Source: an optimization exercise on an open RTL-to-GDS flow (aim: small area and a short achievable clock period). Production flows keep margins and buffers that such runs may drop.
Only simulation tests tie the RTL to the original design; equivalence was not proved.
The series may have gaps, and a smaller design here may also do less where the tests do not look.

==> flow/design.v <==
module pipeline (
  input  CLK,
  input  [31:0]counter_in,
  input  [127:0]target_hash,
  input  reset,
  output found,
  output reg [31:0]found_word
);
reg [31:0] word00, word01, word02, word03, word04, word05, word06, word07,
           word08, word09, word10, word11, word12, word13, word14, word15,
           word16, word17, word18, word19, word20, word21, word22, word23,
           word24, word25, word26, word27, word28, word29, word30, word31,
           word32, word33, word34, word35, word36, word37, word38, word39,
           word40, word41, word42, word43, word44, word45, word46, word47,
           word48, word49, word50, word51, word52, word53, word54, word55,
           word56, word57, word58, word59, word60, word61, word62, word63,
           word64;
wire [31:0] counter19;
wire [31:0] counter41;
wire [31:0] counter48;
assign counter19[31:0] = {word18[ 7: 0],word18[15: 8],word18[23:16],word18[31:24]};
assign counter41[31:0] = {word40[ 7: 0],word40[15: 8],word40[23:16],word40[31:24]};
assign counter48[31:0] = {word47[ 7: 0],word47[15: 8],word47[23:16],word47[31:24]};
reg [127:0] hash;
reg hash_equal;
reg [31:0] counter00;
reg [31:0] A00, B00, C00, D00, F00;
reg [31:0] A01, B01, C01, D01, F01;
reg [31:0] A02, B02, C02, D02, F02;
reg [31:0] A03, B03, C03, D03, F03;
reg [31:0] A04, B04, C04, D04, F04;
reg [31:0] A05, B05, C05, D05, F05;
reg [31:0] A06, B06, C06, D06, F06;
reg [31:0] A07, B07, C07, D07, F07;
reg [31:0] A08, B08, C08, D08, F08;
reg [31:0] A09, B09, C09, D09, F09;
reg [31:0] A10, B10, C10, D10, F10;
reg [31:0] A11, B11, C11, D11, F11;
reg [31:0] A12, B12, C12, D12, F12;
reg [31:0] A13, B13, C13, D13, F13;
reg [31:0] A14, B14, C14, D14, F14;
reg [31:0] A15, B15, C15, D15, F15;
reg [31:0] A16, B16, C16, D16, F16;
reg [31:0] A17, B17, C17, D17, F17;
reg [31:0] A18, B18, C18, D18, F18;
reg [31:0] A19, B19, C19, D19, F19;
reg [31:0] A20, B20, C20, D20, F20;
reg [31:0] A21, B21, C21, D21, F21;
reg [31:0] A22, B22, C22, D22, F22;
reg [31:0] A23, B23, C23, D23, F23;
reg [31:0] A24, B24, C24, D24, F24;
reg [31:0] A25, B25, C25, D25, F25;
reg [31:0] A26, B26, C26, D26, F26;
reg [31:0] A27, B27, C27, D27, F27;
reg [31:0] A28, B28, C28, D28, F28;
reg [31:0] A29, B29, C29, D29, F29;
reg [31:0] A30, B30, C30, D30, F30;
reg [31:0] A31, B31, C31, D31, F31;
reg [31:0] A32, B32, C32, D32, F32;
reg [31:0] A33, B33, C33, D33, F33;
reg [31:0] A34, B34, C34, D34, F34;
reg [31:0] A35, B35, C35, D35, F35;
reg [31:0] A36, B36, C36, D36, F36;
reg [31:0] A37, B37, C37, D37, F37;
reg [31:0] A38, B38, C38, D38, F38;
reg [31:0] A39, B39, C39, D39, F39;
reg [31:0] A40, B40, C40, D40, F40;
reg [31:0] A41, B41, C41, D41, F41;
reg [31:0] A42, B42, C42, D42, F42;
reg [31:0] A43, B43, C43, D43, F43;
reg [31:0] A44, B44, C44, D44, F44;
reg [31:0] A45, B45, C45, D45, F45;
reg [31:0] A46, B46, C46, D46, F46;
reg [31:0] A47, B47, C47, D47, F47;
reg [31:0] A48, B48, C48, D48, F48;
reg [31:0] A49, B49, C49, D49, F49;
reg [31:0] A50, B50, C50, D50, F50;
reg [31:0] A51, B51, C51, D51, F51;
reg [31:0] A52, B52, C52, D52, F52;
reg [31:0] A53, B53, C53, D53, F53;
reg [31:0] A54, B54, C54, D54, F54;
reg [31:0] A55, B55, C55, D55, F55;
reg [31:0] A56, B56, C56, D56, F56;
reg [31:0] A57, B57, C57, D57, F57;
reg [31:0] A58, B58, C58, D58, F58;
reg [31:0] A59, B59, C59, D59, F59;
reg [31:0] A60, B60, C60, D60, F60;
reg [31:0] A61, B61, C61, D61, F61;
reg [31:0] A62, B62, C62, D62, F62;
reg [31:0] A63, B63, C63, D63, F63;
localparam AValue = 32'h67452301;
localparam BValue = 32'hefcdab89;
localparam CValue = 32'h98badcfe;
localparam DValue = 32'h10325476;
localparam Stage00Value = 32'hd76aa478;
localparam Stage01Value = 32'he8c7b7d6;
localparam Stage02Value = 32'h242070db;
localparam Stage03Value = 32'hc1bdceee;
localparam Stage04Value = 32'hf57c0faf;
localparam Stage05Value = 32'h4787c62a;
localparam Stage06Value = 32'ha8304613;
localparam Stage07Value = 32'hfd469501;
localparam Stage08Value = 32'h698098d8;
localparam Stage09Value = 32'h8b44f7af;
localparam Stage10Value = 32'hffff5bb1;
localparam Stage11Value = 32'h895cd7be;
localparam Stage12Value = 32'h6b901122;
localparam Stage13Value = 32'hfd987193;
localparam Stage14Value = 32'ha67943ae;
localparam Stage15Value = 32'h49b40821;
localparam Stage16Value = 32'hf61e25e2;
localparam Stage17Value = 32'hc040b340;
localparam Stage18Value = 32'h265e5a51;
localparam Stage19Value = 32'he9b6c7aa;
localparam Stage20Value = 32'hd62f105d;
localparam Stage21Value = 32'h2441453;
localparam Stage22Value = 32'hd8a1e681;
localparam Stage23Value = 32'he7d3fbc8;
localparam Stage24Value = 32'h21e1cde6;
localparam Stage25Value = 32'hc33707f6;
localparam Stage26Value = 32'hf4d50d87;
localparam Stage27Value = 32'h455a14ed;
localparam Stage28Value = 32'ha9e3e905;
localparam Stage29Value = 32'hfcefa3f8;
localparam Stage30Value = 32'h676f02d9;
localparam Stage31Value = 32'h8d2a4c8a;
localparam Stage32Value = 32'hfffa3942;
localparam Stage33Value = 32'h8771f681;
localparam Stage34Value = 32'h6d9d6122;
localparam Stage35Value = 32'hfde5382c;
localparam Stage36Value = 32'ha4beeac4;
localparam Stage37Value = 32'h4bdecfa9;
localparam Stage38Value = 32'hf6bb4b60;
localparam Stage39Value = 32'hbebfbc70;
localparam Stage40Value = 32'h289b7ec6;
localparam Stage41Value = 32'heaa127fa;
localparam Stage42Value = 32'hd4ef3085;
localparam Stage43Value = 32'h4881d05;
localparam Stage44Value = 32'hd9d4d039;
localparam Stage45Value = 32'he6db99e5;
localparam Stage46Value = 32'h1fa27cf8;
localparam Stage47Value = 32'hc4ac5665;
localparam Stage48Value = 32'hf4292244;
localparam Stage49Value = 32'h432aff97;
localparam Stage50Value = 32'hab9423c7;
localparam Stage51Value = 32'hfc93a039;
localparam Stage52Value = 32'h655b59c3;
localparam Stage53Value = 32'h8f0ccc92;
localparam Stage54Value = 32'hffeff47d;
localparam Stage55Value = 32'h85845e51;
localparam Stage56Value = 32'h6fa87e4f;
localparam Stage57Value = 32'hfe2ce6e0;
localparam Stage58Value = 32'ha3014314;
localparam Stage59Value = 32'h4e0811a1;
localparam Stage60Value = 32'hf7537e82;
localparam Stage61Value = 32'hbd3af235;
localparam Stage62Value = 32'h2ad7d2bb;
localparam Stage63Value = 32'heb86d391;
always @(posedge CLK)
begin
  word00 <= counter_in;
  counter00[ 7: 0] = counter_in[31:24];
  counter00[15: 8] = counter_in[23:16];
  counter00[23:16] = counter_in[15: 8];
  counter00[31:24] = counter_in[ 7: 0];
  F00 = ( ( BValue & CValue) | (( ~ BValue) & DValue) ) + AValue + Stage00Value + counter00;
  A00 <= DValue;
  D00 <= CValue;
  C00 <= BValue;
  B00 <= BValue + ( (F00 << 7) | (F00 >> ( 32 - 7 ) ) );
end
always @(posedge CLK)
begin
  word01 <= word00;
  F01 = ( ( B00 & C00) | (( ~ B00) & D00) ) + A00 + Stage01Value;
  A01 <= D00;
  D01 <= C00;
  C01 <= B00;
  B01 <= B00 + ( (F01 << 12) | (F01 >> ( 32 - 12 ) ) );
end
always @(posedge CLK)
begin
  word02 <= word01;
  F02 = ( ( B01 & C01) | (( ~ B01) & D01) ) + A01 + Stage02Value;
  A02 <= D01;
  D02 <= C01;
  C02 <= B01;
  B02 <= B01 + ( (F02 << 17) | (F02 >> ( 32 - 17 ) ) );
end
always @(posedge CLK)
begin
  word03 <= word02;
  F03 = ( ( B02 & C02) | (( ~ B02) & D02) ) + A02 + Stage03Value;
  A03 <= D02;
  D03 <= C02;
  C03 <= B02;
  B03 <= B02 + ( (F03 << 22) | (F03 >> ( 32 - 22 ) ) );
end
always @(posedge CLK)
begin
  word04 <= word03;
  F04 = ( ( B03 & C03) | (( ~ B03) & D03) ) + A03 + Stage04Value;
  A04 <= D03;
  D04 <= C03;
  C04 <= B03;
  B04 <= B03 + ( (F04 << 7) | (F04 >> ( 32 - 7 ) ) );
end
always @(posedge CLK)
begin
  word05 <= word04;
  F05 = ( ( B04 & C04) | (( ~ B04) & D04) ) + A04 + Stage05Value;
  A05 <= D04;
  D05 <= C04;
  C05 <= B04;
  B05 <= B04 + ( (F05 << 12) | (F05 >> ( 32 - 12 ) ) );
end
always @(posedge CLK)
begin
  word06 <= word05;
  F06 = ( ( B05 & C05) | (( ~ B05) & D05) ) + A05 + Stage06Value;
  A06 <= D05;
  D06 <= C05;
  C06 <= B05;
  B06 <= B05 + ( (F06 << 17) | (F06 >> ( 32 - 17 ) ) );
end
always @(posedge CLK)
begin
  word07 <= word06;
  F07 = ( ( B06 & C06) | (( ~ B06) & D06) ) + A06 + Stage07Value;
  A07 <= D06;
  D07 <= C06;
  C07 <= B06;
  B07 <= B06 + ( (F07 << 22) | (F07 >> ( 32 - 22 ) ) );
end
always @(posedge CLK)
begin
  word08 <= word07;
  F08 = ( ( B07 & C07) | (( ~ B07) & D07) ) + A07 + Stage08Value;
  A08 <= D07;
  D08 <= C07;
  C08 <= B07;
  B08 <= B07 + ( (F08 << 7) | (F08 >> ( 32 - 7 ) ) );
end
always @(posedge CLK)
begin
  word09 <= word08;
  F09 = ( ( B08 & C08) | (( ~ B08) & D08) ) + A08 + Stage09Value;
  A09 <= D08;
  D09 <= C08;
  C09 <= B08;
  B09 <= B08 + ( (F09 << 12) | (F09 >> ( 32 - 12 ) ) );
end
always @(posedge CLK)
begin
  word10 <= word09;
  F10 = ( ( B09 & C09) | (( ~ B09) & D09) ) + A09 + Stage10Value;
  A10 <= D09;
  D10 <= C09;
  C10 <= B09;
  B10 <= B09 + ( (F10 << 17) | (F10 >> ( 32 - 17 ) ) );
end
always @(posedge CLK)
begin
  word11 <= word10;
  F11 = ( ( B10 & C10) | (( ~ B10) & D10) ) + A10 + Stage11Value;
  A11 <= D10;
  D11 <= C10;
  C11 <= B10;
  B11 <= B10 + ( (F11 << 22) | (F11 >> ( 32 - 22 ) ) );
end
always @(posedge CLK)
begin
  word12 <= word11;
  F12 = ( ( B11 & C11) | (( ~ B11) & D11) ) + A11 + Stage12Value;
  A12 <= D11;
  D12 <= C11;
  C12 <= B11;
  B12 <= B11 + ( (F12 << 7) | (F12 >> ( 32 - 7 ) ) );
end
always @(posedge CLK)
begin
  word13 <= word12;
  F13 = ( ( B12 & C12) | (( ~ B12) & D12) ) + A12 + Stage13Value;
  A13 <= D12;
  D13 <= C12;
  C13 <= B12;
  B13 <= B12 + ( (F13 << 12) | (F13 >> ( 32 - 12 ) ) );
end
always @(posedge CLK)
begin
  word14 <= word13;
  F14 = ( ( B13 & C13) | (( ~ B13) & D13) ) + A13 + Stage14Value;
  A14 <= D13;
  D14 <= C13;
  C14 <= B13;
  B14 <= B13 + ( (F14 << 17) | (F14 >> ( 32 - 17 ) ) );
end
always @(posedge CLK)
begin
  word15 <= word14;
  F15 = ( ( B14 & C14) | (( ~ B14) & D14) ) + A14 + Stage15Value;
  A15 <= D14;
  D15 <= C14;
  C15 <= B14;
  B15 <= B14 + ( (F15 << 22) | (F15 >> ( 32 - 22 ) ) );
end
always @(posedge CLK)
begin
  word16 <= word15;
  F16 = ( ( D15 & B15) | (( ~ D15) & C15) ) + A15 + Stage16Value;
  A16 <= D15;
  D16 <= C15;
  C16 <= B15;
  B16 <= B15 + ( (F16 << 5) | (F16 >> ( 32 - 5 ) ) );
end
always @(posedge CLK)
begin
  word17 <= word16;
  F17 = ( ( D16 & B16) | (( ~ D16) & C16) ) + A16 + Stage17Value;
  A17 <= D16;
  D17 <= C16;
  C17 <= B16;
  B17 <= B16 + ( (F17 << 9) | (F17 >> ( 32 - 9 ) ) );
end
always @(posedge CLK)
begin
  word18 <= word17;
  F18 = ( ( D17 & B17) | (( ~ D17) & C17) ) + A17 + Stage18Value;
  A18 <= D17;
  D18 <= C17;
  C18 <= B17;
  B18 <= B17 + ( (F18 << 14) | (F18 >> ( 32 - 14 ) ) );
end
always @(posedge CLK)
begin
  word19 <= word18;
  F19 = ( ( D18 & B18) | (( ~ D18) & C18) ) + A18 + Stage19Value + counter19;
  A19 <= D18;
  D19 <= C18;
  C19 <= B18;
  B19 <= B18 + ( (F19 << 20) | (F19 >> ( 32 - 20 ) ) );
end
always @(posedge CLK)
begin
  word20 <= word19;
  F20 = ( ( D19 & B19) | (( ~ D19) & C19) ) + A19 + Stage20Value;
  A20 <= D19;
  D20 <= C19;
  C20 <= B19;
  B20 <= B19 + ( (F20 << 5) | (F20 >> ( 32 - 5 ) ) );
end
always @(posedge CLK)
begin
  word21 <= word20;
  F21 = ( ( D20 & B20) | (( ~ D20) & C20) ) + A20 + Stage21Value;
  A21 <= D20;
  D21 <= C20;
  C21 <= B20;
  B21 <= B20 + ( (F21 << 9) | (F21 >> ( 32 - 9 ) ) );
end
always @(posedge CLK)
begin
  word22 <= word21;
  F22 = ( ( D21 & B21) | (( ~ D21) & C21) ) + A21 + Stage22Value;
  A22 <= D21;
  D22 <= C21;
  C22 <= B21;
  B22 <= B21 + ( (F22 << 14) | (F22 >> ( 32 - 14 ) ) );
end
always @(posedge CLK)
begin
  word23 <= word22;
  F23 = ( ( D22 & B22) | (( ~ D22) & C22) ) + A22 + Stage23Value;
  A23 <= D22;
  D23 <= C22;
  C23 <= B22;
  B23 <= B22 + ( (F23 << 20) | (F23 >> ( 32 - 20 ) ) );
end
always @(posedge CLK)
begin
  word24 <= word23;
  F24 = ( ( D23 & B23) | (( ~ D23) & C23) ) + A23 + Stage24Value;
  A24 <= D23;
  D24 <= C23;
  C24 <= B23;
  B24 <= B23 + ( (F24 << 5) | (F24 >> ( 32 - 5 ) ) );
end
always @(posedge CLK)
begin
  word25 <= word24;
  F25 = ( ( D24 & B24) | (( ~ D24) & C24) ) + A24 + Stage25Value;
  A25 <= D24;
  D25 <= C24;
  C25 <= B24;
  B25 <= B24 + ( (F25 << 9) | (F25 >> ( 32 - 9 ) ) );
end
always @(posedge CLK)
begin
  word26 <= word25;
  F26 = ( ( D25 & B25) | (( ~ D25) & C25) ) + A25 + Stage26Value;
  A26 <= D25;
  D26 <= C25;
  C26 <= B25;
  B26 <= B25 + ( (F26 << 14) | (F26 >> ( 32 - 14 ) ) );
end
always @(posedge CLK)
begin
  word27 <= word26;
  F27 = ( ( D26 & B26) | (( ~ D26) & C26) ) + A26 + Stage27Value;
  A27 <= D26;
  D27 <= C26;
  C27 <= B26;
  B27 <= B26 + ( (F27 << 20) | (F27 >> ( 32 - 20 ) ) );
end
always @(posedge CLK)
begin
  word28 <= word27;
  F28 = ( ( D27 & B27) | (( ~ D27) & C27) ) + A27 + Stage28Value;
  A28 <= D27;
  D28 <= C27;
  C28 <= B27;
  B28 <= B27 + ( (F28 << 5) | (F28 >> ( 32 - 5 ) ) );
end
always @(posedge CLK)
begin
  word29 <= word28;
  F29 = ( ( D28 & B28) | (( ~ D28) & C28) ) + A28 + Stage29Value;
  A29 <= D28;
  D29 <= C28;
  C29 <= B28;
  B29 <= B28 + ( (F29 << 9) | (F29 >> ( 32 - 9 ) ) );
end
always @(posedge CLK)
begin
  word30 <= word29;
  F30 = ( ( D29 & B29) | (( ~ D29) & C29) ) + A29 + Stage30Value;
  A30 <= D29;
  D30 <= C29;
  C30 <= B29;
  B30 <= B29 + ( (F30 << 14) | (F30 >> ( 32 - 14 ) ) );
end
always @(posedge CLK)
begin
  word31 <= word30;
  F31 = ( ( D30 & B30) | (( ~ D30) & C30) ) + A30 + Stage31Value;
  A31 <= D30;
  D31 <= C30;
  C31 <= B30;
  B31 <= B30 + ( (F31 << 20) | (F31 >> ( 32 - 20 ) ) );
end
always @(posedge CLK)
begin
  word32 <= word31;
  F32 = ( ( B31 ^ C31) ^ D31 ) +  A31 + Stage32Value;
  A32 <= D31;
  D32 <= C31;
  C32 <= B31;
  B32 <= B31 + ( (F32 << 4) | (F32 >> ( 32 - 4 ) ) );
end
always @(posedge CLK)
begin
  word33 <= word32;
  F33 = ( ( B32 ^ C32) ^ D32 ) +  A32 + Stage33Value;
  A33 <= D32;
  D33 <= C32;
  C33 <= B32;
  B33 <= B32 + ( (F33 << 11) | (F33 >> ( 32 - 11 ) ) );
end
always @(posedge CLK)
begin
  word34 <= word33;
  F34 = ( ( B33 ^ C33) ^ D33 ) +  A33 + Stage34Value;
  A34 <= D33;
  D34 <= C33;
  C34 <= B33;
  B34 <= B33 + ( (F34 << 16) | (F34 >> ( 32 - 16 ) ) );
end
always @(posedge CLK)
begin
  word35 <= word34;
  F35 = ( ( B34 ^ C34) ^ D34 ) +  A34 + Stage35Value;
  A35 <= D34;
  D35 <= C34;
  C35 <= B34;
  B35 <= B34 + ( (F35 << 23) | (F35 >> ( 32 - 23 ) ) );
end
always @(posedge CLK)
begin
  word36 <= word35;
  F36 = ( ( B35 ^ C35) ^ D35 ) +  A35 + Stage36Value;
  A36 <= D35;
  D36 <= C35;
  C36 <= B35;
  B36 <= B35 + ( (F36 << 4) | (F36 >> ( 32 - 4 ) ) );
end
always @(posedge CLK)
begin
  word37 <= word36;
  F37 = ( ( B36 ^ C36) ^ D36 ) +  A36 + Stage37Value;
  A37 <= D36;
  D37 <= C36;
  C37 <= B36;
  B37 <= B36 + ( (F37 << 11) | (F37 >> ( 32 - 11 ) ) );
end
always @(posedge CLK)
begin
  word38 <= word37;
  F38 = ( ( B37 ^ C37) ^ D37 ) +  A37 + Stage38Value;
  A38 <= D37;
  D38 <= C37;
  C38 <= B37;
  B38 <= B37 + ( (F38 << 16) | (F38 >> ( 32 - 16 ) ) );
end
always @(posedge CLK)
begin
  word39 <= word38;
  F39 = ( ( B38 ^ C38) ^ D38 ) +  A38 + Stage39Value;
  A39 <= D38;
  D39 <= C38;
  C39 <= B38;
  B39 <= B38 + ( (F39 << 23) | (F39 >> ( 32 - 23 ) ) );
end
always @(posedge CLK)
begin
  word40 <= word39;
  F40 = ( ( B39 ^ C39) ^ D39 ) +  A39 + Stage40Value;
  A40 <= D39;
  D40 <= C39;
  C40 <= B39;
  B40 <= B39 + ( (F40 << 4) | (F40 >> ( 32 - 4 ) ) );
end
always @(posedge CLK)
begin
  word41 <= word40;
  F41 = ( ( B40 ^ C40) ^ D40 ) +  A40 + Stage41Value + counter41;
  A41 <= D40;
  D41 <= C40;
  C41 <= B40;
  B41 <= B40 + ( (F41 << 11) | (F41 >> ( 32 - 11 ) ) );
end
always @(posedge CLK)
begin
  word42 <= word41;
  F42 = ( ( B41 ^ C41) ^ D41 ) +  A41 + Stage42Value;
  A42 <= D41;
  D42 <= C41;
  C42 <= B41;
  B42 <= B41 + ( (F42 << 16) | (F42 >> ( 32 - 16 ) ) );
end
always @(posedge CLK)
begin
  word43 <= word42;
  F43 = ( ( B42 ^ C42) ^ D42 ) +  A42 + Stage43Value;
  A43 <= D42;
  D43 <= C42;
  C43 <= B42;
  B43 <= B42 + ( (F43 << 23) | (F43 >> ( 32 - 23 ) ) );
end
always @(posedge CLK)
begin
  word44 <= word43;
  F44 = ( ( B43 ^ C43) ^ D43 ) +  A43 + Stage44Value;
  A44 <= D43;
  D44 <= C43;
  C44 <= B43;
  B44 <= B43 + ( (F44 << 4) | (F44 >> ( 32 - 4 ) ) );
end
always @(posedge CLK)
begin
  word45 <= word44;
  F45 = ( ( B44 ^ C44) ^ D44 ) +  A44 + Stage45Value;
  A45 <= D44;
  D45 <= C44;
  C45 <= B44;
  B45 <= B44 + ( (F45 << 11) | (F45 >> ( 32 - 11 ) ) );
end
always @(posedge CLK)
begin
  word46 <= word45;
  F46 = ( ( B45 ^ C45) ^ D45 ) +  A45 + Stage46Value;
  A46 <= D45;
  D46 <= C45;
  C46 <= B45;
  B46 <= B45 + ( (F46 << 16) | (F46 >> ( 32 - 16 ) ) );
end
always @(posedge CLK)
begin
  word47 <= word46;
  F47 = ( ( B46 ^ C46) ^ D46 ) +  A46 + Stage47Value;
  A47 <= D46;
  D47 <= C46;
  C47 <= B46;
  B47 <= B46 + ( (F47 << 23) | (F47 >> ( 32 - 23 ) ) );
end
always @(posedge CLK)
begin
  word48 <= word47;
  F48 = ( C47 ^ (  B47 | ~ D47 ) ) +  A47 + Stage48Value + counter48;
  A48 <= D47;
  D48 <= C47;
  C48 <= B47;
  B48 <= B47 + ( (F48 << 6) | (F48 >> ( 32 - 6 ) ) );
end
always @(posedge CLK)
begin
  word49 <= word48;
  F49 = ( C48 ^ (  B48 | ~ D48 ) ) +  A48 + Stage49Value;
  A49 <= D48;
  D49 <= C48;
  C49 <= B48;
  B49 <= B48 + ( (F49 << 10) | (F49 >> ( 32 - 10 ) ) );
end
always @(posedge CLK)
begin
  word50 <= word49;
  F50 = ( C49 ^ (  B49 | ~ D49 ) ) +  A49 + Stage50Value;
  A50 <= D49;
  D50 <= C49;
  C50 <= B49;
  B50 <= B49 + ( (F50 << 15) | (F50 >> ( 32 - 15 ) ) );
end
always @(posedge CLK)
begin
  word51 <= word50;
  F51 = ( C50 ^ (  B50 | ~ D50 ) ) +  A50 + Stage51Value;
  A51 <= D50;
  D51 <= C50;
  C51 <= B50;
  B51 <= B50 + ( (F51 << 21) | (F51 >> ( 32 - 21 ) ) );
end
always @(posedge CLK)
begin
  word52 <= word51;
  F52 = ( C51 ^ (  B51 | ~ D51 ) ) +  A51 + Stage52Value;
  A52 <= D51;
  D52 <= C51;
  C52 <= B51;
  B52 <= B51 + ( (F52 << 6) | (F52 >> ( 32 - 6 ) ) );
end
always @(posedge CLK)
begin
  word53 <= word52;
  F53 = ( C52 ^ (  B52 | ~ D52 ) ) +  A52 + Stage53Value;
  A53 <= D52;
  D53 <= C52;
  C53 <= B52;
  B53 <= B52 + ( (F53 << 10) | (F53 >> ( 32 - 10 ) ) );
end
always @(posedge CLK)
begin
  word54 <= word53;
  F54 = ( C53 ^ (  B53 | ~ D53 ) ) +  A53 + Stage54Value;
  A54 <= D53;
  D54 <= C53;
  C54 <= B53;
  B54 <= B53 + ( (F54 << 15) | (F54 >> ( 32 - 15 ) ) );
end
always @(posedge CLK)
begin
  word55 <= word54;
  F55 = ( C54 ^ (  B54 | ~ D54 ) ) +  A54 + Stage55Value;
  A55 <= D54;
  D55 <= C54;
  C55 <= B54;
  B55 <= B54 + ( (F55 << 21) | (F55 >> ( 32 - 21 ) ) );
end
always @(posedge CLK)
begin
  word56 <= word55;
  F56 = ( C55 ^ (  B55 | ~ D55 ) ) +  A55 + Stage56Value;
  A56 <= D55;
  D56 <= C55;
  C56 <= B55;
  B56 <= B55 + ( (F56 << 6) | (F56 >> ( 32 - 6 ) ) );
end
always @(posedge CLK)
begin
  word57 <= word56;
  F57 = ( C56 ^ (  B56 | ~ D56 ) ) +  A56 + Stage57Value;
  A57 <= D56;
  D57 <= C56;
  C57 <= B56;
  B57 <= B56 + ( (F57 << 10) | (F57 >> ( 32 - 10 ) ) );
end
always @(posedge CLK)
begin
  word58 <= word57;
  F58 = ( C57 ^ (  B57 | ~ D57 ) ) +  A57 + Stage58Value;
  A58 <= D57;
  D58 <= C57;
  C58 <= B57;
  B58 <= B57 + ( (F58 << 15) | (F58 >> ( 32 - 15 ) ) );
end
always @(posedge CLK)
begin
  word59 <= word58;
  F59 = ( C58 ^ (  B58 | ~ D58 ) ) +  A58 + Stage59Value;
  A59 <= D58;
  D59 <= C58;
  C59 <= B58;
  B59 <= B58 + ( (F59 << 21) | (F59 >> ( 32 - 21 ) ) );
end
always @(posedge CLK)
begin
  word60 <= word59;
  F60 = ( C59 ^ (  B59 | ~ D59 ) ) +  A59 + Stage60Value;
  A60 <= D59;
  D60 <= C59;
  C60 <= B59;
  B60 <= B59 + ( (F60 << 6) | (F60 >> ( 32 - 6 ) ) );
end
always @(posedge CLK)
begin
  word61 <= word60;
  F61 = ( C60 ^ (  B60 | ~ D60 ) ) +  A60 + Stage61Value;
  A61 <= D60;
  D61 <= C60;
  C61 <= B60;
  B61 <= B60 + ( (F61 << 10) | (F61 >> ( 32 - 10 ) ) );
end
always @(posedge CLK)
begin
  word62 <= word61;
  F62 = ( C61 ^ (  B61 | ~ D61 ) ) +  A61 + Stage62Value;
  A62 <= D61;
  D62 <= C61;
  C62 <= B61;
  B62 <= B61 + ( (F62 << 15) | (F62 >> ( 32 - 15 ) ) );
end
always @(posedge CLK)
begin
  word63 <= word62;
  F63 = ( C62 ^ (  B62 | ~ D62 ) ) +  A62 + Stage63Value;
  A63 <= D62 + AValue;
  D63 <= C62 + DValue;
  C63 <= B62 + CValue;
  B63 <= B62 + BValue + ( (F63 << 21) | (F63 >> ( 32 - 21 ) ) );
end
always @(posedge CLK)
begin
  word64 <= word63;
  hash <= {A63[7:0],A63[15:8],A63[23:16],A63[31:24],
           B63[7:0],B63[15:8],B63[23:16],B63[31:24],
           C63[7:0],C63[15:8],C63[23:16],C63[31:24],
           D63[7:0],D63[15:8],D63[23:16],D63[31:24]
          };
end
always @(posedge CLK)
begin
  found_word <= word64;
  if (reset)
    hash_equal <= 1'h0;
  else
    hash_equal <= ( hash == target_hash);
end
assign found = hash_equal;
endmodule
==> flow/run.sh <==
#!/bin/bash
# synth_recipe.tcl (not shown) runs the flow's synth.tcl, then flattens the netlist and writes it again
# the make line also repeats each setting of config.mk as NAME=value (left out here)
make -C /OpenROAD-flow-scripts/flow DESIGN_CONFIG=/design/flow/config.mk WORK_HOME=/design/flow/orfs CLKGATE_MAP_FILE= SYNTH_SCRIPT=/design/flow/synth_recipe.tcl finish
==> flow/config.mk <==
export PLATFORM = sky130hd
export DESIGN_NAME = pipeline
export DESIGN_NICKNAME = pipeline
export VERILOG_FILES = /design/flow/design.v
export SDC_FILE = /design/flow/constraint.sdc
export NUM_CORES = 8
export LEC_CHECK = 0
export CAP_MARGIN = 20
export CORE_MARGIN = 2
export CORE_UTILIZATION = 40
export SLEW_MARGIN = 20
==> flow/constraint.sdc <==
create_clock -name core_clock -period 7.5 [get_ports {CLK}]
set_input_delay 1.5000 -clock core_clock [delete_from_list [all_inputs] [get_ports {CLK}]]
set_output_delay 1.5000 -clock core_clock [all_outputs]
set_load 0.01 [all_outputs]
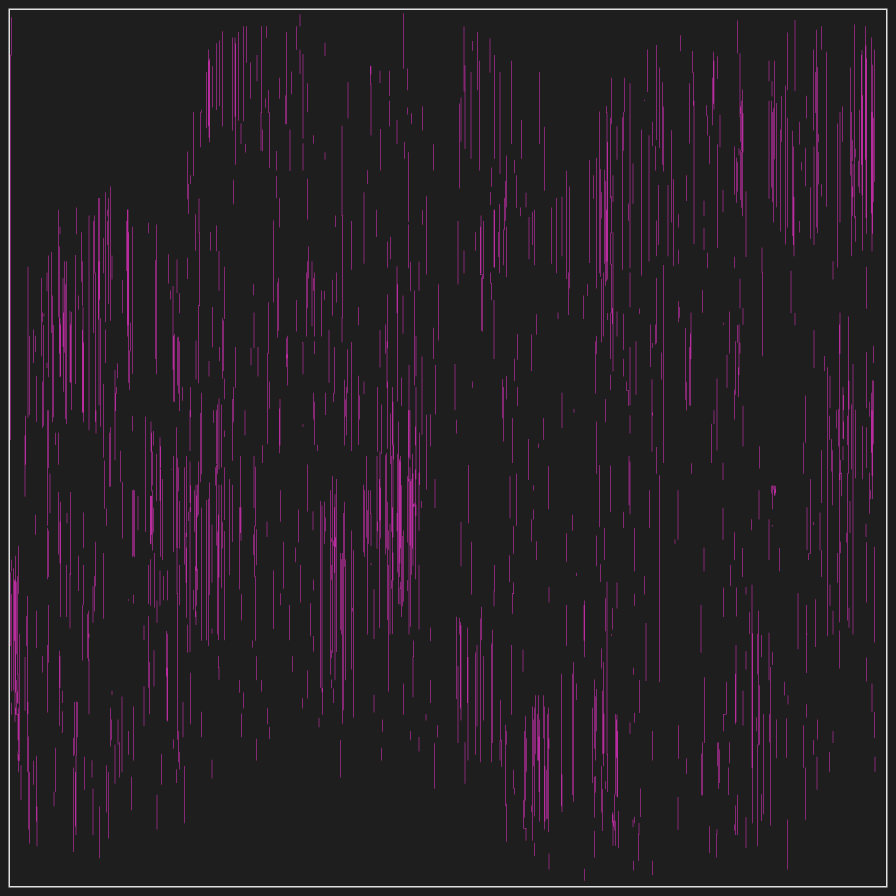
(run_1/met4.png)
The layer holds 5.0% of the routed length. 789 nets have wire on it.

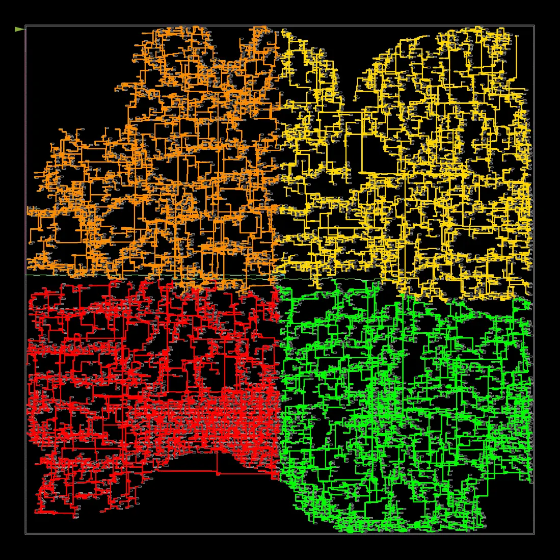
(run_1/cts_layout.png)
seq_cells: 10.24k
CTS Buf Count: 1171
CTS Sinks: 10.24k
H-Tree Level Count: 7
clk root buf: clkbuf_16

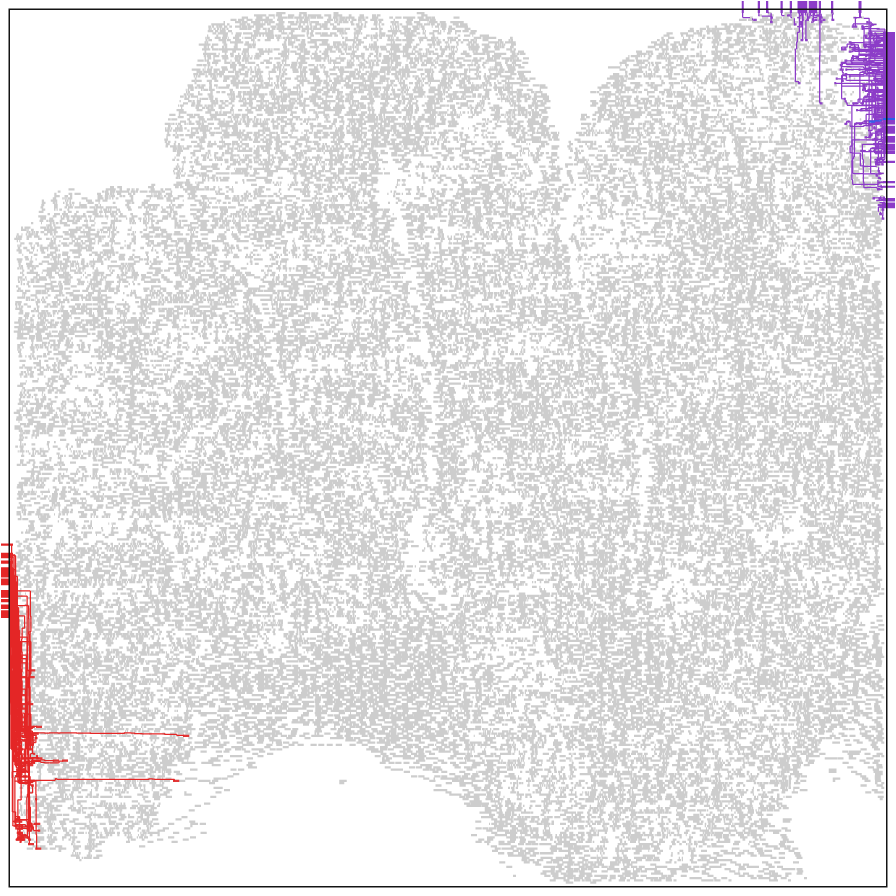
(run_1/port_nets.png)
Key: blue = `found` [bits 1, direction output, edge right, end cells 1, buffers 1, wire 11.8 microns]; purple = `target_hash` [bits 128, direction input, edge 106 right, 22 top, end cells 146, buffers 128, wire 5400 microns]; red = `counter_in` [bits 32, direction input, edge left, end cells 159, buffers 33, wire 9470 microns]

[run 1: synth_stat cells, drive strengths merged (656+ instances only)]
cell and n:
a21o 1267, a21oi 2669, dfxtp 10240, ha 5651, inv 3980, nand2 1293, nand2b 760, nor2 2087
nor2b 699, o21a 656, o21ai 1459, xnor2 4015, xor2 1219
[run 1: repair_timing]
| item | CTS | global route |
|---|---|---|
| endpoints found under the setup margin | 57 | 279 |
| pin swaps | 21 | 120 |
| buffers inserted | 3 | 29 |
| resized for setup | 76 | 405 |
[run 1: per-stage QoR]
| stage | hold WS [ns] |
|---|---|
| 6_report | 0.2515 |
| 3_5_place_dp | 0.3121 |
| 5_1_grt | 0.2575 |
| 3_3_place_gp | 0.3095 |
| 4_1_cts | 0.2440 |
| 2_1_floorplan | 0.3096 |
==> flow_summary.toml, run 1 <==
[outcome]
status = "timing/DRC/antenna clean"

[yosys]
synthFlopType = "dfxtp_1"
syn_area_sq_um = 441900
postSynthAreaPerCell_sq_um = 10.51
synth-xor-area-share_pct = 10.38
synth_mux_area_share_pct = 2.266
ys_types = 101
synthSimpleGateAreaFrac_pct = 7.995
synth_top_cell_area_share_pct = 46.40
async_reset_ff_share_pct = 0
yosysTopAreaCell = "dfxtp_1"
synth_warnings = 1
synthCells = 42050
synth_edf_count = 0
synthTopCellsByArea = "dfxtp_1 (46%), ha_1 (16%), xnor2_1 (8.0%), inv_1 (3.4%), a21oi_1 (3.0%)"
synth_compound_area_share_pct = 12.56
synthAdderAreaFrac_pct = 16.98
synth_top_family_by_area = "adder cells"
synth-seq-cells = 10240
synth_seq_area_share_pct = 46.40

[sta]
relSlewSlack_pct = 14.68
final.setup.tns_ns = 0
finalCriticalPeriod_ns = 7.241
worst_slew_pin_slew_ns = 1.276
slew_violations = 0
max_freq_mhz = 138.1
period_share_pct = 96.55
rsz0062_at_grt = "true"
setup_ws_ns = 0.2588
timing.final.hold_violations = 0
fin_skew_ns = 0.1061
setup_viol = 0

[worst_setup_path]
startpoint_type = "register"
critPathArrivalTime_ns = 8.35
critPathRequiredTime_ns = 8.61
critPathSlowestCell = "fa_1"
critPathMaxStageDelay_ns = 0.49
endpoint = "B38[31]$_DFF_P_"
cp_top_family = "compound AO/OA/AOI/OAI gates"
critPathMaxFanout = 6
path_class = "reg -> reg"
endpoint_kind = "register"
r2r-end = "B38[31]$_DFF_P_"
reg2reg_from = "D37[1]$_DFF_P_"
cp_num_cells = 32
crit_start = "D37[1]$_DFF_P_"
path_buf_inv = 2
rr_worst_depth = 32
ff2ff_setup_slack_ns = 0.26

[routing]
wirelength_microns = 1410000
drt_iter0_markers = 20420
wl_met3_microns = 63140
vias_per_cell = 5.092
wl_per_cell_microns = 23.51
first_pass_iters = 8
dr.max_layer_used = "met5"
wl_met2_microns = 675800
drc = 0
ant_nets = 0
wl_met1_microns = 600300
vias = 305300

[floorplanning]
fp-row-count = 386
fp.coreArea_sq_um = 1103000
dieArea_sq_um = 1113000
tap_cells = 14740
fp.dieH_microns = 1055
io-pin-count = 195
die_x_microns = 1055
start_util_pct = 40.06

[place]
portBuffers = 194
dp.final_hpwl_microns = 1178000
place_area_sq_um = 468900
dp_slack_ns = -0.6771
dp_cells = 57840
place.gp.congestion = 0.9720

[layout]
n_all_inverters = 3980
seq_share_pct = 40.18
multi_input_area_share_pct = 43.86
regArea_sq_um = 205000
final_cells = 59950
n_all_buffers = 1122
mostFrequentLayoutCell = "dfxtp_1"
n_clock_buffer = 1547
multi_input_area_sq_um = 223800
largest_register_ffs = 128
nets = 50330
clockNetworkAreaShare_pct = 7.611
num_antenna_cells = 86
largest-register = "hash"
syn_to_final_growth_pct = 15.47
drive_above_1_share_pct = 8.500
multi_input_cells = 27780
fillers = 102800
buffer_area_share_pct = 1.756
postLayoutCoreUtil_pct = 46.25
post-route-cell-area_sq_um = 510200
largest_cell_class = "multi-input gates"
mostFrequentLayoutCells = "dfxtp_1 (10.23k), ha_1 (5640), inv_1 (3979)"

[cts]
cts_tree = "done"
clk_latency_ns = 1.28
cts.hold.buffers_added = 0
clk_pin_slew_ns = 0.06
clk_path_buf_depth = 6

[global_routing]
grtUsageMet3_pct = 2.767
grt.busiest_layer = "met2"
grt.total_usage_pct = 24.44
grt_max_degree = 18
use_met1_pct = 30.37
grt_pass1_vias = 304700
antenna_found_initial = 128
groute.layer.met2.usage_pct = 42.82
gr-total-overflow = 0
grt_pass1_wl_microns = 2015000

[min_path]
hold_end = "word08[4]$_DFF_P_"
hp-start = "word07[4]$_DFF_P_"
hold_class = "reg -> reg"
min_path_cells = 0

[flow_run]
drv_cap = 0
==> run_1/wire_density.png <==
26 x 26 tiles, from dark purple (low) to yellow (high), scaled to the fullest tile. Values are wire area over tile area, all layers added.
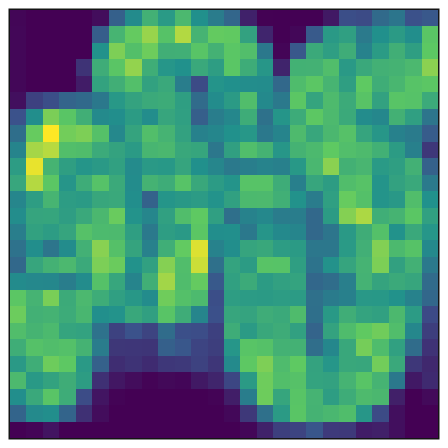

## Run 2: files that changed since run 1, shown whole
==> flow/design.v <==
module pipeline (
  input  CLK,
  input  [31:0]counter_in,
  input  [127:0]target_hash,
  input  reset,
  output reg found,
  output reg [31:0]found_word
);
reg [31:0] w_m1;
reg [31:0] w_00;
reg [31:0] w_01;
reg [31:0] w_02;
reg [31:0] w_03;
reg [31:0] w_04;
reg [31:0] w_05;
reg [31:0] w_06;
reg [31:0] w_07;
reg [31:0] w_08;
reg [31:0] w_09;
reg [31:0] w_10;
reg [31:0] w_11;
reg [31:0] w_12;
reg [31:0] w_13;
reg [31:0] w_14;
reg [31:0] w_15;
reg [31:0] w_16;
reg [31:0] w_17;
reg [31:0] w_18;
reg [31:0] w_19;
reg [31:0] w_20;
reg [31:0] w_21;
reg [31:0] w_22;
reg [31:0] w_23;
reg [31:0] w_24;
reg [31:0] w_25;
reg [31:0] w_26;
reg [31:0] w_27;
reg [31:0] w_28;
reg [31:0] w_29;
reg [31:0] w_30;
reg [31:0] w_31;
reg [31:0] w_32;
reg [31:0] w_33;
reg [31:0] w_34;
reg [31:0] w_35;
reg [31:0] w_36;
reg [31:0] w_37;
reg [31:0] w_38;
reg [31:0] w_39;
reg [31:0] w_40;
reg [31:0] w_41;
reg [31:0] w_42;
reg [31:0] w_43;
reg [31:0] w_44;
always @(posedge CLK) begin
  w_m1 <= counter_in;
  w_00 <= w_m1;
  w_01 <= w_00;
  w_02 <= w_01;
  w_03 <= w_02;
  w_04 <= w_03;
  w_05 <= w_04;
  w_06 <= w_05;
  w_07 <= w_06;
  w_08 <= w_07;
  w_09 <= w_08;
  w_10 <= w_09;
  w_11 <= w_10;
  w_12 <= w_11;
  w_13 <= w_12;
  w_14 <= w_13;
  w_15 <= w_14;
  w_16 <= w_15;
  w_17 <= w_16;
  w_18 <= w_17;
  w_19 <= w_18;
  w_20 <= w_19;
  w_21 <= w_20;
  w_22 <= w_21;
  w_23 <= w_22;
  w_24 <= w_23;
  w_25 <= w_24;
  w_26 <= w_25;
  w_27 <= w_26;
  w_28 <= w_27;
  w_29 <= w_28;
  w_30 <= w_29;
  w_31 <= w_30;
  w_32 <= w_31;
  w_33 <= w_32;
  w_34 <= w_33;
  w_35 <= w_34;
  w_36 <= w_35;
  w_37 <= w_36;
  w_38 <= w_37;
  w_39 <= w_38;
  w_40 <= w_39;
  w_41 <= w_40;
  w_42 <= w_41;
  w_43 <= w_42;
  w_44 <= w_43;
  found_word <= w_44;
end
function [31:0] bswap(input [31:0] x);
  bswap = {x[7:0], x[15:8], x[23:16], x[31:24]};
endfunction
wire [31:0] f_00 = ((32'hefcdab89 & 32'h98badcfe) | (~32'hefcdab89 & 32'h10325476));
wire [31:0] x_00 = bswap(w_m1) + 32'h3eafc779 + f_00;
wire [31:0] r_00 = {x_00[24:0], x_00[31:25]};
reg  [31:0] b_00;
always @(posedge CLK) b_00 <= 32'hefcdab89 + r_00;
wire [31:0] f_01 = ((b_00 & 32'hefcdab89) | (~b_00 & 32'h98badcfe));
wire [31:0] x_01 = 32'hf8fa0c4c + f_01;
wire [31:0] r_01 = {x_01[19:0], x_01[31:20]};
reg  [31:0] b_01;
always @(posedge CLK) b_01 <= b_00 + r_01;
reg  [31:0] c_01;
always @(posedge CLK) c_01 <= b_00;
wire [31:0] f_02 = ((b_01 & c_01) | (~b_01 & 32'hefcdab89));
wire [31:0] x_02 = 32'hbcdb4dd9 + f_02;
wire [31:0] r_02 = {x_02[14:0], x_02[31:15]};
reg  [31:0] b_02;
always @(posedge CLK) b_02 <= b_01 + r_02;
reg  [31:0] c_02;
always @(posedge CLK) c_02 <= b_01;
reg  [31:0] d_02;
always @(posedge CLK) d_02 <= c_01;
wire [31:0] f_03 = ((b_02 & c_02) | (~b_02 & d_02));
wire [31:0] x_03 = 32'hb18b7a77 + f_03;
wire [31:0] r_03 = {x_03[9:0], x_03[31:10]};
reg  [31:0] b_03;
always @(posedge CLK) b_03 <= b_02 + r_03;
reg  [31:0] ap_03;
always @(posedge CLK) ap_03 <= d_02 + 32'hf57c0faf;
reg  [31:0] c_03;
always @(posedge CLK) c_03 <= b_02;
reg  [31:0] d_03;
always @(posedge CLK) d_03 <= c_02;
wire [31:0] f_04 = ((b_03 & c_03) | (~b_03 & d_03));
wire [31:0] x_04 = ap_03 + f_04;
wire [31:0] r_04 = {x_04[24:0], x_04[31:25]};
reg  [31:0] b_04;
always @(posedge CLK) b_04 <= b_03 + r_04;
reg  [31:0] ap_04;
always @(posedge CLK) ap_04 <= d_03 + 32'h4787c62a;
reg  [31:0] c_04;
always @(posedge CLK) c_04 <= b_03;
reg  [31:0] d_04;
always @(posedge CLK) d_04 <= c_03;
wire [31:0] f_05 = ((b_04 & c_04) | (~b_04 & d_04));
wire [31:0] x_05 = ap_04 + f_05;
wire [31:0] r_05 = {x_05[19:0], x_05[31:20]};
reg  [31:0] b_05;
always @(posedge CLK) b_05 <= b_04 + r_05;
reg  [31:0] ap_05;
always @(posedge CLK) ap_05 <= d_04 + 32'ha8304613;
reg  [31:0] c_05;
always @(posedge CLK) c_05 <= b_04;
reg  [31:0] d_05;
always @(posedge CLK) d_05 <= c_04;
wire [31:0] f_06 = ((b_05 & c_05) | (~b_05 & d_05));
wire [31:0] x_06 = ap_05 + f_06;
wire [31:0] r_06 = {x_06[14:0], x_06[31:15]};
reg  [31:0] b_06;
always @(posedge CLK) b_06 <= b_05 + r_06;
reg  [31:0] ap_06;
always @(posedge CLK) ap_06 <= d_05 + 32'hfd469501;
reg  [31:0] c_06;
always @(posedge CLK) c_06 <= b_05;
reg  [31:0] d_06;
always @(posedge CLK) d_06 <= c_05;
wire [31:0] f_07 = ((b_06 & c_06) | (~b_06 & d_06));
wire [31:0] x_07 = ap_06 + f_07;
wire [31:0] r_07 = {x_07[9:0], x_07[31:10]};
reg  [31:0] b_07;
always @(posedge CLK) b_07 <= b_06 + r_07;
reg  [31:0] ap_07;
always @(posedge CLK) ap_07 <= d_06 + 32'h698098d8;
reg  [31:0] c_07;
always @(posedge CLK) c_07 <= b_06;
reg  [31:0] d_07;
always @(posedge CLK) d_07 <= c_06;
wire [31:0] f_08 = ((b_07 & c_07) | (~b_07 & d_07));
wire [31:0] x_08 = ap_07 + f_08;
wire [31:0] r_08 = {x_08[24:0], x_08[31:25]};
reg  [31:0] b_08;
always @(posedge CLK) b_08 <= b_07 + r_08;
reg  [31:0] ap_08;
always @(posedge CLK) ap_08 <= d_07 + 32'h8b44f7af;
reg  [31:0] c_08;
always @(posedge CLK) c_08 <= b_07;
reg  [31:0] d_08;
always @(posedge CLK) d_08 <= c_07;
wire [31:0] f_09 = ((b_08 & c_08) | (~b_08 & d_08));
wire [31:0] x_09 = ap_08 + f_09;
wire [31:0] r_09 = {x_09[19:0], x_09[31:20]};
reg  [31:0] b_09;
always @(posedge CLK) b_09 <= b_08 + r_09;
reg  [31:0] ap_09;
always @(posedge CLK) ap_09 <= d_08 + 32'hffff5bb1;
reg  [31:0] c_09;
always @(posedge CLK) c_09 <= b_08;
reg  [31:0] d_09;
always @(posedge CLK) d_09 <= c_08;
wire [31:0] f_10 = ((b_09 & c_09) | (~b_09 & d_09));
wire [31:0] x_10 = ap_09 + f_10;
wire [31:0] r_10 = {x_10[14:0], x_10[31:15]};
reg  [31:0] b_10;
always @(posedge CLK) b_10 <= b_09 + r_10;
reg  [31:0] ap_10;
always @(posedge CLK) ap_10 <= d_09 + 32'h895cd7be;
reg  [31:0] c_10;
always @(posedge CLK) c_10 <= b_09;
reg  [31:0] d_10;
always @(posedge CLK) d_10 <= c_09;
wire [31:0] f_11 = ((b_10 & c_10) | (~b_10 & d_10));
wire [31:0] x_11 = ap_10 + f_11;
wire [31:0] r_11 = {x_11[9:0], x_11[31:10]};
reg  [31:0] b_11;
always @(posedge CLK) b_11 <= b_10 + r_11;
reg  [31:0] ap_11;
always @(posedge CLK) ap_11 <= d_10 + 32'h6b901122;
reg  [31:0] c_11;
always @(posedge CLK) c_11 <= b_10;
reg  [31:0] d_11;
always @(posedge CLK) d_11 <= c_10;
wire [31:0] f_12 = ((b_11 & c_11) | (~b_11 & d_11));
wire [31:0] x_12 = ap_11 + f_12;
wire [31:0] r_12 = {x_12[24:0], x_12[31:25]};
reg  [31:0] b_12;
always @(posedge CLK) b_12 <= b_11 + r_12;
reg  [31:0] ap_12;
always @(posedge CLK) ap_12 <= d_11 + 32'hfd987193;
reg  [31:0] c_12;
always @(posedge CLK) c_12 <= b_11;
reg  [31:0] d_12;
always @(posedge CLK) d_12 <= c_11;
wire [31:0] f_13 = ((b_12 & c_12) | (~b_12 & d_12));
wire [31:0] x_13 = ap_12 + f_13;
wire [31:0] r_13 = {x_13[19:0], x_13[31:20]};
reg  [31:0] b_13;
always @(posedge CLK) b_13 <= b_12 + r_13;
reg  [31:0] ap_13;
always @(posedge CLK) ap_13 <= d_12 + 32'ha67943ae;
reg  [31:0] c_13;
always @(posedge CLK) c_13 <= b_12;
reg  [31:0] d_13;
always @(posedge CLK) d_13 <= c_12;
wire [31:0] f_14 = ((b_13 & c_13) | (~b_13 & d_13));
wire [31:0] x_14 = ap_13 + f_14;
wire [31:0] r_14 = {x_14[14:0], x_14[31:15]};
reg  [31:0] b_14;
always @(posedge CLK) b_14 <= b_13 + r_14;
reg  [31:0] ap_14;
always @(posedge CLK) ap_14 <= d_13 + 32'h49b40821;
reg  [31:0] c_14;
always @(posedge CLK) c_14 <= b_13;
reg  [31:0] d_14;
always @(posedge CLK) d_14 <= c_13;
wire [31:0] f_15 = ((b_14 & c_14) | (~b_14 & d_14));
wire [31:0] x_15 = ap_14 + f_15;
wire [31:0] r_15 = {x_15[9:0], x_15[31:10]};
reg  [31:0] b_15;
always @(posedge CLK) b_15 <= b_14 + r_15;
reg  [31:0] ap_15;
always @(posedge CLK) ap_15 <= d_14 + 32'hf61e25e2;
reg  [31:0] c_15;
always @(posedge CLK) c_15 <= b_14;
reg  [31:0] d_15;
always @(posedge CLK) d_15 <= c_14;
wire [31:0] f_16 = ((d_15 & b_15) | (c_15 & ~d_15));
wire [31:0] x_16 = ap_15 + f_16;
wire [31:0] r_16 = {x_16[26:0], x_16[31:27]};
reg  [31:0] b_16;
always @(posedge CLK) b_16 <= b_15 + r_16;
reg  [31:0] ap_16;
always @(posedge CLK) ap_16 <= d_15 + 32'hc040b340;
reg  [31:0] c_16;
always @(posedge CLK) c_16 <= b_15;
reg  [31:0] d_16;
always @(posedge CLK) d_16 <= c_15;
wire [31:0] f_17 = ((d_16 & b_16) | (c_16 & ~d_16));
wire [31:0] x_17 = ap_16 + f_17;
wire [31:0] r_17 = {x_17[22:0], x_17[31:23]};
reg  [31:0] b_17;
always @(posedge CLK) b_17 <= b_16 + r_17;
reg  [31:0] ap_17;
always @(posedge CLK) ap_17 <= d_16 + 32'h265e5a51;
reg  [31:0] c_17;
always @(posedge CLK) c_17 <= b_16;
reg  [31:0] d_17;
always @(posedge CLK) d_17 <= c_16;
wire [31:0] f_18 = ((d_17 & b_17) | (c_17 & ~d_17));
wire [31:0] x_18 = ap_17 + f_18;
wire [31:0] r_18 = {x_18[17:0], x_18[31:18]};
reg  [31:0] b_18;
always @(posedge CLK) b_18 <= b_17 + r_18;
reg  [31:0] ap_18;
always @(posedge CLK) ap_18 <= d_17 + 32'he9b6c7aa + bswap(w_17);
reg  [31:0] c_18;
always @(posedge CLK) c_18 <= b_17;
reg  [31:0] d_18;
always @(posedge CLK) d_18 <= c_17;
wire [31:0] f_19 = ((d_18 & b_18) | (c_18 & ~d_18));
wire [31:0] x_19 = ap_18 + f_19;
wire [31:0] r_19 = {x_19[11:0], x_19[31:12]};
reg  [31:0] b_19;
always @(posedge CLK) b_19 <= b_18 + r_19;
reg  [31:0] ap_19;
always @(posedge CLK) ap_19 <= d_18 + 32'hd62f105d;
reg  [31:0] c_19;
always @(posedge CLK) c_19 <= b_18;
reg  [31:0] d_19;
always @(posedge CLK) d_19 <= c_18;
wire [31:0] f_20 = ((d_19 & b_19) | (c_19 & ~d_19));
wire [31:0] x_20 = ap_19 + f_20;
wire [31:0] r_20 = {x_20[26:0], x_20[31:27]};
reg  [31:0] b_20;
always @(posedge CLK) b_20 <= b_19 + r_20;
reg  [31:0] ap_20;
always @(posedge CLK) ap_20 <= d_19 + 32'h02441453;
reg  [31:0] c_20;
always @(posedge CLK) c_20 <= b_19;
reg  [31:0] d_20;
always @(posedge CLK) d_20 <= c_19;
wire [31:0] f_21 = ((d_20 & b_20) | (c_20 & ~d_20));
wire [31:0] x_21 = ap_20 + f_21;
wire [31:0] r_21 = {x_21[22:0], x_21[31:23]};
reg  [31:0] b_21;
always @(posedge CLK) b_21 <= b_20 + r_21;
reg  [31:0] ap_21;
always @(posedge CLK) ap_21 <= d_20 + 32'hd8a1e681;
reg  [31:0] c_21;
always @(posedge CLK) c_21 <= b_20;
reg  [31:0] d_21;
always @(posedge CLK) d_21 <= c_20;
wire [31:0] f_22 = ((d_21 & b_21) | (c_21 & ~d_21));
wire [31:0] x_22 = ap_21 + f_22;
wire [31:0] r_22 = {x_22[17:0], x_22[31:18]};
reg  [31:0] b_22;
always @(posedge CLK) b_22 <= b_21 + r_22;
reg  [31:0] ap_22;
always @(posedge CLK) ap_22 <= d_21 + 32'he7d3fbc8;
reg  [31:0] c_22;
always @(posedge CLK) c_22 <= b_21;
reg  [31:0] d_22;
always @(posedge CLK) d_22 <= c_21;
wire [31:0] f_23 = ((d_22 & b_22) | (c_22 & ~d_22));
wire [31:0] x_23 = ap_22 + f_23;
wire [31:0] r_23 = {x_23[11:0], x_23[31:12]};
reg  [31:0] b_23;
always @(posedge CLK) b_23 <= b_22 + r_23;
reg  [31:0] ap_23;
always @(posedge CLK) ap_23 <= d_22 + 32'h21e1cde6;
reg  [31:0] c_23;
always @(posedge CLK) c_23 <= b_22;
reg  [31:0] d_23;
always @(posedge CLK) d_23 <= c_22;
wire [31:0] f_24 = ((d_23 & b_23) | (c_23 & ~d_23));
wire [31:0] x_24 = ap_23 + f_24;
wire [31:0] r_24 = {x_24[26:0], x_24[31:27]};
reg  [31:0] b_24;
always @(posedge CLK) b_24 <= b_23 + r_24;
reg  [31:0] ap_24;
always @(posedge CLK) ap_24 <= d_23 + 32'hc33707f6;
reg  [31:0] c_24;
always @(posedge CLK) c_24 <= b_23;
reg  [31:0] d_24;
always @(posedge CLK) d_24 <= c_23;
wire [31:0] f_25 = ((d_24 & b_24) | (c_24 & ~d_24));
wire [31:0] x_25 = ap_24 + f_25;
wire [31:0] r_25 = {x_25[22:0], x_25[31:23]};
reg  [31:0] b_25;
always @(posedge CLK) b_25 <= b_24 + r_25;
reg  [31:0] ap_25;
always @(posedge CLK) ap_25 <= d_24 + 32'hf4d50d87;
reg  [31:0] c_25;
always @(posedge CLK) c_25 <= b_24;
reg  [31:0] d_25;
always @(posedge CLK) d_25 <= c_24;
wire [31:0] f_26 = ((d_25 & b_25) | (c_25 & ~d_25));
wire [31:0] x_26 = ap_25 + f_26;
wire [31:0] r_26 = {x_26[17:0], x_26[31:18]};
reg  [31:0] b_26;
always @(posedge CLK) b_26 <= b_25 + r_26;
reg  [31:0] ap_26;
always @(posedge CLK) ap_26 <= d_25 + 32'h455a14ed;
reg  [31:0] c_26;
always @(posedge CLK) c_26 <= b_25;
reg  [31:0] d_26;
always @(posedge CLK) d_26 <= c_25;
wire [31:0] f_27 = ((d_26 & b_26) | (c_26 & ~d_26));
wire [31:0] x_27 = ap_26 + f_27;
wire [31:0] r_27 = {x_27[11:0], x_27[31:12]};
reg  [31:0] b_27;
always @(posedge CLK) b_27 <= b_26 + r_27;
reg  [31:0] ap_27;
always @(posedge CLK) ap_27 <= d_26 + 32'ha9e3e905;
reg  [31:0] c_27;
always @(posedge CLK) c_27 <= b_26;
reg  [31:0] d_27;
always @(posedge CLK) d_27 <= c_26;
wire [31:0] f_28 = ((d_27 & b_27) | (c_27 & ~d_27));
wire [31:0] x_28 = ap_27 + f_28;
wire [31:0] r_28 = {x_28[26:0], x_28[31:27]};
reg  [31:0] b_28;
always @(posedge CLK) b_28 <= b_27 + r_28;
reg  [31:0] ap_28;
always @(posedge CLK) ap_28 <= d_27 + 32'hfcefa3f8;
reg  [31:0] c_28;
always @(posedge CLK) c_28 <= b_27;
reg  [31:0] d_28;
always @(posedge CLK) d_28 <= c_27;
wire [31:0] f_29 = ((d_28 & b_28) | (c_28 & ~d_28));
wire [31:0] x_29 = ap_28 + f_29;
wire [31:0] r_29 = {x_29[22:0], x_29[31:23]};
reg  [31:0] b_29;
always @(posedge CLK) b_29 <= b_28 + r_29;
reg  [31:0] ap_29;
always @(posedge CLK) ap_29 <= d_28 + 32'h676f02d9;
reg  [31:0] c_29;
always @(posedge CLK) c_29 <= b_28;
reg  [31:0] d_29;
always @(posedge CLK) d_29 <= c_28;
wire [31:0] f_30 = ((d_29 & b_29) | (c_29 & ~d_29));
wire [31:0] x_30 = ap_29 + f_30;
wire [31:0] r_30 = {x_30[17:0], x_30[31:18]};
reg  [31:0] b_30;
always @(posedge CLK) b_30 <= b_29 + r_30;
reg  [31:0] ap_30;
always @(posedge CLK) ap_30 <= d_29 + 32'h8d2a4c8a;
reg  [31:0] c_30;
always @(posedge CLK) c_30 <= b_29;
reg  [31:0] d_30;
always @(posedge CLK) d_30 <= c_29;
wire [31:0] f_31 = ((d_30 & b_30) | (c_30 & ~d_30));
wire [31:0] x_31 = ap_30 + f_31;
wire [31:0] r_31 = {x_31[11:0], x_31[31:12]};
reg  [31:0] b_31;
always @(posedge CLK) b_31 <= b_30 + r_31;
reg  [31:0] ap_31;
always @(posedge CLK) ap_31 <= d_30 + 32'hfffa3942;
reg  [31:0] c_31;
always @(posedge CLK) c_31 <= b_30;
reg  [31:0] d_31;
always @(posedge CLK) d_31 <= c_30;
wire [31:0] f_32 = (b_31 ^ c_31 ^ d_31);
wire [31:0] x_32 = ap_31 + f_32;
wire [31:0] r_32 = {x_32[27:0], x_32[31:28]};
reg  [31:0] b_32;
always @(posedge CLK) b_32 <= b_31 + r_32;
reg  [31:0] ap_32;
always @(posedge CLK) ap_32 <= d_31 + 32'h8771f681;
reg  [31:0] c_32;
always @(posedge CLK) c_32 <= b_31;
reg  [31:0] d_32;
always @(posedge CLK) d_32 <= c_31;
wire [31:0] f_33 = (b_32 ^ c_32 ^ d_32);
wire [31:0] x_33 = ap_32 + f_33;
wire [31:0] r_33 = {x_33[20:0], x_33[31:21]};
reg  [31:0] b_33;
always @(posedge CLK) b_33 <= b_32 + r_33;
reg  [31:0] ap_33;
always @(posedge CLK) ap_33 <= d_32 + 32'h6d9d6122;
reg  [31:0] c_33;
always @(posedge CLK) c_33 <= b_32;
reg  [31:0] d_33;
always @(posedge CLK) d_33 <= c_32;
wire [31:0] f_34 = (b_33 ^ c_33 ^ d_33);
wire [31:0] x_34 = ap_33 + f_34;
wire [31:0] r_34 = {x_34[15:0], x_34[31:16]};
reg  [31:0] b_34;
always @(posedge CLK) b_34 <= b_33 + r_34;
reg  [31:0] ap_34;
always @(posedge CLK) ap_34 <= d_33 + 32'hfde5382c;
reg  [31:0] c_34;
always @(posedge CLK) c_34 <= b_33;
reg  [31:0] d_34;
always @(posedge CLK) d_34 <= c_33;
wire [31:0] f_35 = (b_34 ^ c_34 ^ d_34);
wire [31:0] x_35 = ap_34 + f_35;
wire [31:0] r_35 = {x_35[8:0], x_35[31:9]};
reg  [31:0] b_35;
always @(posedge CLK) b_35 <= b_34 + r_35;
reg  [31:0] ap_35;
always @(posedge CLK) ap_35 <= d_34 + 32'ha4beeac4;
reg  [31:0] c_35;
always @(posedge CLK) c_35 <= b_34;
reg  [31:0] d_35;
always @(posedge CLK) d_35 <= c_34;
wire [31:0] f_36 = (b_35 ^ c_35 ^ d_35);
wire [31:0] x_36 = ap_35 + f_36;
wire [31:0] r_36 = {x_36[27:0], x_36[31:28]};
reg  [31:0] b_36;
always @(posedge CLK) b_36 <= b_35 + r_36;
reg  [31:0] ap_36;
always @(posedge CLK) ap_36 <= d_35 + 32'h4bdecfa9;
reg  [31:0] c_36;
always @(posedge CLK) c_36 <= b_35;
reg  [31:0] d_36;
always @(posedge CLK) d_36 <= c_35;
wire [31:0] f_37 = (b_36 ^ c_36 ^ d_36);
wire [31:0] x_37 = ap_36 + f_37;
wire [31:0] r_37 = {x_37[20:0], x_37[31:21]};
reg  [31:0] b_37;
always @(posedge CLK) b_37 <= b_36 + r_37;
reg  [31:0] ap_37;
always @(posedge CLK) ap_37 <= d_36 + 32'hf6bb4b60;
reg  [31:0] c_37;
always @(posedge CLK) c_37 <= b_36;
reg  [31:0] d_37;
always @(posedge CLK) d_37 <= c_36;
wire [31:0] f_38 = (b_37 ^ c_37 ^ d_37);
wire [31:0] x_38 = ap_37 + f_38;
wire [31:0] r_38 = {x_38[15:0], x_38[31:16]};
reg  [31:0] b_38;
always @(posedge CLK) b_38 <= b_37 + r_38;
reg  [31:0] ap_38;
always @(posedge CLK) ap_38 <= d_37 + 32'hbebfbc70;
reg  [31:0] c_38;
always @(posedge CLK) c_38 <= b_37;
reg  [31:0] d_38;
always @(posedge CLK) d_38 <= c_37;
wire [31:0] f_39 = (b_38 ^ c_38 ^ d_38);
wire [31:0] x_39 = ap_38 + f_39;
wire [31:0] r_39 = {x_39[8:0], x_39[31:9]};
reg  [31:0] b_39;
always @(posedge CLK) b_39 <= b_38 + r_39;
reg  [31:0] ap_39;
always @(posedge CLK) ap_39 <= d_38 + 32'h289b7ec6;
reg  [31:0] c_39;
always @(posedge CLK) c_39 <= b_38;
reg  [31:0] d_39;
always @(posedge CLK) d_39 <= c_38;
wire [31:0] f_40 = (b_39 ^ c_39 ^ d_39);
wire [31:0] x_40 = ap_39 + f_40;
wire [31:0] r_40 = {x_40[27:0], x_40[31:28]};
reg  [31:0] b_40;
always @(posedge CLK) b_40 <= b_39 + r_40;
reg  [31:0] ap_40;
always @(posedge CLK) ap_40 <= d_39 + 32'heaa127fa + bswap(w_39);
reg  [31:0] c_40;
always @(posedge CLK) c_40 <= b_39;
reg  [31:0] d_40;
always @(posedge CLK) d_40 <= c_39;
wire [31:0] f_41 = (b_40 ^ c_40 ^ d_40);
wire [31:0] x_41 = ap_40 + f_41;
wire [31:0] r_41 = {x_41[20:0], x_41[31:21]};
reg  [31:0] b_41;
always @(posedge CLK) b_41 <= b_40 + r_41;
reg  [31:0] ap_41;
always @(posedge CLK) ap_41 <= d_40 + 32'hd4ef3085;
reg  [31:0] c_41;
always @(posedge CLK) c_41 <= b_40;
reg  [31:0] d_41;
always @(posedge CLK) d_41 <= c_40;
wire [31:0] f_42 = (b_41 ^ c_41 ^ d_41);
wire [31:0] x_42 = ap_41 + f_42;
wire [31:0] r_42 = {x_42[15:0], x_42[31:16]};
reg  [31:0] b_42;
always @(posedge CLK) b_42 <= b_41 + r_42;
reg  [31:0] ap_42;
always @(posedge CLK) ap_42 <= d_41 + 32'h04881d05;
reg  [31:0] c_42;
always @(posedge CLK) c_42 <= b_41;
reg  [31:0] d_42;
always @(posedge CLK) d_42 <= c_41;
wire [31:0] f_43 = (b_42 ^ c_42 ^ d_42);
wire [31:0] x_43 = ap_42 + f_43;
wire [31:0] r_43 = {x_43[8:0], x_43[31:9]};
reg  [31:0] b_43;
always @(posedge CLK) b_43 <= b_42 + r_43;
reg  [31:0] ap_43;
always @(posedge CLK) ap_43 <= d_42 + 32'hd9d4d039;
reg  [31:0] c_43;
always @(posedge CLK) c_43 <= b_42;
reg  [31:0] d_43;
always @(posedge CLK) d_43 <= c_42;
wire [31:0] f_44 = (b_43 ^ c_43 ^ d_43);
wire [31:0] x_44 = ap_43 + f_44;
wire [31:0] r_44 = {x_44[27:0], x_44[31:28]};
reg  [31:0] b_44;
always @(posedge CLK) b_44 <= b_43 + r_44;
reg  [31:0] ap_44;
always @(posedge CLK) ap_44 <= d_43 + 32'he6db99e5;
reg  [31:0] c_44;
always @(posedge CLK) c_44 <= b_43;
reg  [31:0] d_44;
always @(posedge CLK) d_44 <= c_43;
reg  [5:0]  cnt;    
reg  [31:0] q0, q1, q2, q3, t21, dq;
wire [4:0]  step = cnt[5:1];
wire busy = (cnt != 6'd44);
always @(posedge CLK)
  if (reset) cnt <= 6'd0;
  else if (busy) cnt <= cnt + 6'd1;
reg  [31:0] ex, kc;
reg  [2:0]  rs;
always @* begin
  case (step)
    5'd0: begin ex = bswap(target_hash[95:64]); kc = 32'h10325478; rs = 3'd0; end
    5'd1: begin ex = bswap(target_hash[63:32]); kc = 32'h67452303; rs = 3'd0; end
    5'd2: begin ex = bswap(target_hash[31:0]); kc = 32'hefcdab8b; rs = 3'd0; end
    5'd3: begin ex = bswap(target_hash[127:96]); kc = 32'h98badd00; rs = 3'd0; end
    5'd4: begin ex = q0 - q1; kc = 32'h14792c70; rs = 3'd4; end
    5'd5: begin ex = q0 - q1; kc = 32'hd5282d46; rs = 3'd3; end
    5'd6: begin ex = q0 - q1; kc = 32'h42c50dcc; rs = 3'd2; end
    5'd7: begin ex = q0 - q1; kc = 32'h08ac817f; rs = 3'd1; end
    5'd8: begin ex = q0 - q1; kc = 32'hb1f7ee60; rs = 3'd4; end
    5'd9: begin ex = q0 - q1; kc = 32'h5cfebced; rs = 3'd3; end
    5'd10: begin ex = q0 - q1; kc = 32'h01d31921; rs = 3'd2; end
    5'd11: begin ex = q0 - q1; kc = 32'h905781b2; rs = 3'd1; end
    5'd12: begin ex = q0 - q1; kc = 32'h7a7ba1b0; rs = 3'd4; end
    5'd13: begin ex = q0 - q1; kc = 32'h00100b84; rs = 3'd3; end
    5'd14: begin ex = q0 - q1; kc = 32'h70f3336f; rs = 3'd2; end
    5'd15: begin ex = q0 - q1; kc = 32'h9aa4a63e; rs = 3'd1; end
    5'd16: begin ex = q0 - q1; kc = 32'h036c5fc8; rs = 3'd4; end
    5'd17: begin ex = q0 - q1; kc = 32'h546bdc3a; rs = 3'd3; end
    5'd18: begin ex = q0 - q1; kc = 32'hbcd5006a; rs = 3'd2; end
    5'd19: begin ex = q0 - q1; kc = 32'h0bd6ddbd; rs = 3'd1; end
    5'd20: begin ex = q0 - q1; kc = 32'h3b53a99c; rs = 3'd5; end
    5'd21: begin ex = q0 - q1; kc = 32'he05d8309; rs = 3'd6; end
    default: begin ex = q0 - q1; kc = 32'h0; rs = 3'd0; end
  endcase
end
always @(posedge CLK)
  if (busy & ~cnt[0]) dq <= ex;
reg  [31:0] rot;
always @*
  case (rs)
    3'd0: rot = dq;
    3'd1: rot = {dq[5:0], dq[31:6]};
    3'd2: rot = {dq[9:0], dq[31:10]};
    3'd3: rot = {dq[14:0], dq[31:15]};
    3'd4: rot = {dq[20:0], dq[31:21]};
    3'd5: rot = {dq[22:0], dq[31:23]};
    3'd6: rot = {dq[15:0], dq[31:16]};
    default: rot = dq;
  endcase
wire usef = (step >= 5'd4) && (step < 5'd20);
wire [31:0] nf = usef ? ~(q2 ^ (q1 | ~q3)) : 32'hffffffff;
wire [31:0] cs_s = rot ^ nf ^ kc;
wire [31:0] cs_c = {(rot[30:0] & nf[30:0]) | (rot[30:0] & kc[30:0]) | (nf[30:0] & kc[30:0]), 1'b0};
wire [31:0] er = cs_s + cs_c;
always @(posedge CLK)
  if (busy & cnt[0]) begin
    q0 <= q1; q1 <= q2; q2 <= q3; q3 <= er;
  end
always @(posedge CLK)
  if (cnt == 6'd42) t21 <= q0 ^ q1;
function eqadd(input [31:0] a, input [31:0] b, input [31:0] k);
  reg [31:0] cy;
  begin
    cy = {(a[30:0] & b[30:0]) | ((a[30:0] | b[30:0]) & ~k[30:0]), 1'b0};
    eqadd = ((a ^ b ^ k) == cy);
  end
endfunction
wire [31:0] x_45 = ap_44 + (b_44 ^ c_44 ^ d_44);
wire c45 = eqadd(b_44, {x_45[20:0], x_45[31:21]}, q0);
wire c46 = eqadd(d_44, q0 ^ b_44 ^ c_44, q3);
wire c47 = eqadd(c_44, t21 ^ b_44, q2);
wire c48 = eqadd(b_44, bswap(w_44), q1);
always @(posedge CLK) found <= c45 & c46 & c47 & c48;
endmodule
==> flow/config.mk <==
export PLATFORM = sky130hd
export DESIGN_NAME = pipeline
export DESIGN_NICKNAME = pipeline
export VERILOG_FILES = /design/flow/design.v
export SDC_FILE = /design/flow/constraint.sdc
export NUM_CORES = 8
export LEC_CHECK = 0
export ABC_AREA = 1
export CAP_MARGIN = 20
export CORE_MARGIN = 2
export CORE_UTILIZATION = 40
export SLEW_MARGIN = 20
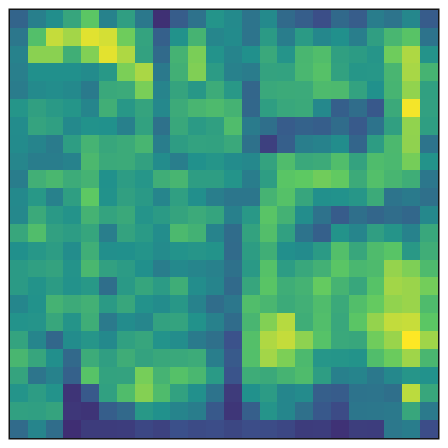
(run_2/wire_density.png)
24 x 24 tiles, from dark purple (low) to yellow (high), scaled to the fullest tile. Values are wire area over tile area, all layers added.
61% of the tiles are over half the peak. The mean over all tiles is 0.28. The fullest tile reaches 0.52.

==> run 2 against run 1 <==
Final cell count is 7.2% lower. First-iteration DRC count is 22% higher. Critical path depth is 13 lower. Global-route usage is 8.3 points higher. Clock-buffer cell count is 555 lower. Highest routed layer unchanged. Core utilization is 1.1 points lower. Synthesized area is 20% lower.
==> flow_summary.toml, run 2 <==
[cts]
cts_tree = "done"
clk_pin_slew_ns = 0.06
cts_root_buf = "clkbuf_16"
cts_made_buffers = 768
cts.hold.buffers_added = 0
post_cts_buffers = 0
clkSinkCount = 7271
clk_latency_ns = 1.22
clk_path_buf_depth = 4

[layout]
mostFrequentLayoutCell = "nand2_1"
fillers = 87360
drive_above_1_share_pct = 3.972
nets = 46420
syn_to_final_growth_pct = 12.56

[worst_setup_path]
cp_top_family = "compound AO/OA/AOI/OAI gates"
cp_num_cells = 19
endpoint = "b_41[21]$_DFF_P_"
endpoint_kind = "register"
startpoint_type = "register"
r2r-end = "b_41[21]$_DFF_P_"
ff2ff_setup_slack_ns = 1.67
path_buf_inv = 1
critPathArrivalTime_ns = 6.82
critPathMaxStageDelay_ns = 0.66
critPathSlowestCell = "a21boi_0"
critPathRequiredTime_ns = 8.49
rr_worst_depth = 19

[routing]
vias = 292900
wl_met3_microns = 76200
wl_per_cell_microns = 27.22
drc = 0
wl_met2_microns = 722000
wirelength_microns = 1514000
first_pass_iters = 12
vias_per_cell = 5.266
ant_nets = 0
dr.max_layer_used = "met5"
wl_met1_microns = 608500

[yosys]
synth-xor-area-share_pct = 11.87
synthSimpleGateAreaFrac_pct = 15.80
synth-seq-cells = 7271
synth_most_common_cell = "nand2_1"
synthCells = 42200
synthFlopType = "dfxtp_1"
syn_area_sq_um = 353100
synth_top_cell_area_share_pct = 40.13
postSynthAreaPerCell_sq_um = 8.369
synth_edf_count = 192
synthTopCellsByArea = "dfxtp_1 (40%), ha_1 (10%), nand2_1 (8.4%), xor2_1 (8.1%), inv_1 (5.2%)"
synth_warnings = 1
synth_top_family_by_area = "simple AND/OR/NAND/NOR gates"
synthAdderAreaFrac_pct = 11.68

[floorplanning]
die_x_microns = 943.6
fp-row-count = 345
dieArea_sq_um = 890300

[sta]
slew_violations = 0
period_share_pct = 77.77
finalCriticalPeriod_ns = 5.832
setup_viol = 0
rsz0062_at_grt = "false"
relSlewSlack_pct = 12.16
setup_ws_ns = 1.668

[global_routing]
grtUsageMet3_pct = 3.874
gr-total-overflow = 0
groute.layer.met2.usage_pct = 56.85
antenna_found_initial = 127
grt.busiest_layer = "met2"
grt_pass1_wl_microns = 2105000
use_met1_pct = 39.06

[place]
portBuffers = 194
dp.final_hpwl_microns = 1302000
dp_slack_ns = 1.741
place_area_sq_um = 369900
place.gp.congestion = 1.021

[min_path]
hold_end = "w_43[11]$_DFF_P_"
hp-start = "w_42[11]$_DFF_P_"

[outcome]
status = "timing/DRC/antenna clean"
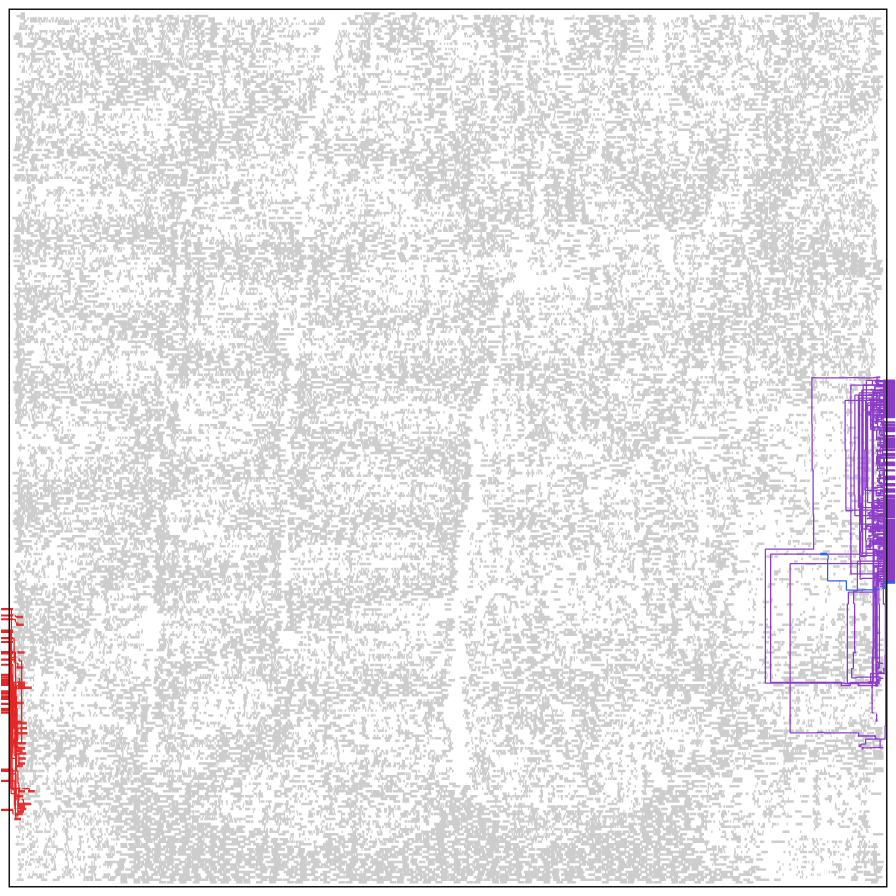
(run_2/port_nets.png)
Key: blue = `found` [bits 1, direction output, edge right, end cells 1, buffers 1, wire 106 microns]; purple = `target_hash` [bits 128, direction input, edge right, end cells 71, buffers 128, wire 8110 microns]; red = `counter_in` [bits 32, direction input, edge left, end cells 32, buffers 32, wire 2240 microns]

-- run 2: cell count changes after synthesis, sizes merged, moves of 514 or more --
cell    previous run  this run
nand2b           760         0
ha              5651      2903
a21o            1267       295
nand2           1293      7886
xor2            1219      3251
o21ai           1459      2344
nor2b            699         9
xnor2           4015      1530
dfxtp          10241      7079
nor2            2087      3126
o21a             656       142
inv             3980      4950
a21oi           2669      3650
nand3            548      1416
-- run 2: final cells by class --
class / count / area share, %
Multi-Input combinational cell: 29850 / 46.97
Sequential cell: 7271 / 37.11
Clock buffer: 992 / 5.362
Inverter: 4954 / 4.679
Tap cell: 11800 / 3.714
Clock inverter: 428 / 1.509
Timing Repair Buffer: 261 / 0.6208
Antenna cell: 62 / 0.03904
-- run 2: metrics by stage --
| stage | instances | util [%] | hold WS, ns |
|---|---|---|---|
| floorplan | 42200 | - | 0.3096 |
| global placement | 54130 | 41.98 | 0.3095 |
| detailed placement | 54130 | 41.99 | 0.3121 |
| CTS | 55550 | 45.09 | 0.2783 |
| global route | 55570 | 45.10 | 0.2844 |
| finish | 55620 | 45.11 | 0.2768 |
==> run_2/clock_map.png <==
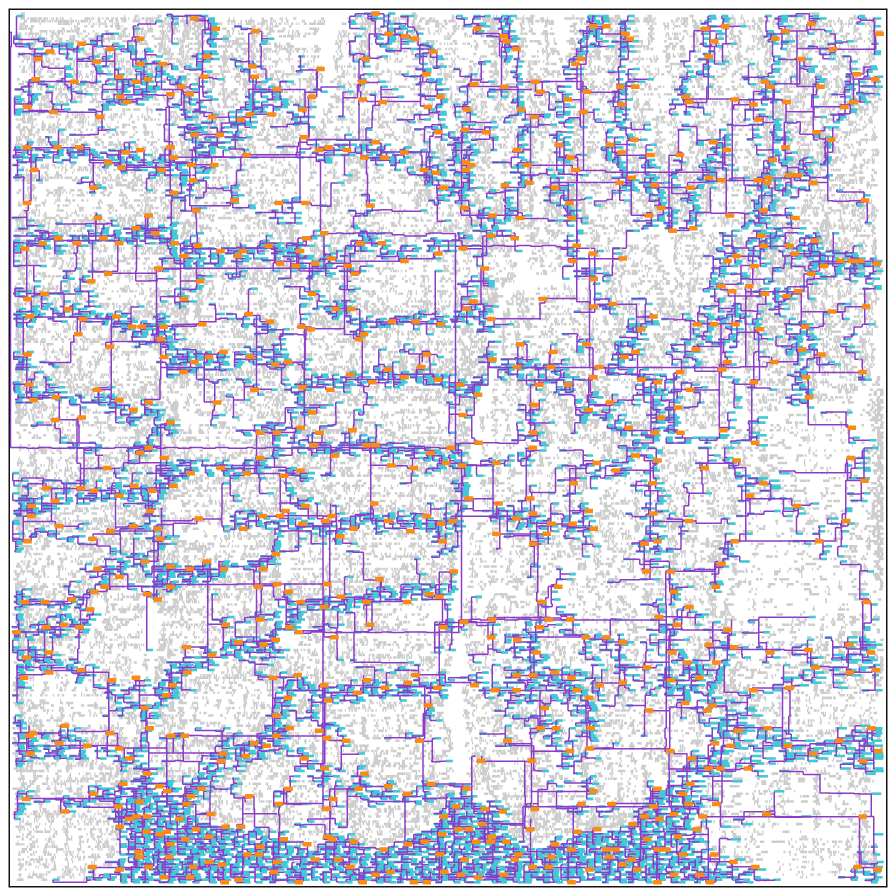

## Run 3: what changed since run 2
--- a/flow/config.mk
+++ b/flow/config.mk
@@ -8,5 +8,6 @@
 export ABC_AREA = 1
 export CAP_MARGIN = 20
 export CORE_MARGIN = 2
-export CORE_UTILIZATION = 40
+export CORE_UTILIZATION = 55
+export SETUP_SLACK_MARGIN = 3.0
 export SLEW_MARGIN = 20
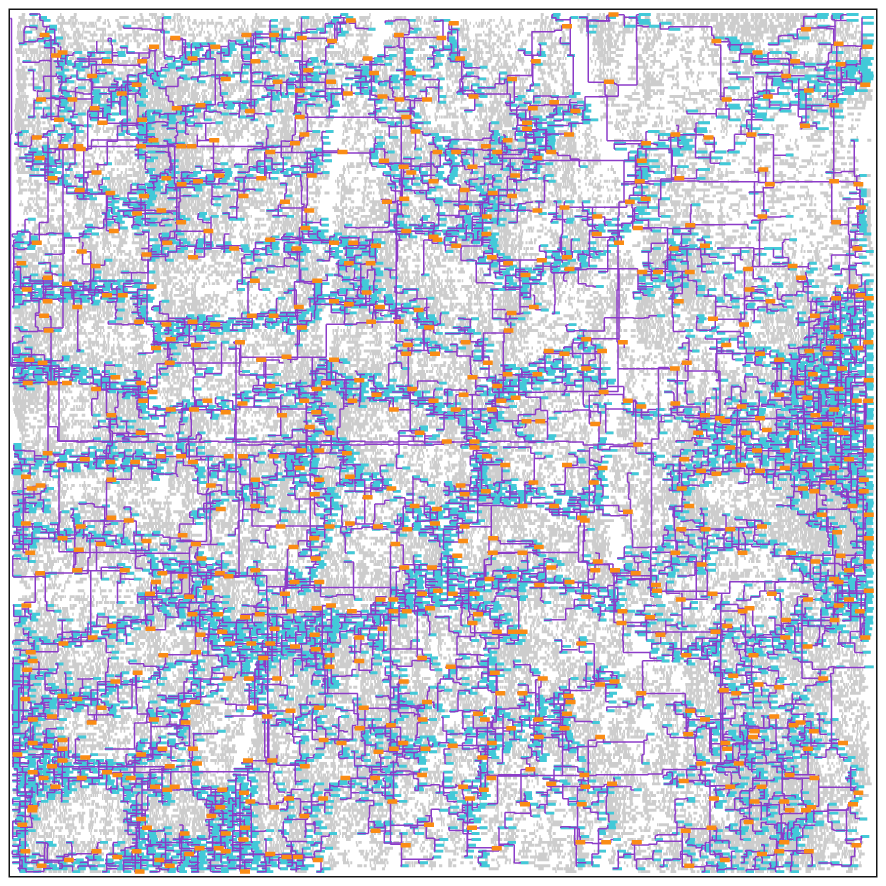
(run_3/clock_map.png)
Key: orange = cells driving clock nets [count 729]; cyan = flip-flops [count 7271]; purple = clock wires [length 86.7 mm]
Position of the flops: all over the die. There are 730 routed clock nets.

==> run 3 against run 2 <==
Now fails the layout checks on antenna violations. Fmax increased by 24%. Highest routed layer unchanged. Flip-flop and latch count stayed put. Clock skew is 0.031 ns lower. Design area rose by 5.4%.
==> flow_summary.toml, run 3 <==
[floorplanning]
dieArea_sq_um = 648500
fp-row-count = 294
start_util_pct = 55.14
die_x_microns = 805.3
io-pin-count = 195
fp.dieH_microns = 805.3
fp.coreArea_sq_um = 640400

[layout]
drive_above_1_share_pct = 14.06
syn_to_final_growth_pct = 18.67
fillers = 52000
postLayoutCoreUtil_pct = 65.43
final_cells = 53040
mostFrequentLayoutCell = "nand2_1"
nets = 47040
regArea_sq_um = 149100
mostFrequentLayoutCells = "nand2_1 (7536), dfxtp_1 (6244), inv_1 (4875)"
multi_input_area_sq_um = 206500

[worst_setup_path]
endpoint_kind = "register"
critPathMaxStageDelay_ns = 0.39
critPathMaxFanout = 4
path_buf_inv = 5
startpoint_type = "register"
critPathSlowestCell = "fa_2"
ff2ff_setup_slack_ns = 2.79
rr_worst_depth = 28
critPathRequiredTime_ns = 8.52
r2r-end = "b_36[31]$_DFF_P_"
cp_top_family = "compound AO/OA/AOI/OAI gates"
worst_path_most_repeated_cell = "inv_1"
critPathArrivalTime_ns = 5.73

[outcome]
status = "complete, but fails checks"
violatedChecks = "antenna violations"

[yosys]
synth_common_cells = "nand2_1 (7878), dfxtp_1 (7079), inv_1 (4928)"
synth_top_family_by_area = "simple AND/OR/NAND/NOR gates"
synthFlopType = "dfxtp_1"
synth_edf_count = 192
synthAdderAreaFrac_pct = 11.68
synth_most_common_cell = "nand2_1"
synthCells = 42200
synth-seq-cells = 7271
yosysTopAreaCell = "dfxtp_1"
postSynthAreaPerCell_sq_um = 8.369
synthSimpleGateAreaFrac_pct = 15.80
syn_area_sq_um = 353100
synth_warnings = 1
synth_top_cell_area_share_pct = 40.13
synth-xor-area-share_pct = 11.87
ys_types = 76
synth_mux_area_share_pct = 0.8192
synthTopCellsByArea = "dfxtp_1 (40%), ha_1 (10%), nand2_1 (8.4%), xor2_1 (8.1%), inv_1 (5.2%)"

[routing]
drc = 0
wirelength_microns = 1438000
dr.max_layer_used = "met5"
first_pass_iters = 12
ant_nets = 1
vias = 314900
wl_met3_microns = 159900
wl_met2_microns = 614900
wl_per_cell_microns = 27.10
wl_met1_microns = 545100
vias_per_cell = 5.937
drt_iter0_markers = 37430

[min_path]
hold_end = "w_16[22]$_DFF_P_"
hold_class = "reg -> reg"
hp-start = "w_15[22]$_DFF_P_"

[global_routing]
grt_pass1_wl_microns = 2004000
grt_pass1_vias = 298700
antenna_found_initial = 167
gr-total-overflow = 0
grt.total_usage_pct = 41.79

[place]
place.gp.congestion = 1.130
dp.final_hpwl_microns = 1169000
place_area_sq_um = 365700
portBuffers = 194
dp_slack_ns = 1.518
dp_cells = 50900

[cts]
cts_tree = "done"
post_cts_resize_count = 2033
clk_latency_ns = 1.22
cts_made_buffers = 729
post_cts_buffers = 212
clk_pin_slew_ns = 0.07
clkSinkCount = 7271
cts_root_buf = "clkbuf_16"
cts.hold.buffers_added = 0
clk_path_buf_depth = 4

[sta]
relSlewSlack_pct = 11.30
hold_ws_ns = 0.2721
slew_violations = 0
fin_skew_ns = 0.08902
period_share_pct = 62.78
setup_ws_ns = 2.792
max_freq_mhz = 212.4
rsz0062_at_grt = "true"
final.setup.tns_ns = 0
setup_viol = 0
finalCriticalPeriod_ns = 4.708
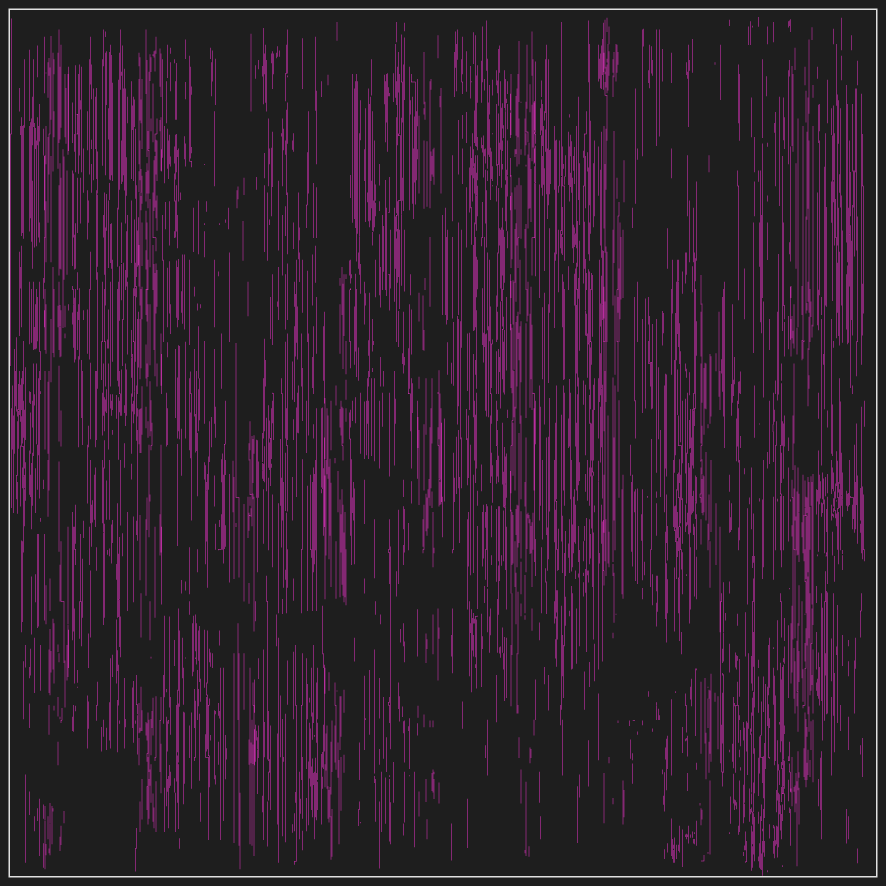
(run_3/met4.png)
The wires run mostly vertical. 2063 nets have wire on it. The layer holds 8.1% of the routed length. The layer carries 117 mm of wire. The longest straight run is 252 microns.

## run 3: cell counts after synthesis
Identical to the previous run, type by type.
## run 3: metal layers
metal / global-route usage (%) / vias up
met4: 26.51 / 136
met2: 64.22 / 18740
met5: 0 / -
li1: - / 142600
met1: 51.78 / 148000
met3: 11.67 / 5397
## run 3: worst max-delay path by stage
stage / end / slack (ns) / startpoint / cells past startpoint
4_1_cts: b_35[24]$_DFF_P_ / 2.86 / d_34[0]$_DFF_P_ / 24
3_5_place_dp: b_39[26]$_DFF_P_ / 1.52 / b_38[13]$_DFF_P_ / 20
5_1_grt: b_36[31]$_DFF_P_ / 2.76 / b_35[0]$_DFF_P_ / 28
2_1_floorplan: b_22[30]$_DFF_P_ / 3.05 / d_21[0]$_DFF_P_ / 26
6_report: b_36[31]$_DFF_P_ / 2.79 / d_35[0]$_DFF_P_ / 28
3_3_place_gp: b_39[28]$_DFF_P_ / 1.35 / b_38[13]$_DFF_P_ / 18
## run 3: final cells by class
class	instances	area share (%)
multi-input combinational	29850	49.27
sequential	7271	35.58
clock buffer	926	4.811
inverter	4954	4.447
tap	8584	2.563
timing repair buffer	915	1.822
clock inverter	429	1.440
antenna	108	0.06449
==> run_3/wire_density.png <==
20 x 20 tiles, from dark purple (low) to yellow (high), scaled to the fullest tile. Values are wire area over tile area, all layers added.
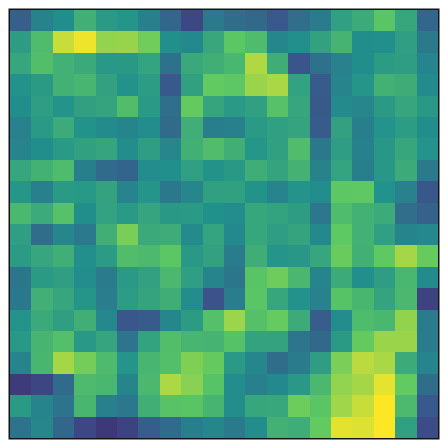

## Run 4: what changed since run 3
--- a/flow/config.mk
+++ b/flow/config.mk
@@ -9,5 +9,6 @@
 export CAP_MARGIN = 20
 export CORE_MARGIN = 2
 export CORE_UTILIZATION = 55
-export SETUP_SLACK_MARGIN = 3.0
+export CTS_BUF_LIST = sky130_fd_sc_hd__clkbuf_8
+export CTS_CLUSTER_SIZE = 30
 export SLEW_MARGIN = 20
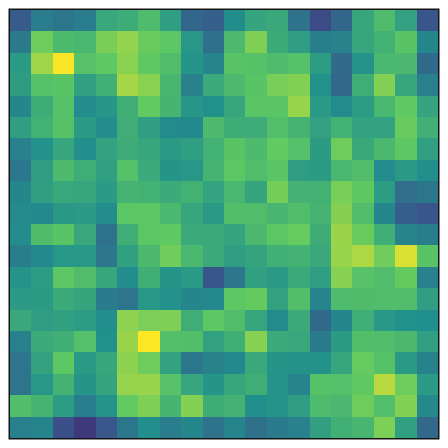
(run_4/wire_density.png)
20 x 20 tiles, from dark purple (low) to yellow (high), scaled to the fullest tile. Values are wire area over tile area, all layers added.
77% of the tiles are over half the peak. The mean over all tiles is 0.38. The fullest tile reaches 0.63.

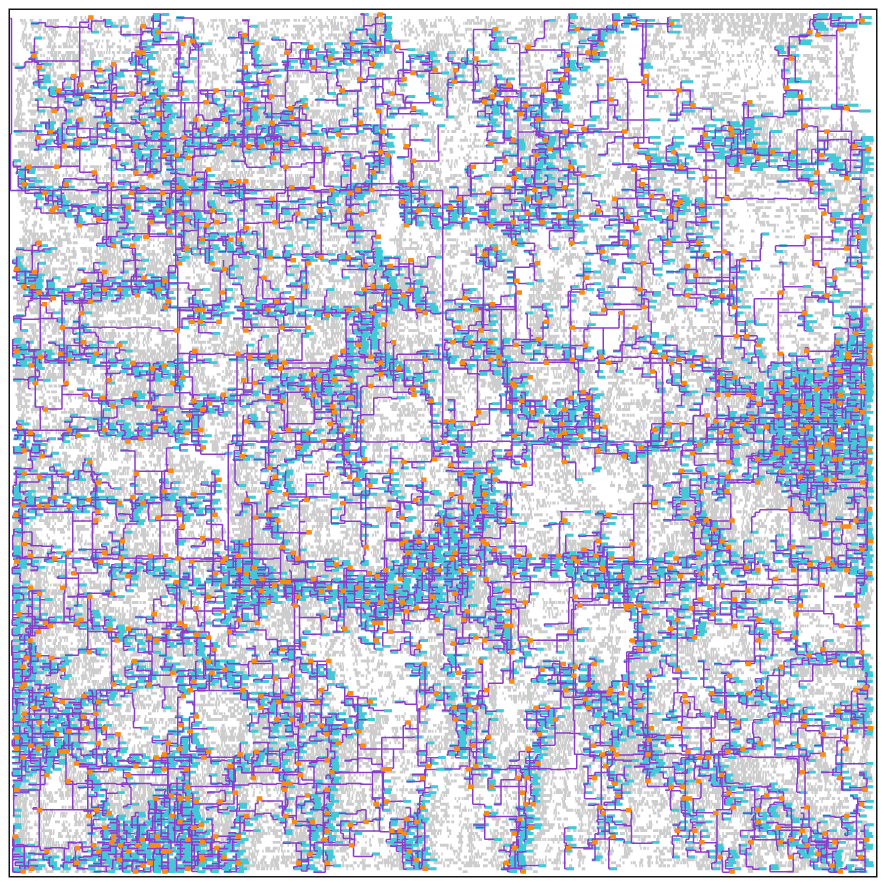
(run_4/clock_map.png)
Clock Skew: 0.1239 ns

==> run 4 against run 3 <==
The run now finishes clean. Synthesized area is the same. Final cell count is essentially flat. Routed wire length shrank 2.0%. Critical path depth shrank 6. First-iteration DRC count grew 0.70%. Setup slack lost 1.4 ns. Register-to-register slack lost 1.4 ns. Global-route usage grew 0.15 points. Flip-flop and latch count is the same. Core utilization shrank 4.3 points. Critical endpoint is now q3[27]$_DFFE_PP_. Largest cell class unchanged.
==> flow_summary.toml, run 4 <==
[sta]
worst_slew_pin_slew_ns = 1.229
setup_viol = 0
relSlewSlack_pct = 15.95
rsz0062_at_grt = "false"
final.setup.tns_ns = 0
period_share_pct = 81.28
slew_violations = 0
finalCriticalPeriod_ns = 6.096

[layout]
clockNetworkAreaShare_pct = 6.523
multi_input_area_share_pct = 47.68
buffer_area_share_pct = 0.5766
multi_input_area_sq_um = 186700
n_all_inverters = 4954
mostFrequentLayoutCell = "nand2_1"
regArea_sq_um = 147500
num_antenna_cells = 76
n_all_buffers = 236
fillers = 55430
largest_cell_class = "multi-input gates"
nets = 46860
syn_to_final_growth_pct = 10.86
n_clock_buffer = 1495
mostFrequentLayoutCells = "nand2_1 (7878), dfxtp_1 (7079), inv_1 (5208)"
drive_above_1_share_pct = 5.003

[worst_setup_path]
critPathMaxStageDelay_ns = 1.03
crit_chain = "inv_1 > nor2_1 > nand2_1 > nand2_1 > nor2_4 > nand2_1 > nor2_2 > buf_4 > a2111oi_0 > fa_1 > inv_1 > ha_1 > inv_1 > fa_1 > o21ai_1 > a21oi_1 > o21ai_0 > nand3_1 > nand2_1 > nand3_1 > nand2_1 > xor2_1"
cp_num_cells = 22
r2r-end = "q3[27]$_DFFE_PP_"
path_buf_inv = 4
critPathArrivalTime_ns = 7.21
cp_top_family = "compound AO/OA/AOI/OAI gates"
endpoint = "q3[27]$_DFFE_PP_"
startpoint_type = "register"
ff2ff_setup_slack_ns = 1.40
critPathSlowestCell = "a2111oi_0"
crit_start = "cnt[2]$_SDFFE_PP0N_"
endpoint_kind = "register"
critPathRequiredTime_ns = 8.61
critPathMaxFanout = 13
rr_worst_depth = 22
worst_path_most_repeated_cell = "nand2_1"

[cts]
clk_path_buf_depth = 5
cts.hold.buffers_added = 0
cts_made_buffers = 1233
clk_pin_slew_ns = 0.07
cts_root_buf = "clkbuf_8"
clk_latency_ns = 1.48
cts_tree = "done"
clkSinkCount = 7271
post_cts_resize_count = 0

[routing]
ant_nets = 0
vias = 310500
dr.max_layer_used = "met5"
wirelength_microns = 1409000
wl_met2_microns = 601300
wl_per_cell_microns = 26.55
first_pass_iters = 9
vias_per_cell = 5.850
drt_iter0_markers = 37690
wl_met3_microns = 144600
drc = 0
wl_met1_microns = 554700

[floorplanning]
fp.dieH_microns = 805.3
fp.coreArea_sq_um = 640400
io-pin-count = 195
die_x_microns = 805.3
dieArea_sq_um = 648500
fp-row-count = 294
tap_cells = 8584
start_util_pct = 55.14

[global_routing]
grtUsageMet3_pct = 10.74
grt_pass1_wl_microns = 1997000
grt.total_usage_pct = 41.94
grt_pass1_vias = 296800
antenna_found_initial = 160
gr-total-overflow = 0
groute.layer.met2.usage_pct = 63.98
use_met1_pct = 52.64
grt.busiest_layer = "met2"

[yosys]
syn_area_sq_um = 353100
synthFlopType = "dfxtp_1"
synthCells = 42200
synth_edf_count = 192
yosysTopAreaCell = "dfxtp_1"
synth_most_common_cell = "nand2_1"
synth-seq-cells = 7271
synth_top_cell_area_share_pct = 40.13
synth_common_cells = "nand2_1 (7878), dfxtp_1 (7079), inv_1 (4928)"
synth_warnings = 1
ys_types = 76

[min_path]
hp-start = "w_03[0]$_DFF_P_"
hold_class = "reg -> reg"

[place]
portBuffers = 194
place.gp.congestion = 1.100

[outcome]
status = "timing/DRC/antenna clean"
## run 4: cell counts after synthesis
No cell type changed its count.
## run 4: through the flow
| stage | utilization, % | setup WS (ns) | hold slack (ns) | area [sq um] |
|---|---|---|---|---|
| floorplan | - | 0.5529 | 0.3096 | 353100 |
| global placement | 57.11 | 1.739 | 0.3095 | 365700 |
| detailed placement | 57.11 | 1.679 | 0.3121 | 365700 |
| CTS | 61.10 | 1.608 | 0.2430 | 391300 |
| global route | 61.10 | 1.136 | 0.2576 | 391300 |
| finish | 61.13 | 1.404 | 0.2671 | 391500 |
## run 4: kinds of logic after synthesis
logic type                 share of synthesized area (%)
muxes                                             0.8192
adders and majority gates                          11.68
and+or+nand+nor                                    15.80
DFF                                                41.77
buffers and inverters                              5.397
other                                           0.001062
xor gates and xnor gates                           11.87
AOI/OAI and AO/OA                                  12.67
==> run_4/port_nets.png <==
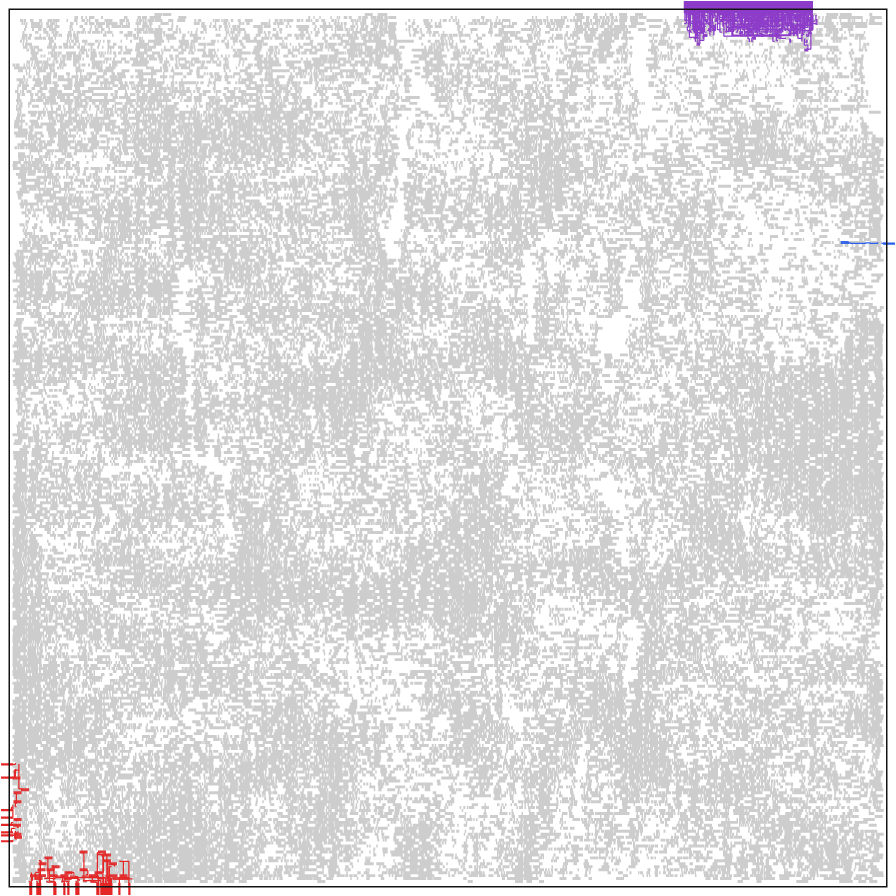

## Run 5: what changed since run 4
==> flow/config.mk (replaced) <==
export PLATFORM = sky130hd
export DESIGN_NAME = pipeline
export DESIGN_NICKNAME = pipeline
export VERILOG_FILES = /design/flow/design.v
export SDC_FILE = /design/flow/constraint.sdc
export NUM_CORES = 8
export LEC_CHECK = 0
export CAP_MARGIN = 20
export CORE_MARGIN = 2
export CORE_UTILIZATION = 55
export SETUP_SLACK_MARGIN = 4.0
export SLEW_MARGIN = 20
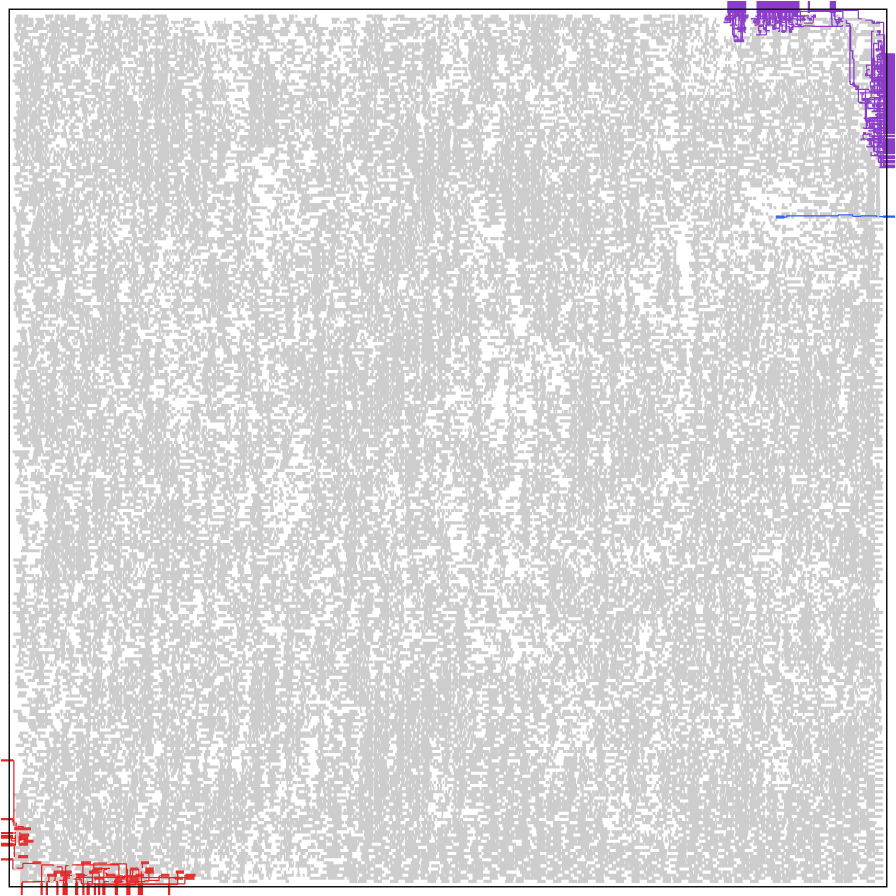
(run_5/port_nets.png)
number of port buffers: 194
I/O pins: 195

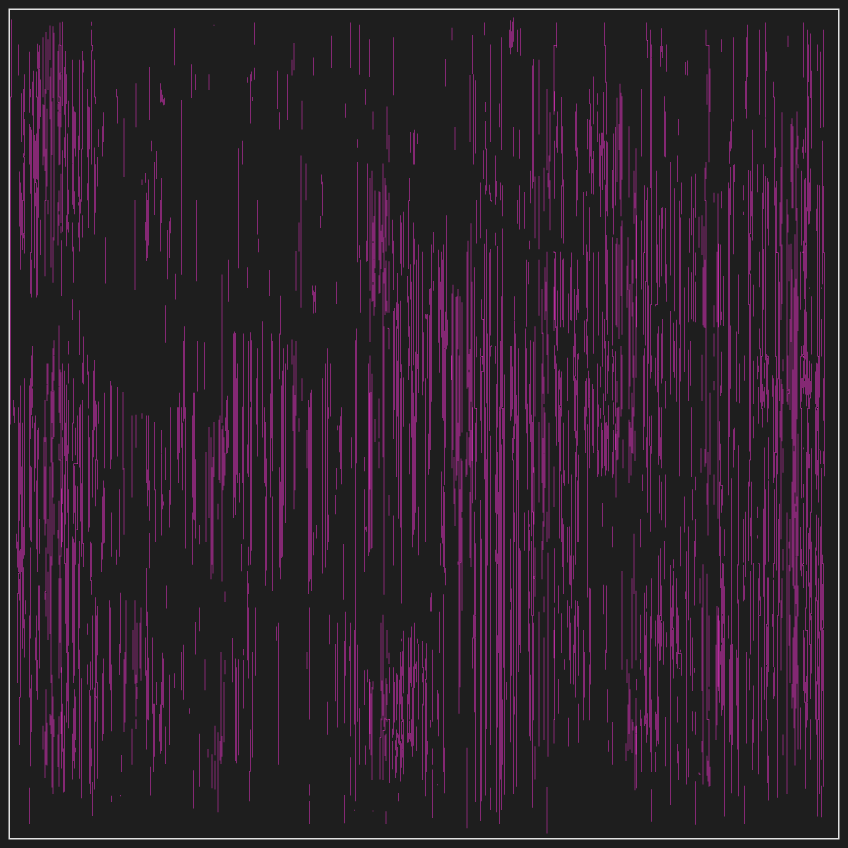
(run_5/met4.png)
The longest straight run is 429 microns. The wires run mostly vertical. The layer holds 8.6% of the routed length. The layer carries 100 mm of wire. 1323 nets have wire on it.

==> run 5 against run 4 <==
Hold slack improved by 0.022 ns. Synthesized area shrank 8.4%. Non-clock buffer count is 2925 higher. Highest routed layer unchanged.
==> flow_summary.toml, run 5 <==
[global_routing]
antenna_found_initial = 71
grt.total_usage_pct = 36.86
grt_pass1_vias = 248200
groute.layer.met2.usage_pct = 58.89
use_met1_pct = 45.51
grt_pass1_wl_microns = 1629000
grt.busiest_layer = "met2"
grtUsageMet3_pct = 6.314
gr-total-overflow = 0

[worst_setup_path]
critPathMaxStageDelay_ns = 0.38
startpoint_type = "register"
critPathSlowestCell = "a221o_1"
path_class = "reg -> reg"
ff2ff_setup_slack_ns = 1.08
critPathMaxFanout = 5
crit_start = "d_20[0]$_DFF_P_"
critPathArrivalTime_ns = 7.39
rr_worst_depth = 27
endpoint = "b_21[31]$_DFF_P_"
endpoint_kind = "register"
critPathRequiredTime_ns = 8.47
reg2reg_from = "d_20[0]$_DFF_P_"
r2r-end = "b_21[31]$_DFF_P_"

[routing]
wl_met1_microns = 458800
drc = 0
first_pass_iters = 6
dr.max_layer_used = "met5"
vias_per_cell = 5.889
wl_met2_microns = 520400
vias = 254500
wirelength_microns = 1163000
ant_nets = 0
drt_iter0_markers = 20820
wl_met3_microns = 83640
wl_per_cell_microns = 26.92

[floorplanning]
die_x_microns = 771.0
fp.dieH_microns = 771.0
fp.coreArea_sq_um = 585700
dieArea_sq_um = 594500
fp-row-count = 281
start_util_pct = 55.24

[sta]
setup_ws_ns = 1.080
rsz0062_at_grt = "true"
setup_viol = 0
relSlewSlack_pct = 28.73
worst_slew_pin_slew_ns = 1.069
timing.final.hold_violations = 0
hold_ws_ns = 0.2889
max_freq_mhz = 155.8
period_share_pct = 85.60
fin_skew_ns = 0.09211
slew_violations = 0
finalCriticalPeriod_ns = 6.420
final.setup.tns_ns = 0

[place]
dp.final_hpwl_microns = 876700
place.gp.congestion = 1.009
dp_cells = 38940
dp_slack_ns = 0.2155
place_area_sq_um = 336900

[cts]
post_cts_buffers = 2013
h-tree-depth = 6
cts.hold.buffers_added = 0
clk_pin_slew_ns = 0.06
clk_path_buf_depth = 4
cts_root_buf = "clkbuf_16"
clk_latency_ns = 1.17
clkSinkCount = 7271
cts_made_buffers = 727
cts_tree = "done"
post_cts_resize_count = 5336

[layout]
final_cells = 43220
mostFrequentLayoutCell = "dfxtp_1"
mostFrequentLayoutCells = "dfxtp_1 (6479), xnor2_1 (2966), ha_1 (2417)"
nets = 38060
post-route-cell-area_sq_um = 420200
drive_above_1_share_pct = 29.08
postLayoutCoreUtil_pct = 71.74
syn_to_final_growth_pct = 29.86

[yosys]
synth_seq_area_share_pct = 45.58
async_reset_ff_share_pct = 0
synthTopCellsByArea = "dfxtp_1 (44%), ha_1 (11%), xnor2_1 (9.7%), a21oi_1 (3.4%), xor2_1 (3.4%)"
synth_top_family_by_area = "compound AO/OA/AOI/OAI gates"
postSynthAreaPerCell_sq_um = 10.44
yosysTopAreaCell = "dfxtp_1"
synthFlopType = "dfxtp_1"
synth_most_common_cell = "dfxtp_1"
synth_mux_area_share_pct = 3.505
synth_top_cell_area_share_pct = 43.79
synth_warnings = 1
ys_types = 104
synth-seq-cells = 7271
synthAdderAreaFrac_pct = 12.74
synth-xor-area-share_pct = 13.04
synth_common_cells = "dfxtp_1 (7079), xnor2_1 (3569), ha_1 (2903)"
syn_area_sq_um = 323600
synth_edf_count = 192
synth_compound_area_share_pct = 14.17
synthSimpleGateAreaFrac_pct = 9.530
synthCells = 30990

[min_path]
hp-start = "c_13[11]$_DFF_P_"
hold_end = "d_14[11]$_DFF_P_"
min_path_cells = 0
hold_class = "reg -> reg"

[outcome]
status = "timing/DRC/antenna clean"

[flow_run]
drv_cap = 0
==> run 5: changes by cell type after synthesis, sizes merged, moves of 1075 or more <==
cell   delta
nor2   -1166
a21oi  -1431
nand2  -6482
inv    -3839
xor2   -2004
xnor2  +2039
o21ai  -1075
==> run 5: critical path: cells and delay by family (launching register included) <==
family                     cells  cell delay, ns
buffers and inverters          1            0.16
adders and majority gates      3            0.91
muxes                          1            0.31
and+or+nand+nor                1            0.07
DFF                            1            0.35
xor gates and xnor gates       2            0.28
AOI/OAI and AO/OA             19            4.21
==> run 5: cell families after synthesis <==
| kind of cell | Yosys count |
|---|---|
| compound gates | 7118 |
| other cells | 1 |
| simple gates | 6415 |
| buf+inv | 1237 |
| fa+ha+maj | 3149 |
| mux | 981 |
| xor+xnor | 4816 |
| flops | 7271 |
==> run 5: area by class of cell <==
cell class / count / area (sq um)
inverter: 1111 / 4219
timing repair buffer: 3161 / 27920
clock buffer: 925 / 20030
antenna: 58 / 145.1
sequential: 7271 / 148800
clock inverter: 428 / 5948
fill: 41270 / 165500
multi-input combinational: 22480 / 203500
tap: 7782 / 9737
==> run_5/cts_layout.png <==
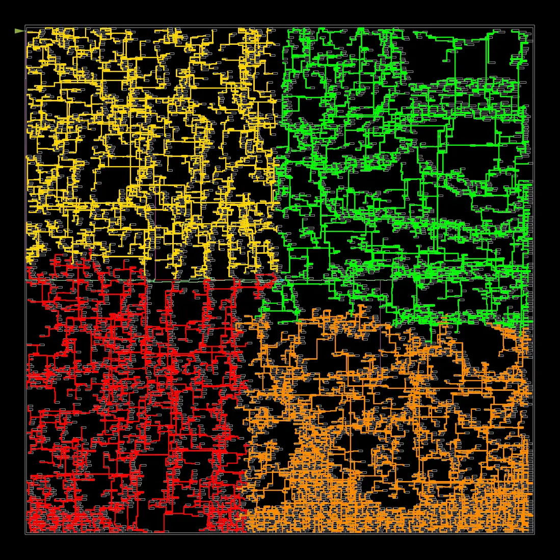

--- run 6: outline of the changes from run 5 ---
flow/design.v: 664 -> 1064 lines; modules unchanged: 0
  pipeline: edited, 664 -> 897 lines
  add_sk: new, 167 lines
==> flow/flow/run.sh (new file) <==
#!/bin/bash
# Layout flow: the standard ORFS flow, with Yosys's full/half-adder
# extraction turned off (the RTL already spells out its adders as prefix
# networks) and more antenna-repair rounds after detailed routing.
set -euo pipefail
bash standard.sh ADDER_MAP_FILE= MAX_REPAIR_ANTENNAS_ITER_DRT=10 finish > standard.log 2>&1
==> flow/standard.sh (new file) <==
#!/bin/bash
# synth_recipe.tcl (not shown) runs the flow's synth.tcl, then flattens the netlist and writes it again
# the make line also repeats each setting of config.mk as NAME=value (left out here)
make -C /OpenROAD-flow-scripts/flow DESIGN_CONFIG=/design/flow/config.mk WORK_HOME=/design/flow/orfs CLKGATE_MAP_FILE= SYNTH_SCRIPT=/design/flow/synth_recipe.tcl "${@:-finish}"
--- a/flow/config.mk
+++ b/flow/config.mk
@@ -6,4 +6,5 @@
 export NUM_CORES = 8
 export LEC_CHECK = 0
+export ABC_AREA = 1
 export CAP_MARGIN = 20
 export CORE_MARGIN = 2
removed: flow/run.sh
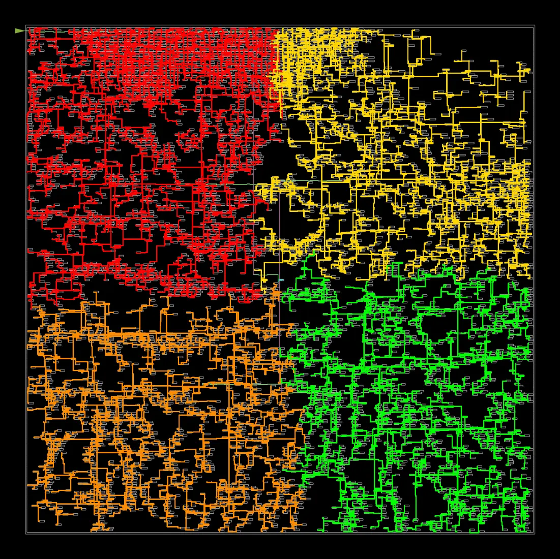
(run_6/cts_layout.png)
CTS Sinks: 7371
CTS Buf Count: 752

==> run 6 against run 5 <==
Still clean on timing, DRC and antenna. Final cell count rose by 49%. Die area rose by 10%. Via count rose by 37%. Setup slack improved by 2.8 ns. Routed wire length rose by 15%. Highest routed layer unchanged.
==> flow_summary.toml, run 6 <==
[worst_setup_path]
rr_worst_depth = 27
critPathRequiredTime_ns = 8.59
path_class = "reg -> reg"
path_buf_inv = 1
r2r-end = "b_41[21]$_DFF_P_"
cp_top_family = "simple AND/OR/NAND/NOR gates"
ff2ff_setup_slack_ns = 3.93
worst_path_most_repeated_cell = "nand2_1"
reg2reg_from = "b_40[6]$_DFF_P_"
critPathArrivalTime_ns = 4.66
endpoint_kind = "register"
crit_start = "b_40[6]$_DFF_P_"
critPathSlowestCell = "dfxtp_4"
endpoint = "b_41[21]$_DFF_P_"
critPathMaxFanout = 8
startpoint_type = "register"
cp_num_cells = 27
critPathMaxStageDelay_ns = 0.36

[yosys]
async_reset_ff_share_pct = 0
synthAdderAreaFrac_pct = 0.01965
synthCells = 52770
synth-seq-cells = 7371
synth_top_family_by_area = "simple AND/OR/NAND/NOR gates"
synth_common_cells = "nand2_1 (18.79k), inv_1 (7554), dfxtp_1 (7179)"
synth_mux_area_share_pct = 0.07930
synth_seq_area_share_pct = 41.92
ys_types = 94
syn_area_sq_um = 356600
synth_compound_area_share_pct = 6.963
synth_edf_count = 192
synthFlopType = "dfxtp_1"
synth_most_common_cell = "nand2_1"
yosysTopAreaCell = "dfxtp_1"
postSynthAreaPerCell_sq_um = 6.758
synthSimpleGateAreaFrac_pct = 35.87
synth-xor-area-share_pct = 6.605
synth_top_cell_area_share_pct = 40.30
synth_warnings = 1
synthTopCellsByArea = "dfxtp_1 (40%), nand2_1 (20%), inv_1 (8.0%), nand3_1 (5.4%), nor2_1 (4.9%)"

[sta]
slew_violations = 0
rsz0062_at_grt = "true"
finalCriticalPeriod_ns = 3.571
setup_ws_ns = 3.929
fin_skew_ns = 0.1375
timing.final.hold_violations = 0
setup_viol = 0
relSlewSlack_pct = 19.10
worst_slew_pin_slew_ns = 1.213
max_freq_mhz = 280.0
final.setup.tns_ns = 0
period_share_pct = 47.62
hold_ws_ns = 0.2384

[cts]
clk_pin_slew_ns = 0.06
cts_tree = "done"
clk_path_buf_depth = 4
cts.hold.buffers_added = 0
clk_latency_ns = 1.27
cts_root_buf = "clkbuf_16"
h-tree-depth = 6

[global_routing]
grt_max_degree = 133
grt_pass1_vias = 313000
grt.total_usage_pct = 37.51
gr-total-overflow = 0
antenna_found_initial = 107
grt_pass1_wl_microns = 1874000

[layout]
largest_cell_class = "multi-input gates"
n_all_buffers = 1418
seq_cells = 7371
num_antenna_cells = 73
mostFrequentLayoutCells = "nand2_1 (17.10k), inv_1 (7317), dfxtp_1 (5809)"
mostFrequentLayoutCell = "nand2_1"
buffer_area_share_pct = 2.854
final_cells = 64190
n_clock_buffer = 975
fillers = 53910
clockNetworkAreaShare_pct = 6.230
n_all_inverters = 7788
multi_input_area_sq_um = 201900
regArea_sq_um = 152100
syn_to_final_growth_pct = 21.64
seq_share_pct = 35.06
nets = 55010
postLayoutCoreUtil_pct = 67.19
multi_input_cells = 37520
drive_above_1_share_pct = 19.34
multi_input_area_share_pct = 46.55

[outcome]
status = "timing/DRC/antenna clean"

[routing]
wl_per_cell_microns = 20.91
drt_iter0_markers = 34620
ant_nets = 0
vias_per_cell = 5.442
first_pass_iters = 13
drc = 0

[floorplanning]
dieArea_sq_um = 654800
die_x_microns = 809.2
io-pin-count = 195
start_util_pct = 55.24
fp-row-count = 295
tap_cells = 8613
fp.dieH_microns = 809.2
fp.coreArea_sq_um = 645600

[place]
place.gp.congestion = 1.043
portBuffers = 194
dp.final_hpwl_microns = 1039000
dp_slack_ns = 2.413
dp_cells = 61450

[flow_run]
drv_cap = 0

[min_path]
hold_class = "reg -> reg"
min_path_cells = 0
hold_end = "w_38[21]$_DFF_P_"
hp-start = "w_37[21]$_DFF_P_"
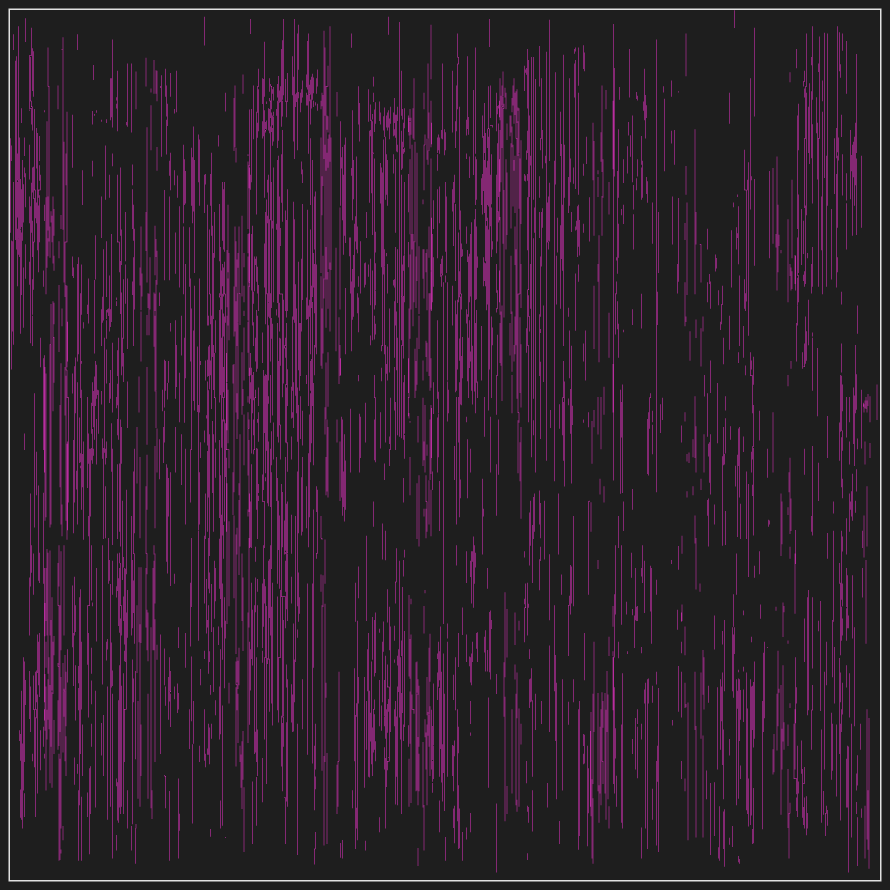
(run_6/met4.png)
final wirelength: 1342000 microns
via count: 349.3k

## run 6: cell types whose count changed after synthesis, sizes merged, moves of 898 or more
cell,before,now
inv,1111,7783
ha,2903,0
a21o,1080,182
nor2,1960,4921
nand3,517,3961
xnor2,3569,782
nand2,1404,19361
## run 6: stage by stage
step | instance area (sq um)
floorplan | 356600
global placement | 368400
detailed placement | 368400
CTS | 403600
global route | 433600
finish | 433700
## run 6: timing repair
action,CTS,global route
buffers inserted,223,972
cloned,30,35
endpoints found under the setup margin,1230,1352
pin swaps,209,1414
resized for setup,1802,6705
## run 6: metal layers
metal	part of all wire, %	track usage, %	vias to the layer above
li1	-	-	167100
met1	38	45.64	160700
met2	45	61.12	16670
met3	9.0	6.855	4794
met4	8.1	24.30	44
met5	0.026	0	-
## run 6: cells by family after synthesis
logic type	Yosys count
simple gates	30400
buf+inv	7936
flops	7371
compound gates	4356
xor+xnor	2668
mux	28
fa+ha+maj	7
## Run 7: what changed since run 6
--- a/flow/config.mk
+++ b/flow/config.mk
@@ -8,6 +8,7 @@
 export ABC_AREA = 1
 export CAP_MARGIN = 20
 export CORE_MARGIN = 2
-export CORE_UTILIZATION = 55
+export CORE_UTILIZATION = 70
+export PLACE_DENSITY = 0.78
 export SETUP_SLACK_MARGIN = 4.0
 export SLEW_MARGIN = 20
==> run 7 against run 6 <==
The flow now stops in 5_1_grt. Synthesized area unchanged. Synthesized cell count unchanged.
==> flow_summary.toml, run 7 <==
[floorplanning]
die_x_microns = 717.7
fp.dieH_microns = 717.7
io-pin-count = 195
start_util_pct = 70.18
fp-row-count = 262

[place]
place_area_sq_um = 366000
dp.final_hpwl_microns = 989300
portBuffers = 194
dp_slack_ns = 3.185
dp_cells = 59570
place.gp.congestion = 1.119

[yosys]
synth_seq_area_share_pct = 41.92
synth_warnings = 1
synth_edf_count = 192
synthFlopType = "dfxtp_1"
syn_area_sq_um = 356600
ys_types = 94
synth-seq-cells = 7371
synth_most_common_cell = "nand2_1"
synthCells = 52770
yosysTopAreaCell = "dfxtp_1"
postSynthAreaPerCell_sq_um = 6.758
async_reset_ff_share_pct = 0
synth_common_cells = "nand2_1 (18.79k), inv_1 (7554), dfxtp_1 (7179)"
synthTopCellsByArea = "dfxtp_1 (40%), nand2_1 (20%), inv_1 (8.0%), nand3_1 (5.4%), nor2_1 (4.9%)"
synth_top_cell_area_share_pct = 40.30

[global_routing]
grt_pass1_wl_microns = 2331000
grt_pass1_vias = 373800
grt.total_usage_pct = 59.41
grt_max_degree = 75
gr-total-overflow = 2828

[cts]
clkSinkCount = 7371
cts_root_buf = "clkbuf_16"
clk_path_buf_depth = 4
cts_made_buffers = 712
h-tree-depth = 6

[outcome]
tool.error = "[ERROR GRT-0116] Global routing finished with congestion. Check the congestion regions in the DRC Viewer."
haltStage = "5_1_grt"
status = "stopped before the end"
==> run 7: metal layers <==
metal / GRT overflow / GRT usage, %
met1: 228 / 62.36
met2: 1637 / 81.84
met3: 175 / 34.10
met4: 761 / 54.15
met5: 27 / 18.14
==> run 7: what timing repair did <==
action / 4_1_cts
setup buffers: 202
cloned: 24
endpoints found under the hold margin: 0
pin swaps: 202
gates resized for setup: 1787
endpoints found under the setup margin: 1173
hold buffers: 0
==> run 7: worst max path at each step <==
stage	slack [ns]	startpoint	cells after the start	endpoint
floorplan	2.90	step[2]$_SDFFE_PP0P_	10	step[4]$_SDFFE_PP0P_
global placement	2.92	step[4]$_SDFFE_PP0P_	13	er[30]$_DFFE_PP_
detailed placement	3.18	step[4]$_SDFFE_PP0P_	14	er[28]$_DFFE_PP_
CTS	3.84	d_17[2]$_DFF_P_	27	ap_18[29]$_DFF_P_
==> run 7: cell families after synthesis <==
kind of cell / Yosys count / share of synthesized area, %
AOI/OAI and AO/OA: 4356 / 6.963
xor gates and xnor gates: 2668 / 6.605
adders and majority gates: 7 / 0.01965
buffers and inverters: 7936 / 8.542
DFF: 7371 / 41.92
muxes: 28 / 0.07930
and+or+nand+nor: 30400 / 35.87
## Run 8: what changed since run 7
==> flow/flow/run.sh (replaced) <==
#!/bin/bash
# Layout flow: the standard ORFS flow, with Yosys's full/half-adder
# extraction turned off (the RTL already spells out its adders as prefix
# networks), larger clock-tree sink clusters without dummy loads, and more
# antenna-repair rounds after detailed routing.
set -euo pipefail
bash standard.sh ADDER_MAP_FILE= MAX_REPAIR_ANTENNAS_ITER_DRT=10 \
  "CTS_ARGS=-sink_clustering_enable -repair_clock_nets -dont_use_dummy_load -sink_clustering_size 24 -sink_clustering_max_diameter 80" \
  finish > standard.log 2>&1
--- a/flow/config.mk
+++ b/flow/config.mk
@@ -8,7 +8,6 @@
 export ABC_AREA = 1
 export CAP_MARGIN = 20
 export CORE_MARGIN = 2
-export CORE_UTILIZATION = 70
-export PLACE_DENSITY = 0.78
+export CORE_UTILIZATION = 55
 export SETUP_SLACK_MARGIN = 4.0
 export SLEW_MARGIN = 20
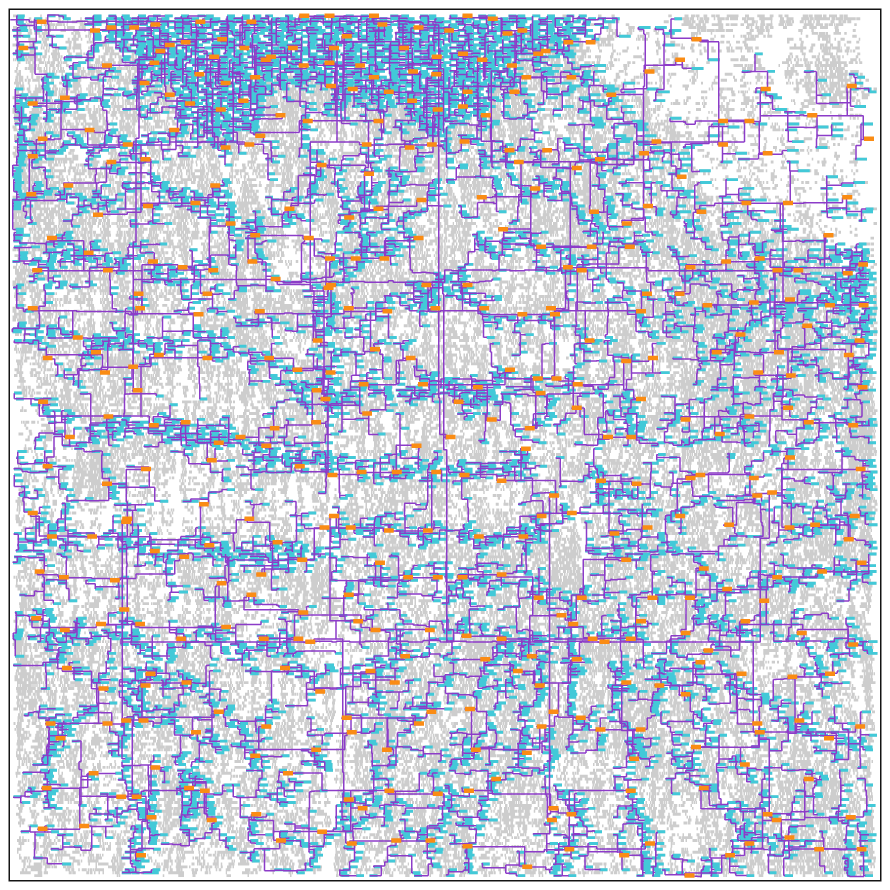
(run_8/clock_map.png)
Key: purple = clock wires [length 80.4 mm]; orange = cells driving clock nets [count 441]; cyan = flip-flops [count 7371]
Position of the flops: all over the die.

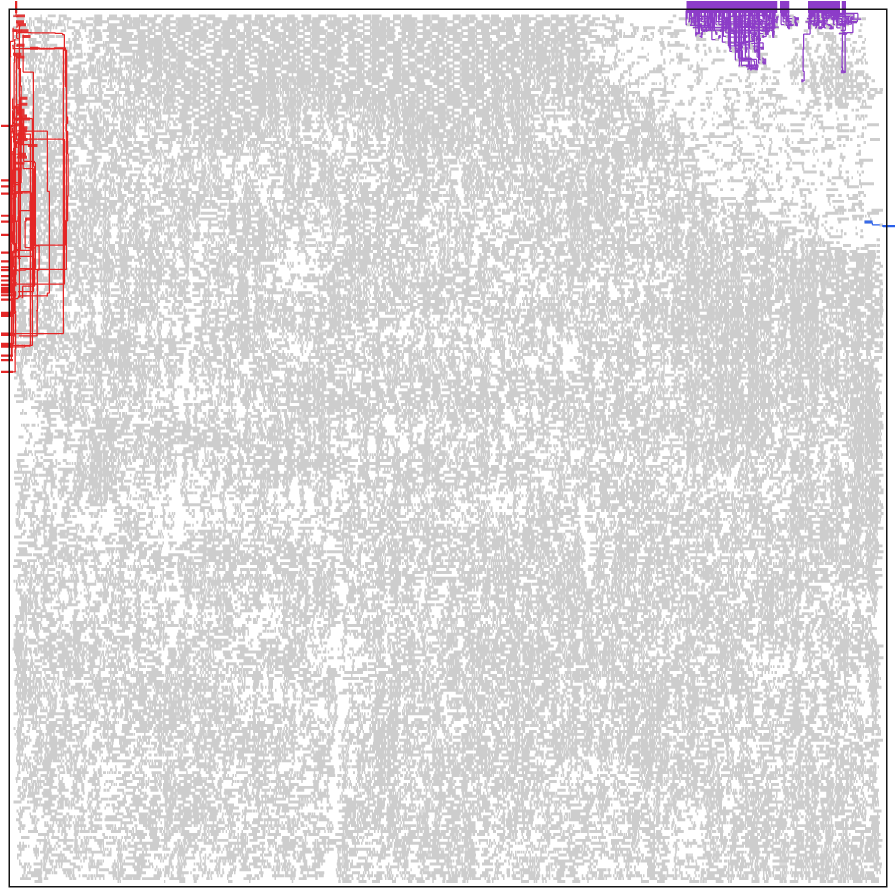
(run_8/port_nets.png)

==> run 8 against run 7 <==
The run now finishes clean. Synthesized area unchanged. Synthesized cell count stayed put.
==> flow_summary.toml, run 8 <==
[layout]
n_all_buffers = 1484
regArea_sq_um = 152300
n_clock_buffer = 441
mostFrequentLayoutCell = "nand2_1"
postLayoutCoreUtil_pct = 64.86
final_cells = 63280
buffer_area_share_pct = 3.091
fillers = 56040
post-route-cell-area_sq_um = 418700
num_antenna_cells = 61

[global_routing]
gr-total-overflow = 0
grt_pass1_wl_microns = 1831000
grt.total_usage_pct = 36.72
grt_max_degree = 133
grt_pass1_vias = 304800
use_met1_pct = 45.24
groute.layer.met2.usage_pct = 60.02
grt.busiest_layer = "met2"
grtUsageMet3_pct = 6.363

[yosys]
synth_warnings = 1
yosysTopAreaCell = "dfxtp_1"
synth_edf_count = 192
synth_seq_area_share_pct = 41.92
ys_types = 94
postSynthAreaPerCell_sq_um = 6.758
async_reset_ff_share_pct = 0
synthTopCellsByArea = "dfxtp_1 (40%), nand2_1 (20%), inv_1 (8.0%), nand3_1 (5.4%), nor2_1 (4.9%)"
synth_top_cell_area_share_pct = 40.30
synthFlopType = "dfxtp_1"
synth_most_common_cell = "nand2_1"
synth-seq-cells = 7371
syn_area_sq_um = 356600
synth_common_cells = "nand2_1 (18.79k), inv_1 (7554), dfxtp_1 (7179)"
synthCells = 52770

[sta]
worst_slew_pin_slew_ns = 1.145
setup_ws_ns = 3.939
finalCriticalPeriod_ns = 3.561
fin_skew_ns = 0.1716
period_share_pct = 47.48
max_freq_mhz = 280.8
timing.final.hold_violations = 0
hold_ws_ns = 0.2545
setup_viol = 0
relSlewSlack_pct = 23.66

[routing]
vias_per_cell = 5.427
wl_met3_microns = 116500
wirelength_microns = 1312000
first_pass_iters = 16

[cts]
clk_pin_slew_ns = 0.10
clk_path_buf_depth = 4
cts_tree = "done"
post_cts_resize_count = 1768
post_cts_buffers = 233
h-tree-depth = 5
cts_made_buffers = 441
cts.hold.buffers_added = 0
cts_root_buf = "clkbuf_16"
clkSinkCount = 7371

[place]
place.gp.congestion = 1.043
portBuffers = 194
dp_cells = 61450
dp.final_hpwl_microns = 1039000
place_area_sq_um = 368400
dp_slack_ns = 2.413

[floorplanning]
die_x_microns = 809.2
io-pin-count = 195
tap_cells = 8613
fp-row-count = 295
fp.dieH_microns = 809.2
start_util_pct = 55.24
fp.coreArea_sq_um = 645600
dieArea_sq_um = 654800

[worst_setup_path]
startpoint_type = "register"
critPathSlowestCell = "dfxtp_4"
critPathMaxFanout = 8
critPathMaxStageDelay_ns = 0.43
path_class = "reg -> reg"

[min_path]
hold_class = "reg -> reg"

[outcome]
status = "timing/DRC/antenna clean"
==> run 8: cell counts after synthesis <==
No cell type changed its count.
==> run 8: path summary, 6_finish.rpt <==
| check | start | to | slack (ns) | cells after the start |
|---|---|---|---|---|
| worst min register to register | c_14[30]$_DFF_P_ | d_15[30]$_DFF_P_ | 0.25 | 0 |
| worst min-delay path | c_14[30]$_DFF_P_ | d_15[30]$_DFF_P_ | 0.25 | 0 |
| worst max register to register | b_38[18]$_DFF_P_ | b_39[20]$_DFF_P_ | 3.94 | 26 |
| worst max-delay path | b_38[18]$_DFF_P_ | b_39[20]$_DFF_P_ | 3.94 | 26 |
==> run 8: cell families after synthesis <==
group,synth area share [%]
AO/OA/AOI/OAI,6.963
XOR/XNOR,6.605
adder cells (fa/ha/maj),0.01965
buffers and inverters,8.542
flip-flops,41.92
multiplexers,0.07930
AND/OR/NAND/NOR,35.87

-- afterwards: timing with drivers on the ports --
In the flow no input, the clock included, has a driving cell. The finished layouts below were timed again as built, in two steps. Step 1 (the two cells are an assumption about what drives the block):
set clk [get_ports {CLK}]
set_driving_cell -lib_cell sky130_fd_sc_hd__clkbuf_16 $clk
set_driving_cell -lib_cell sky130_fd_sc_hd__buf_2 [delete_from_list [all_inputs] $clk]
Step 2 moves the port delays by t, midway between the first and last clock arrival at a register: inputs arrive t later, outputs are due t later. That takes back most of the time a late clock gives input paths. Slacks: ideal / step 1 / step 2; pairs: ideal / step 1.
| run | t (ns) | setup slack, ns | worst setup path at the end | clock arrival spread, ns |
|---|---|---|---|---|
| run 1 | 1.361 | 0.259 / 0.259 / 0.259 | register to register | 0.146 / 0.146 |
| run 2 | 1.316 | 1.668 / 1.668 / 1.668 | register to register | 0.149 / 0.149 |
| run 3 | 1.316 | 2.792 / 2.792 / 2.792 | register to register | 0.116 / 0.117 |
| run 4 | 1.566 | 1.404 / 1.404 / 1.404 | register to register | 0.132 / 0.133 |
| run 5 | 1.263 | 1.080 / 1.080 / 1.080 | register to register | 0.111 / 0.110 |
| run 6 | 1.342 | 3.929 / 3.922 / 3.915 | input to register | 0.158 / 0.158 |
| run 8 | 1.228 | 3.939 / 3.920 / 3.939 | register to register | 0.203 / 0.203 |
The setup slack of run 6, which loses most, moves by -0.007 ns with the drivers and by -0.014 ns with both steps.
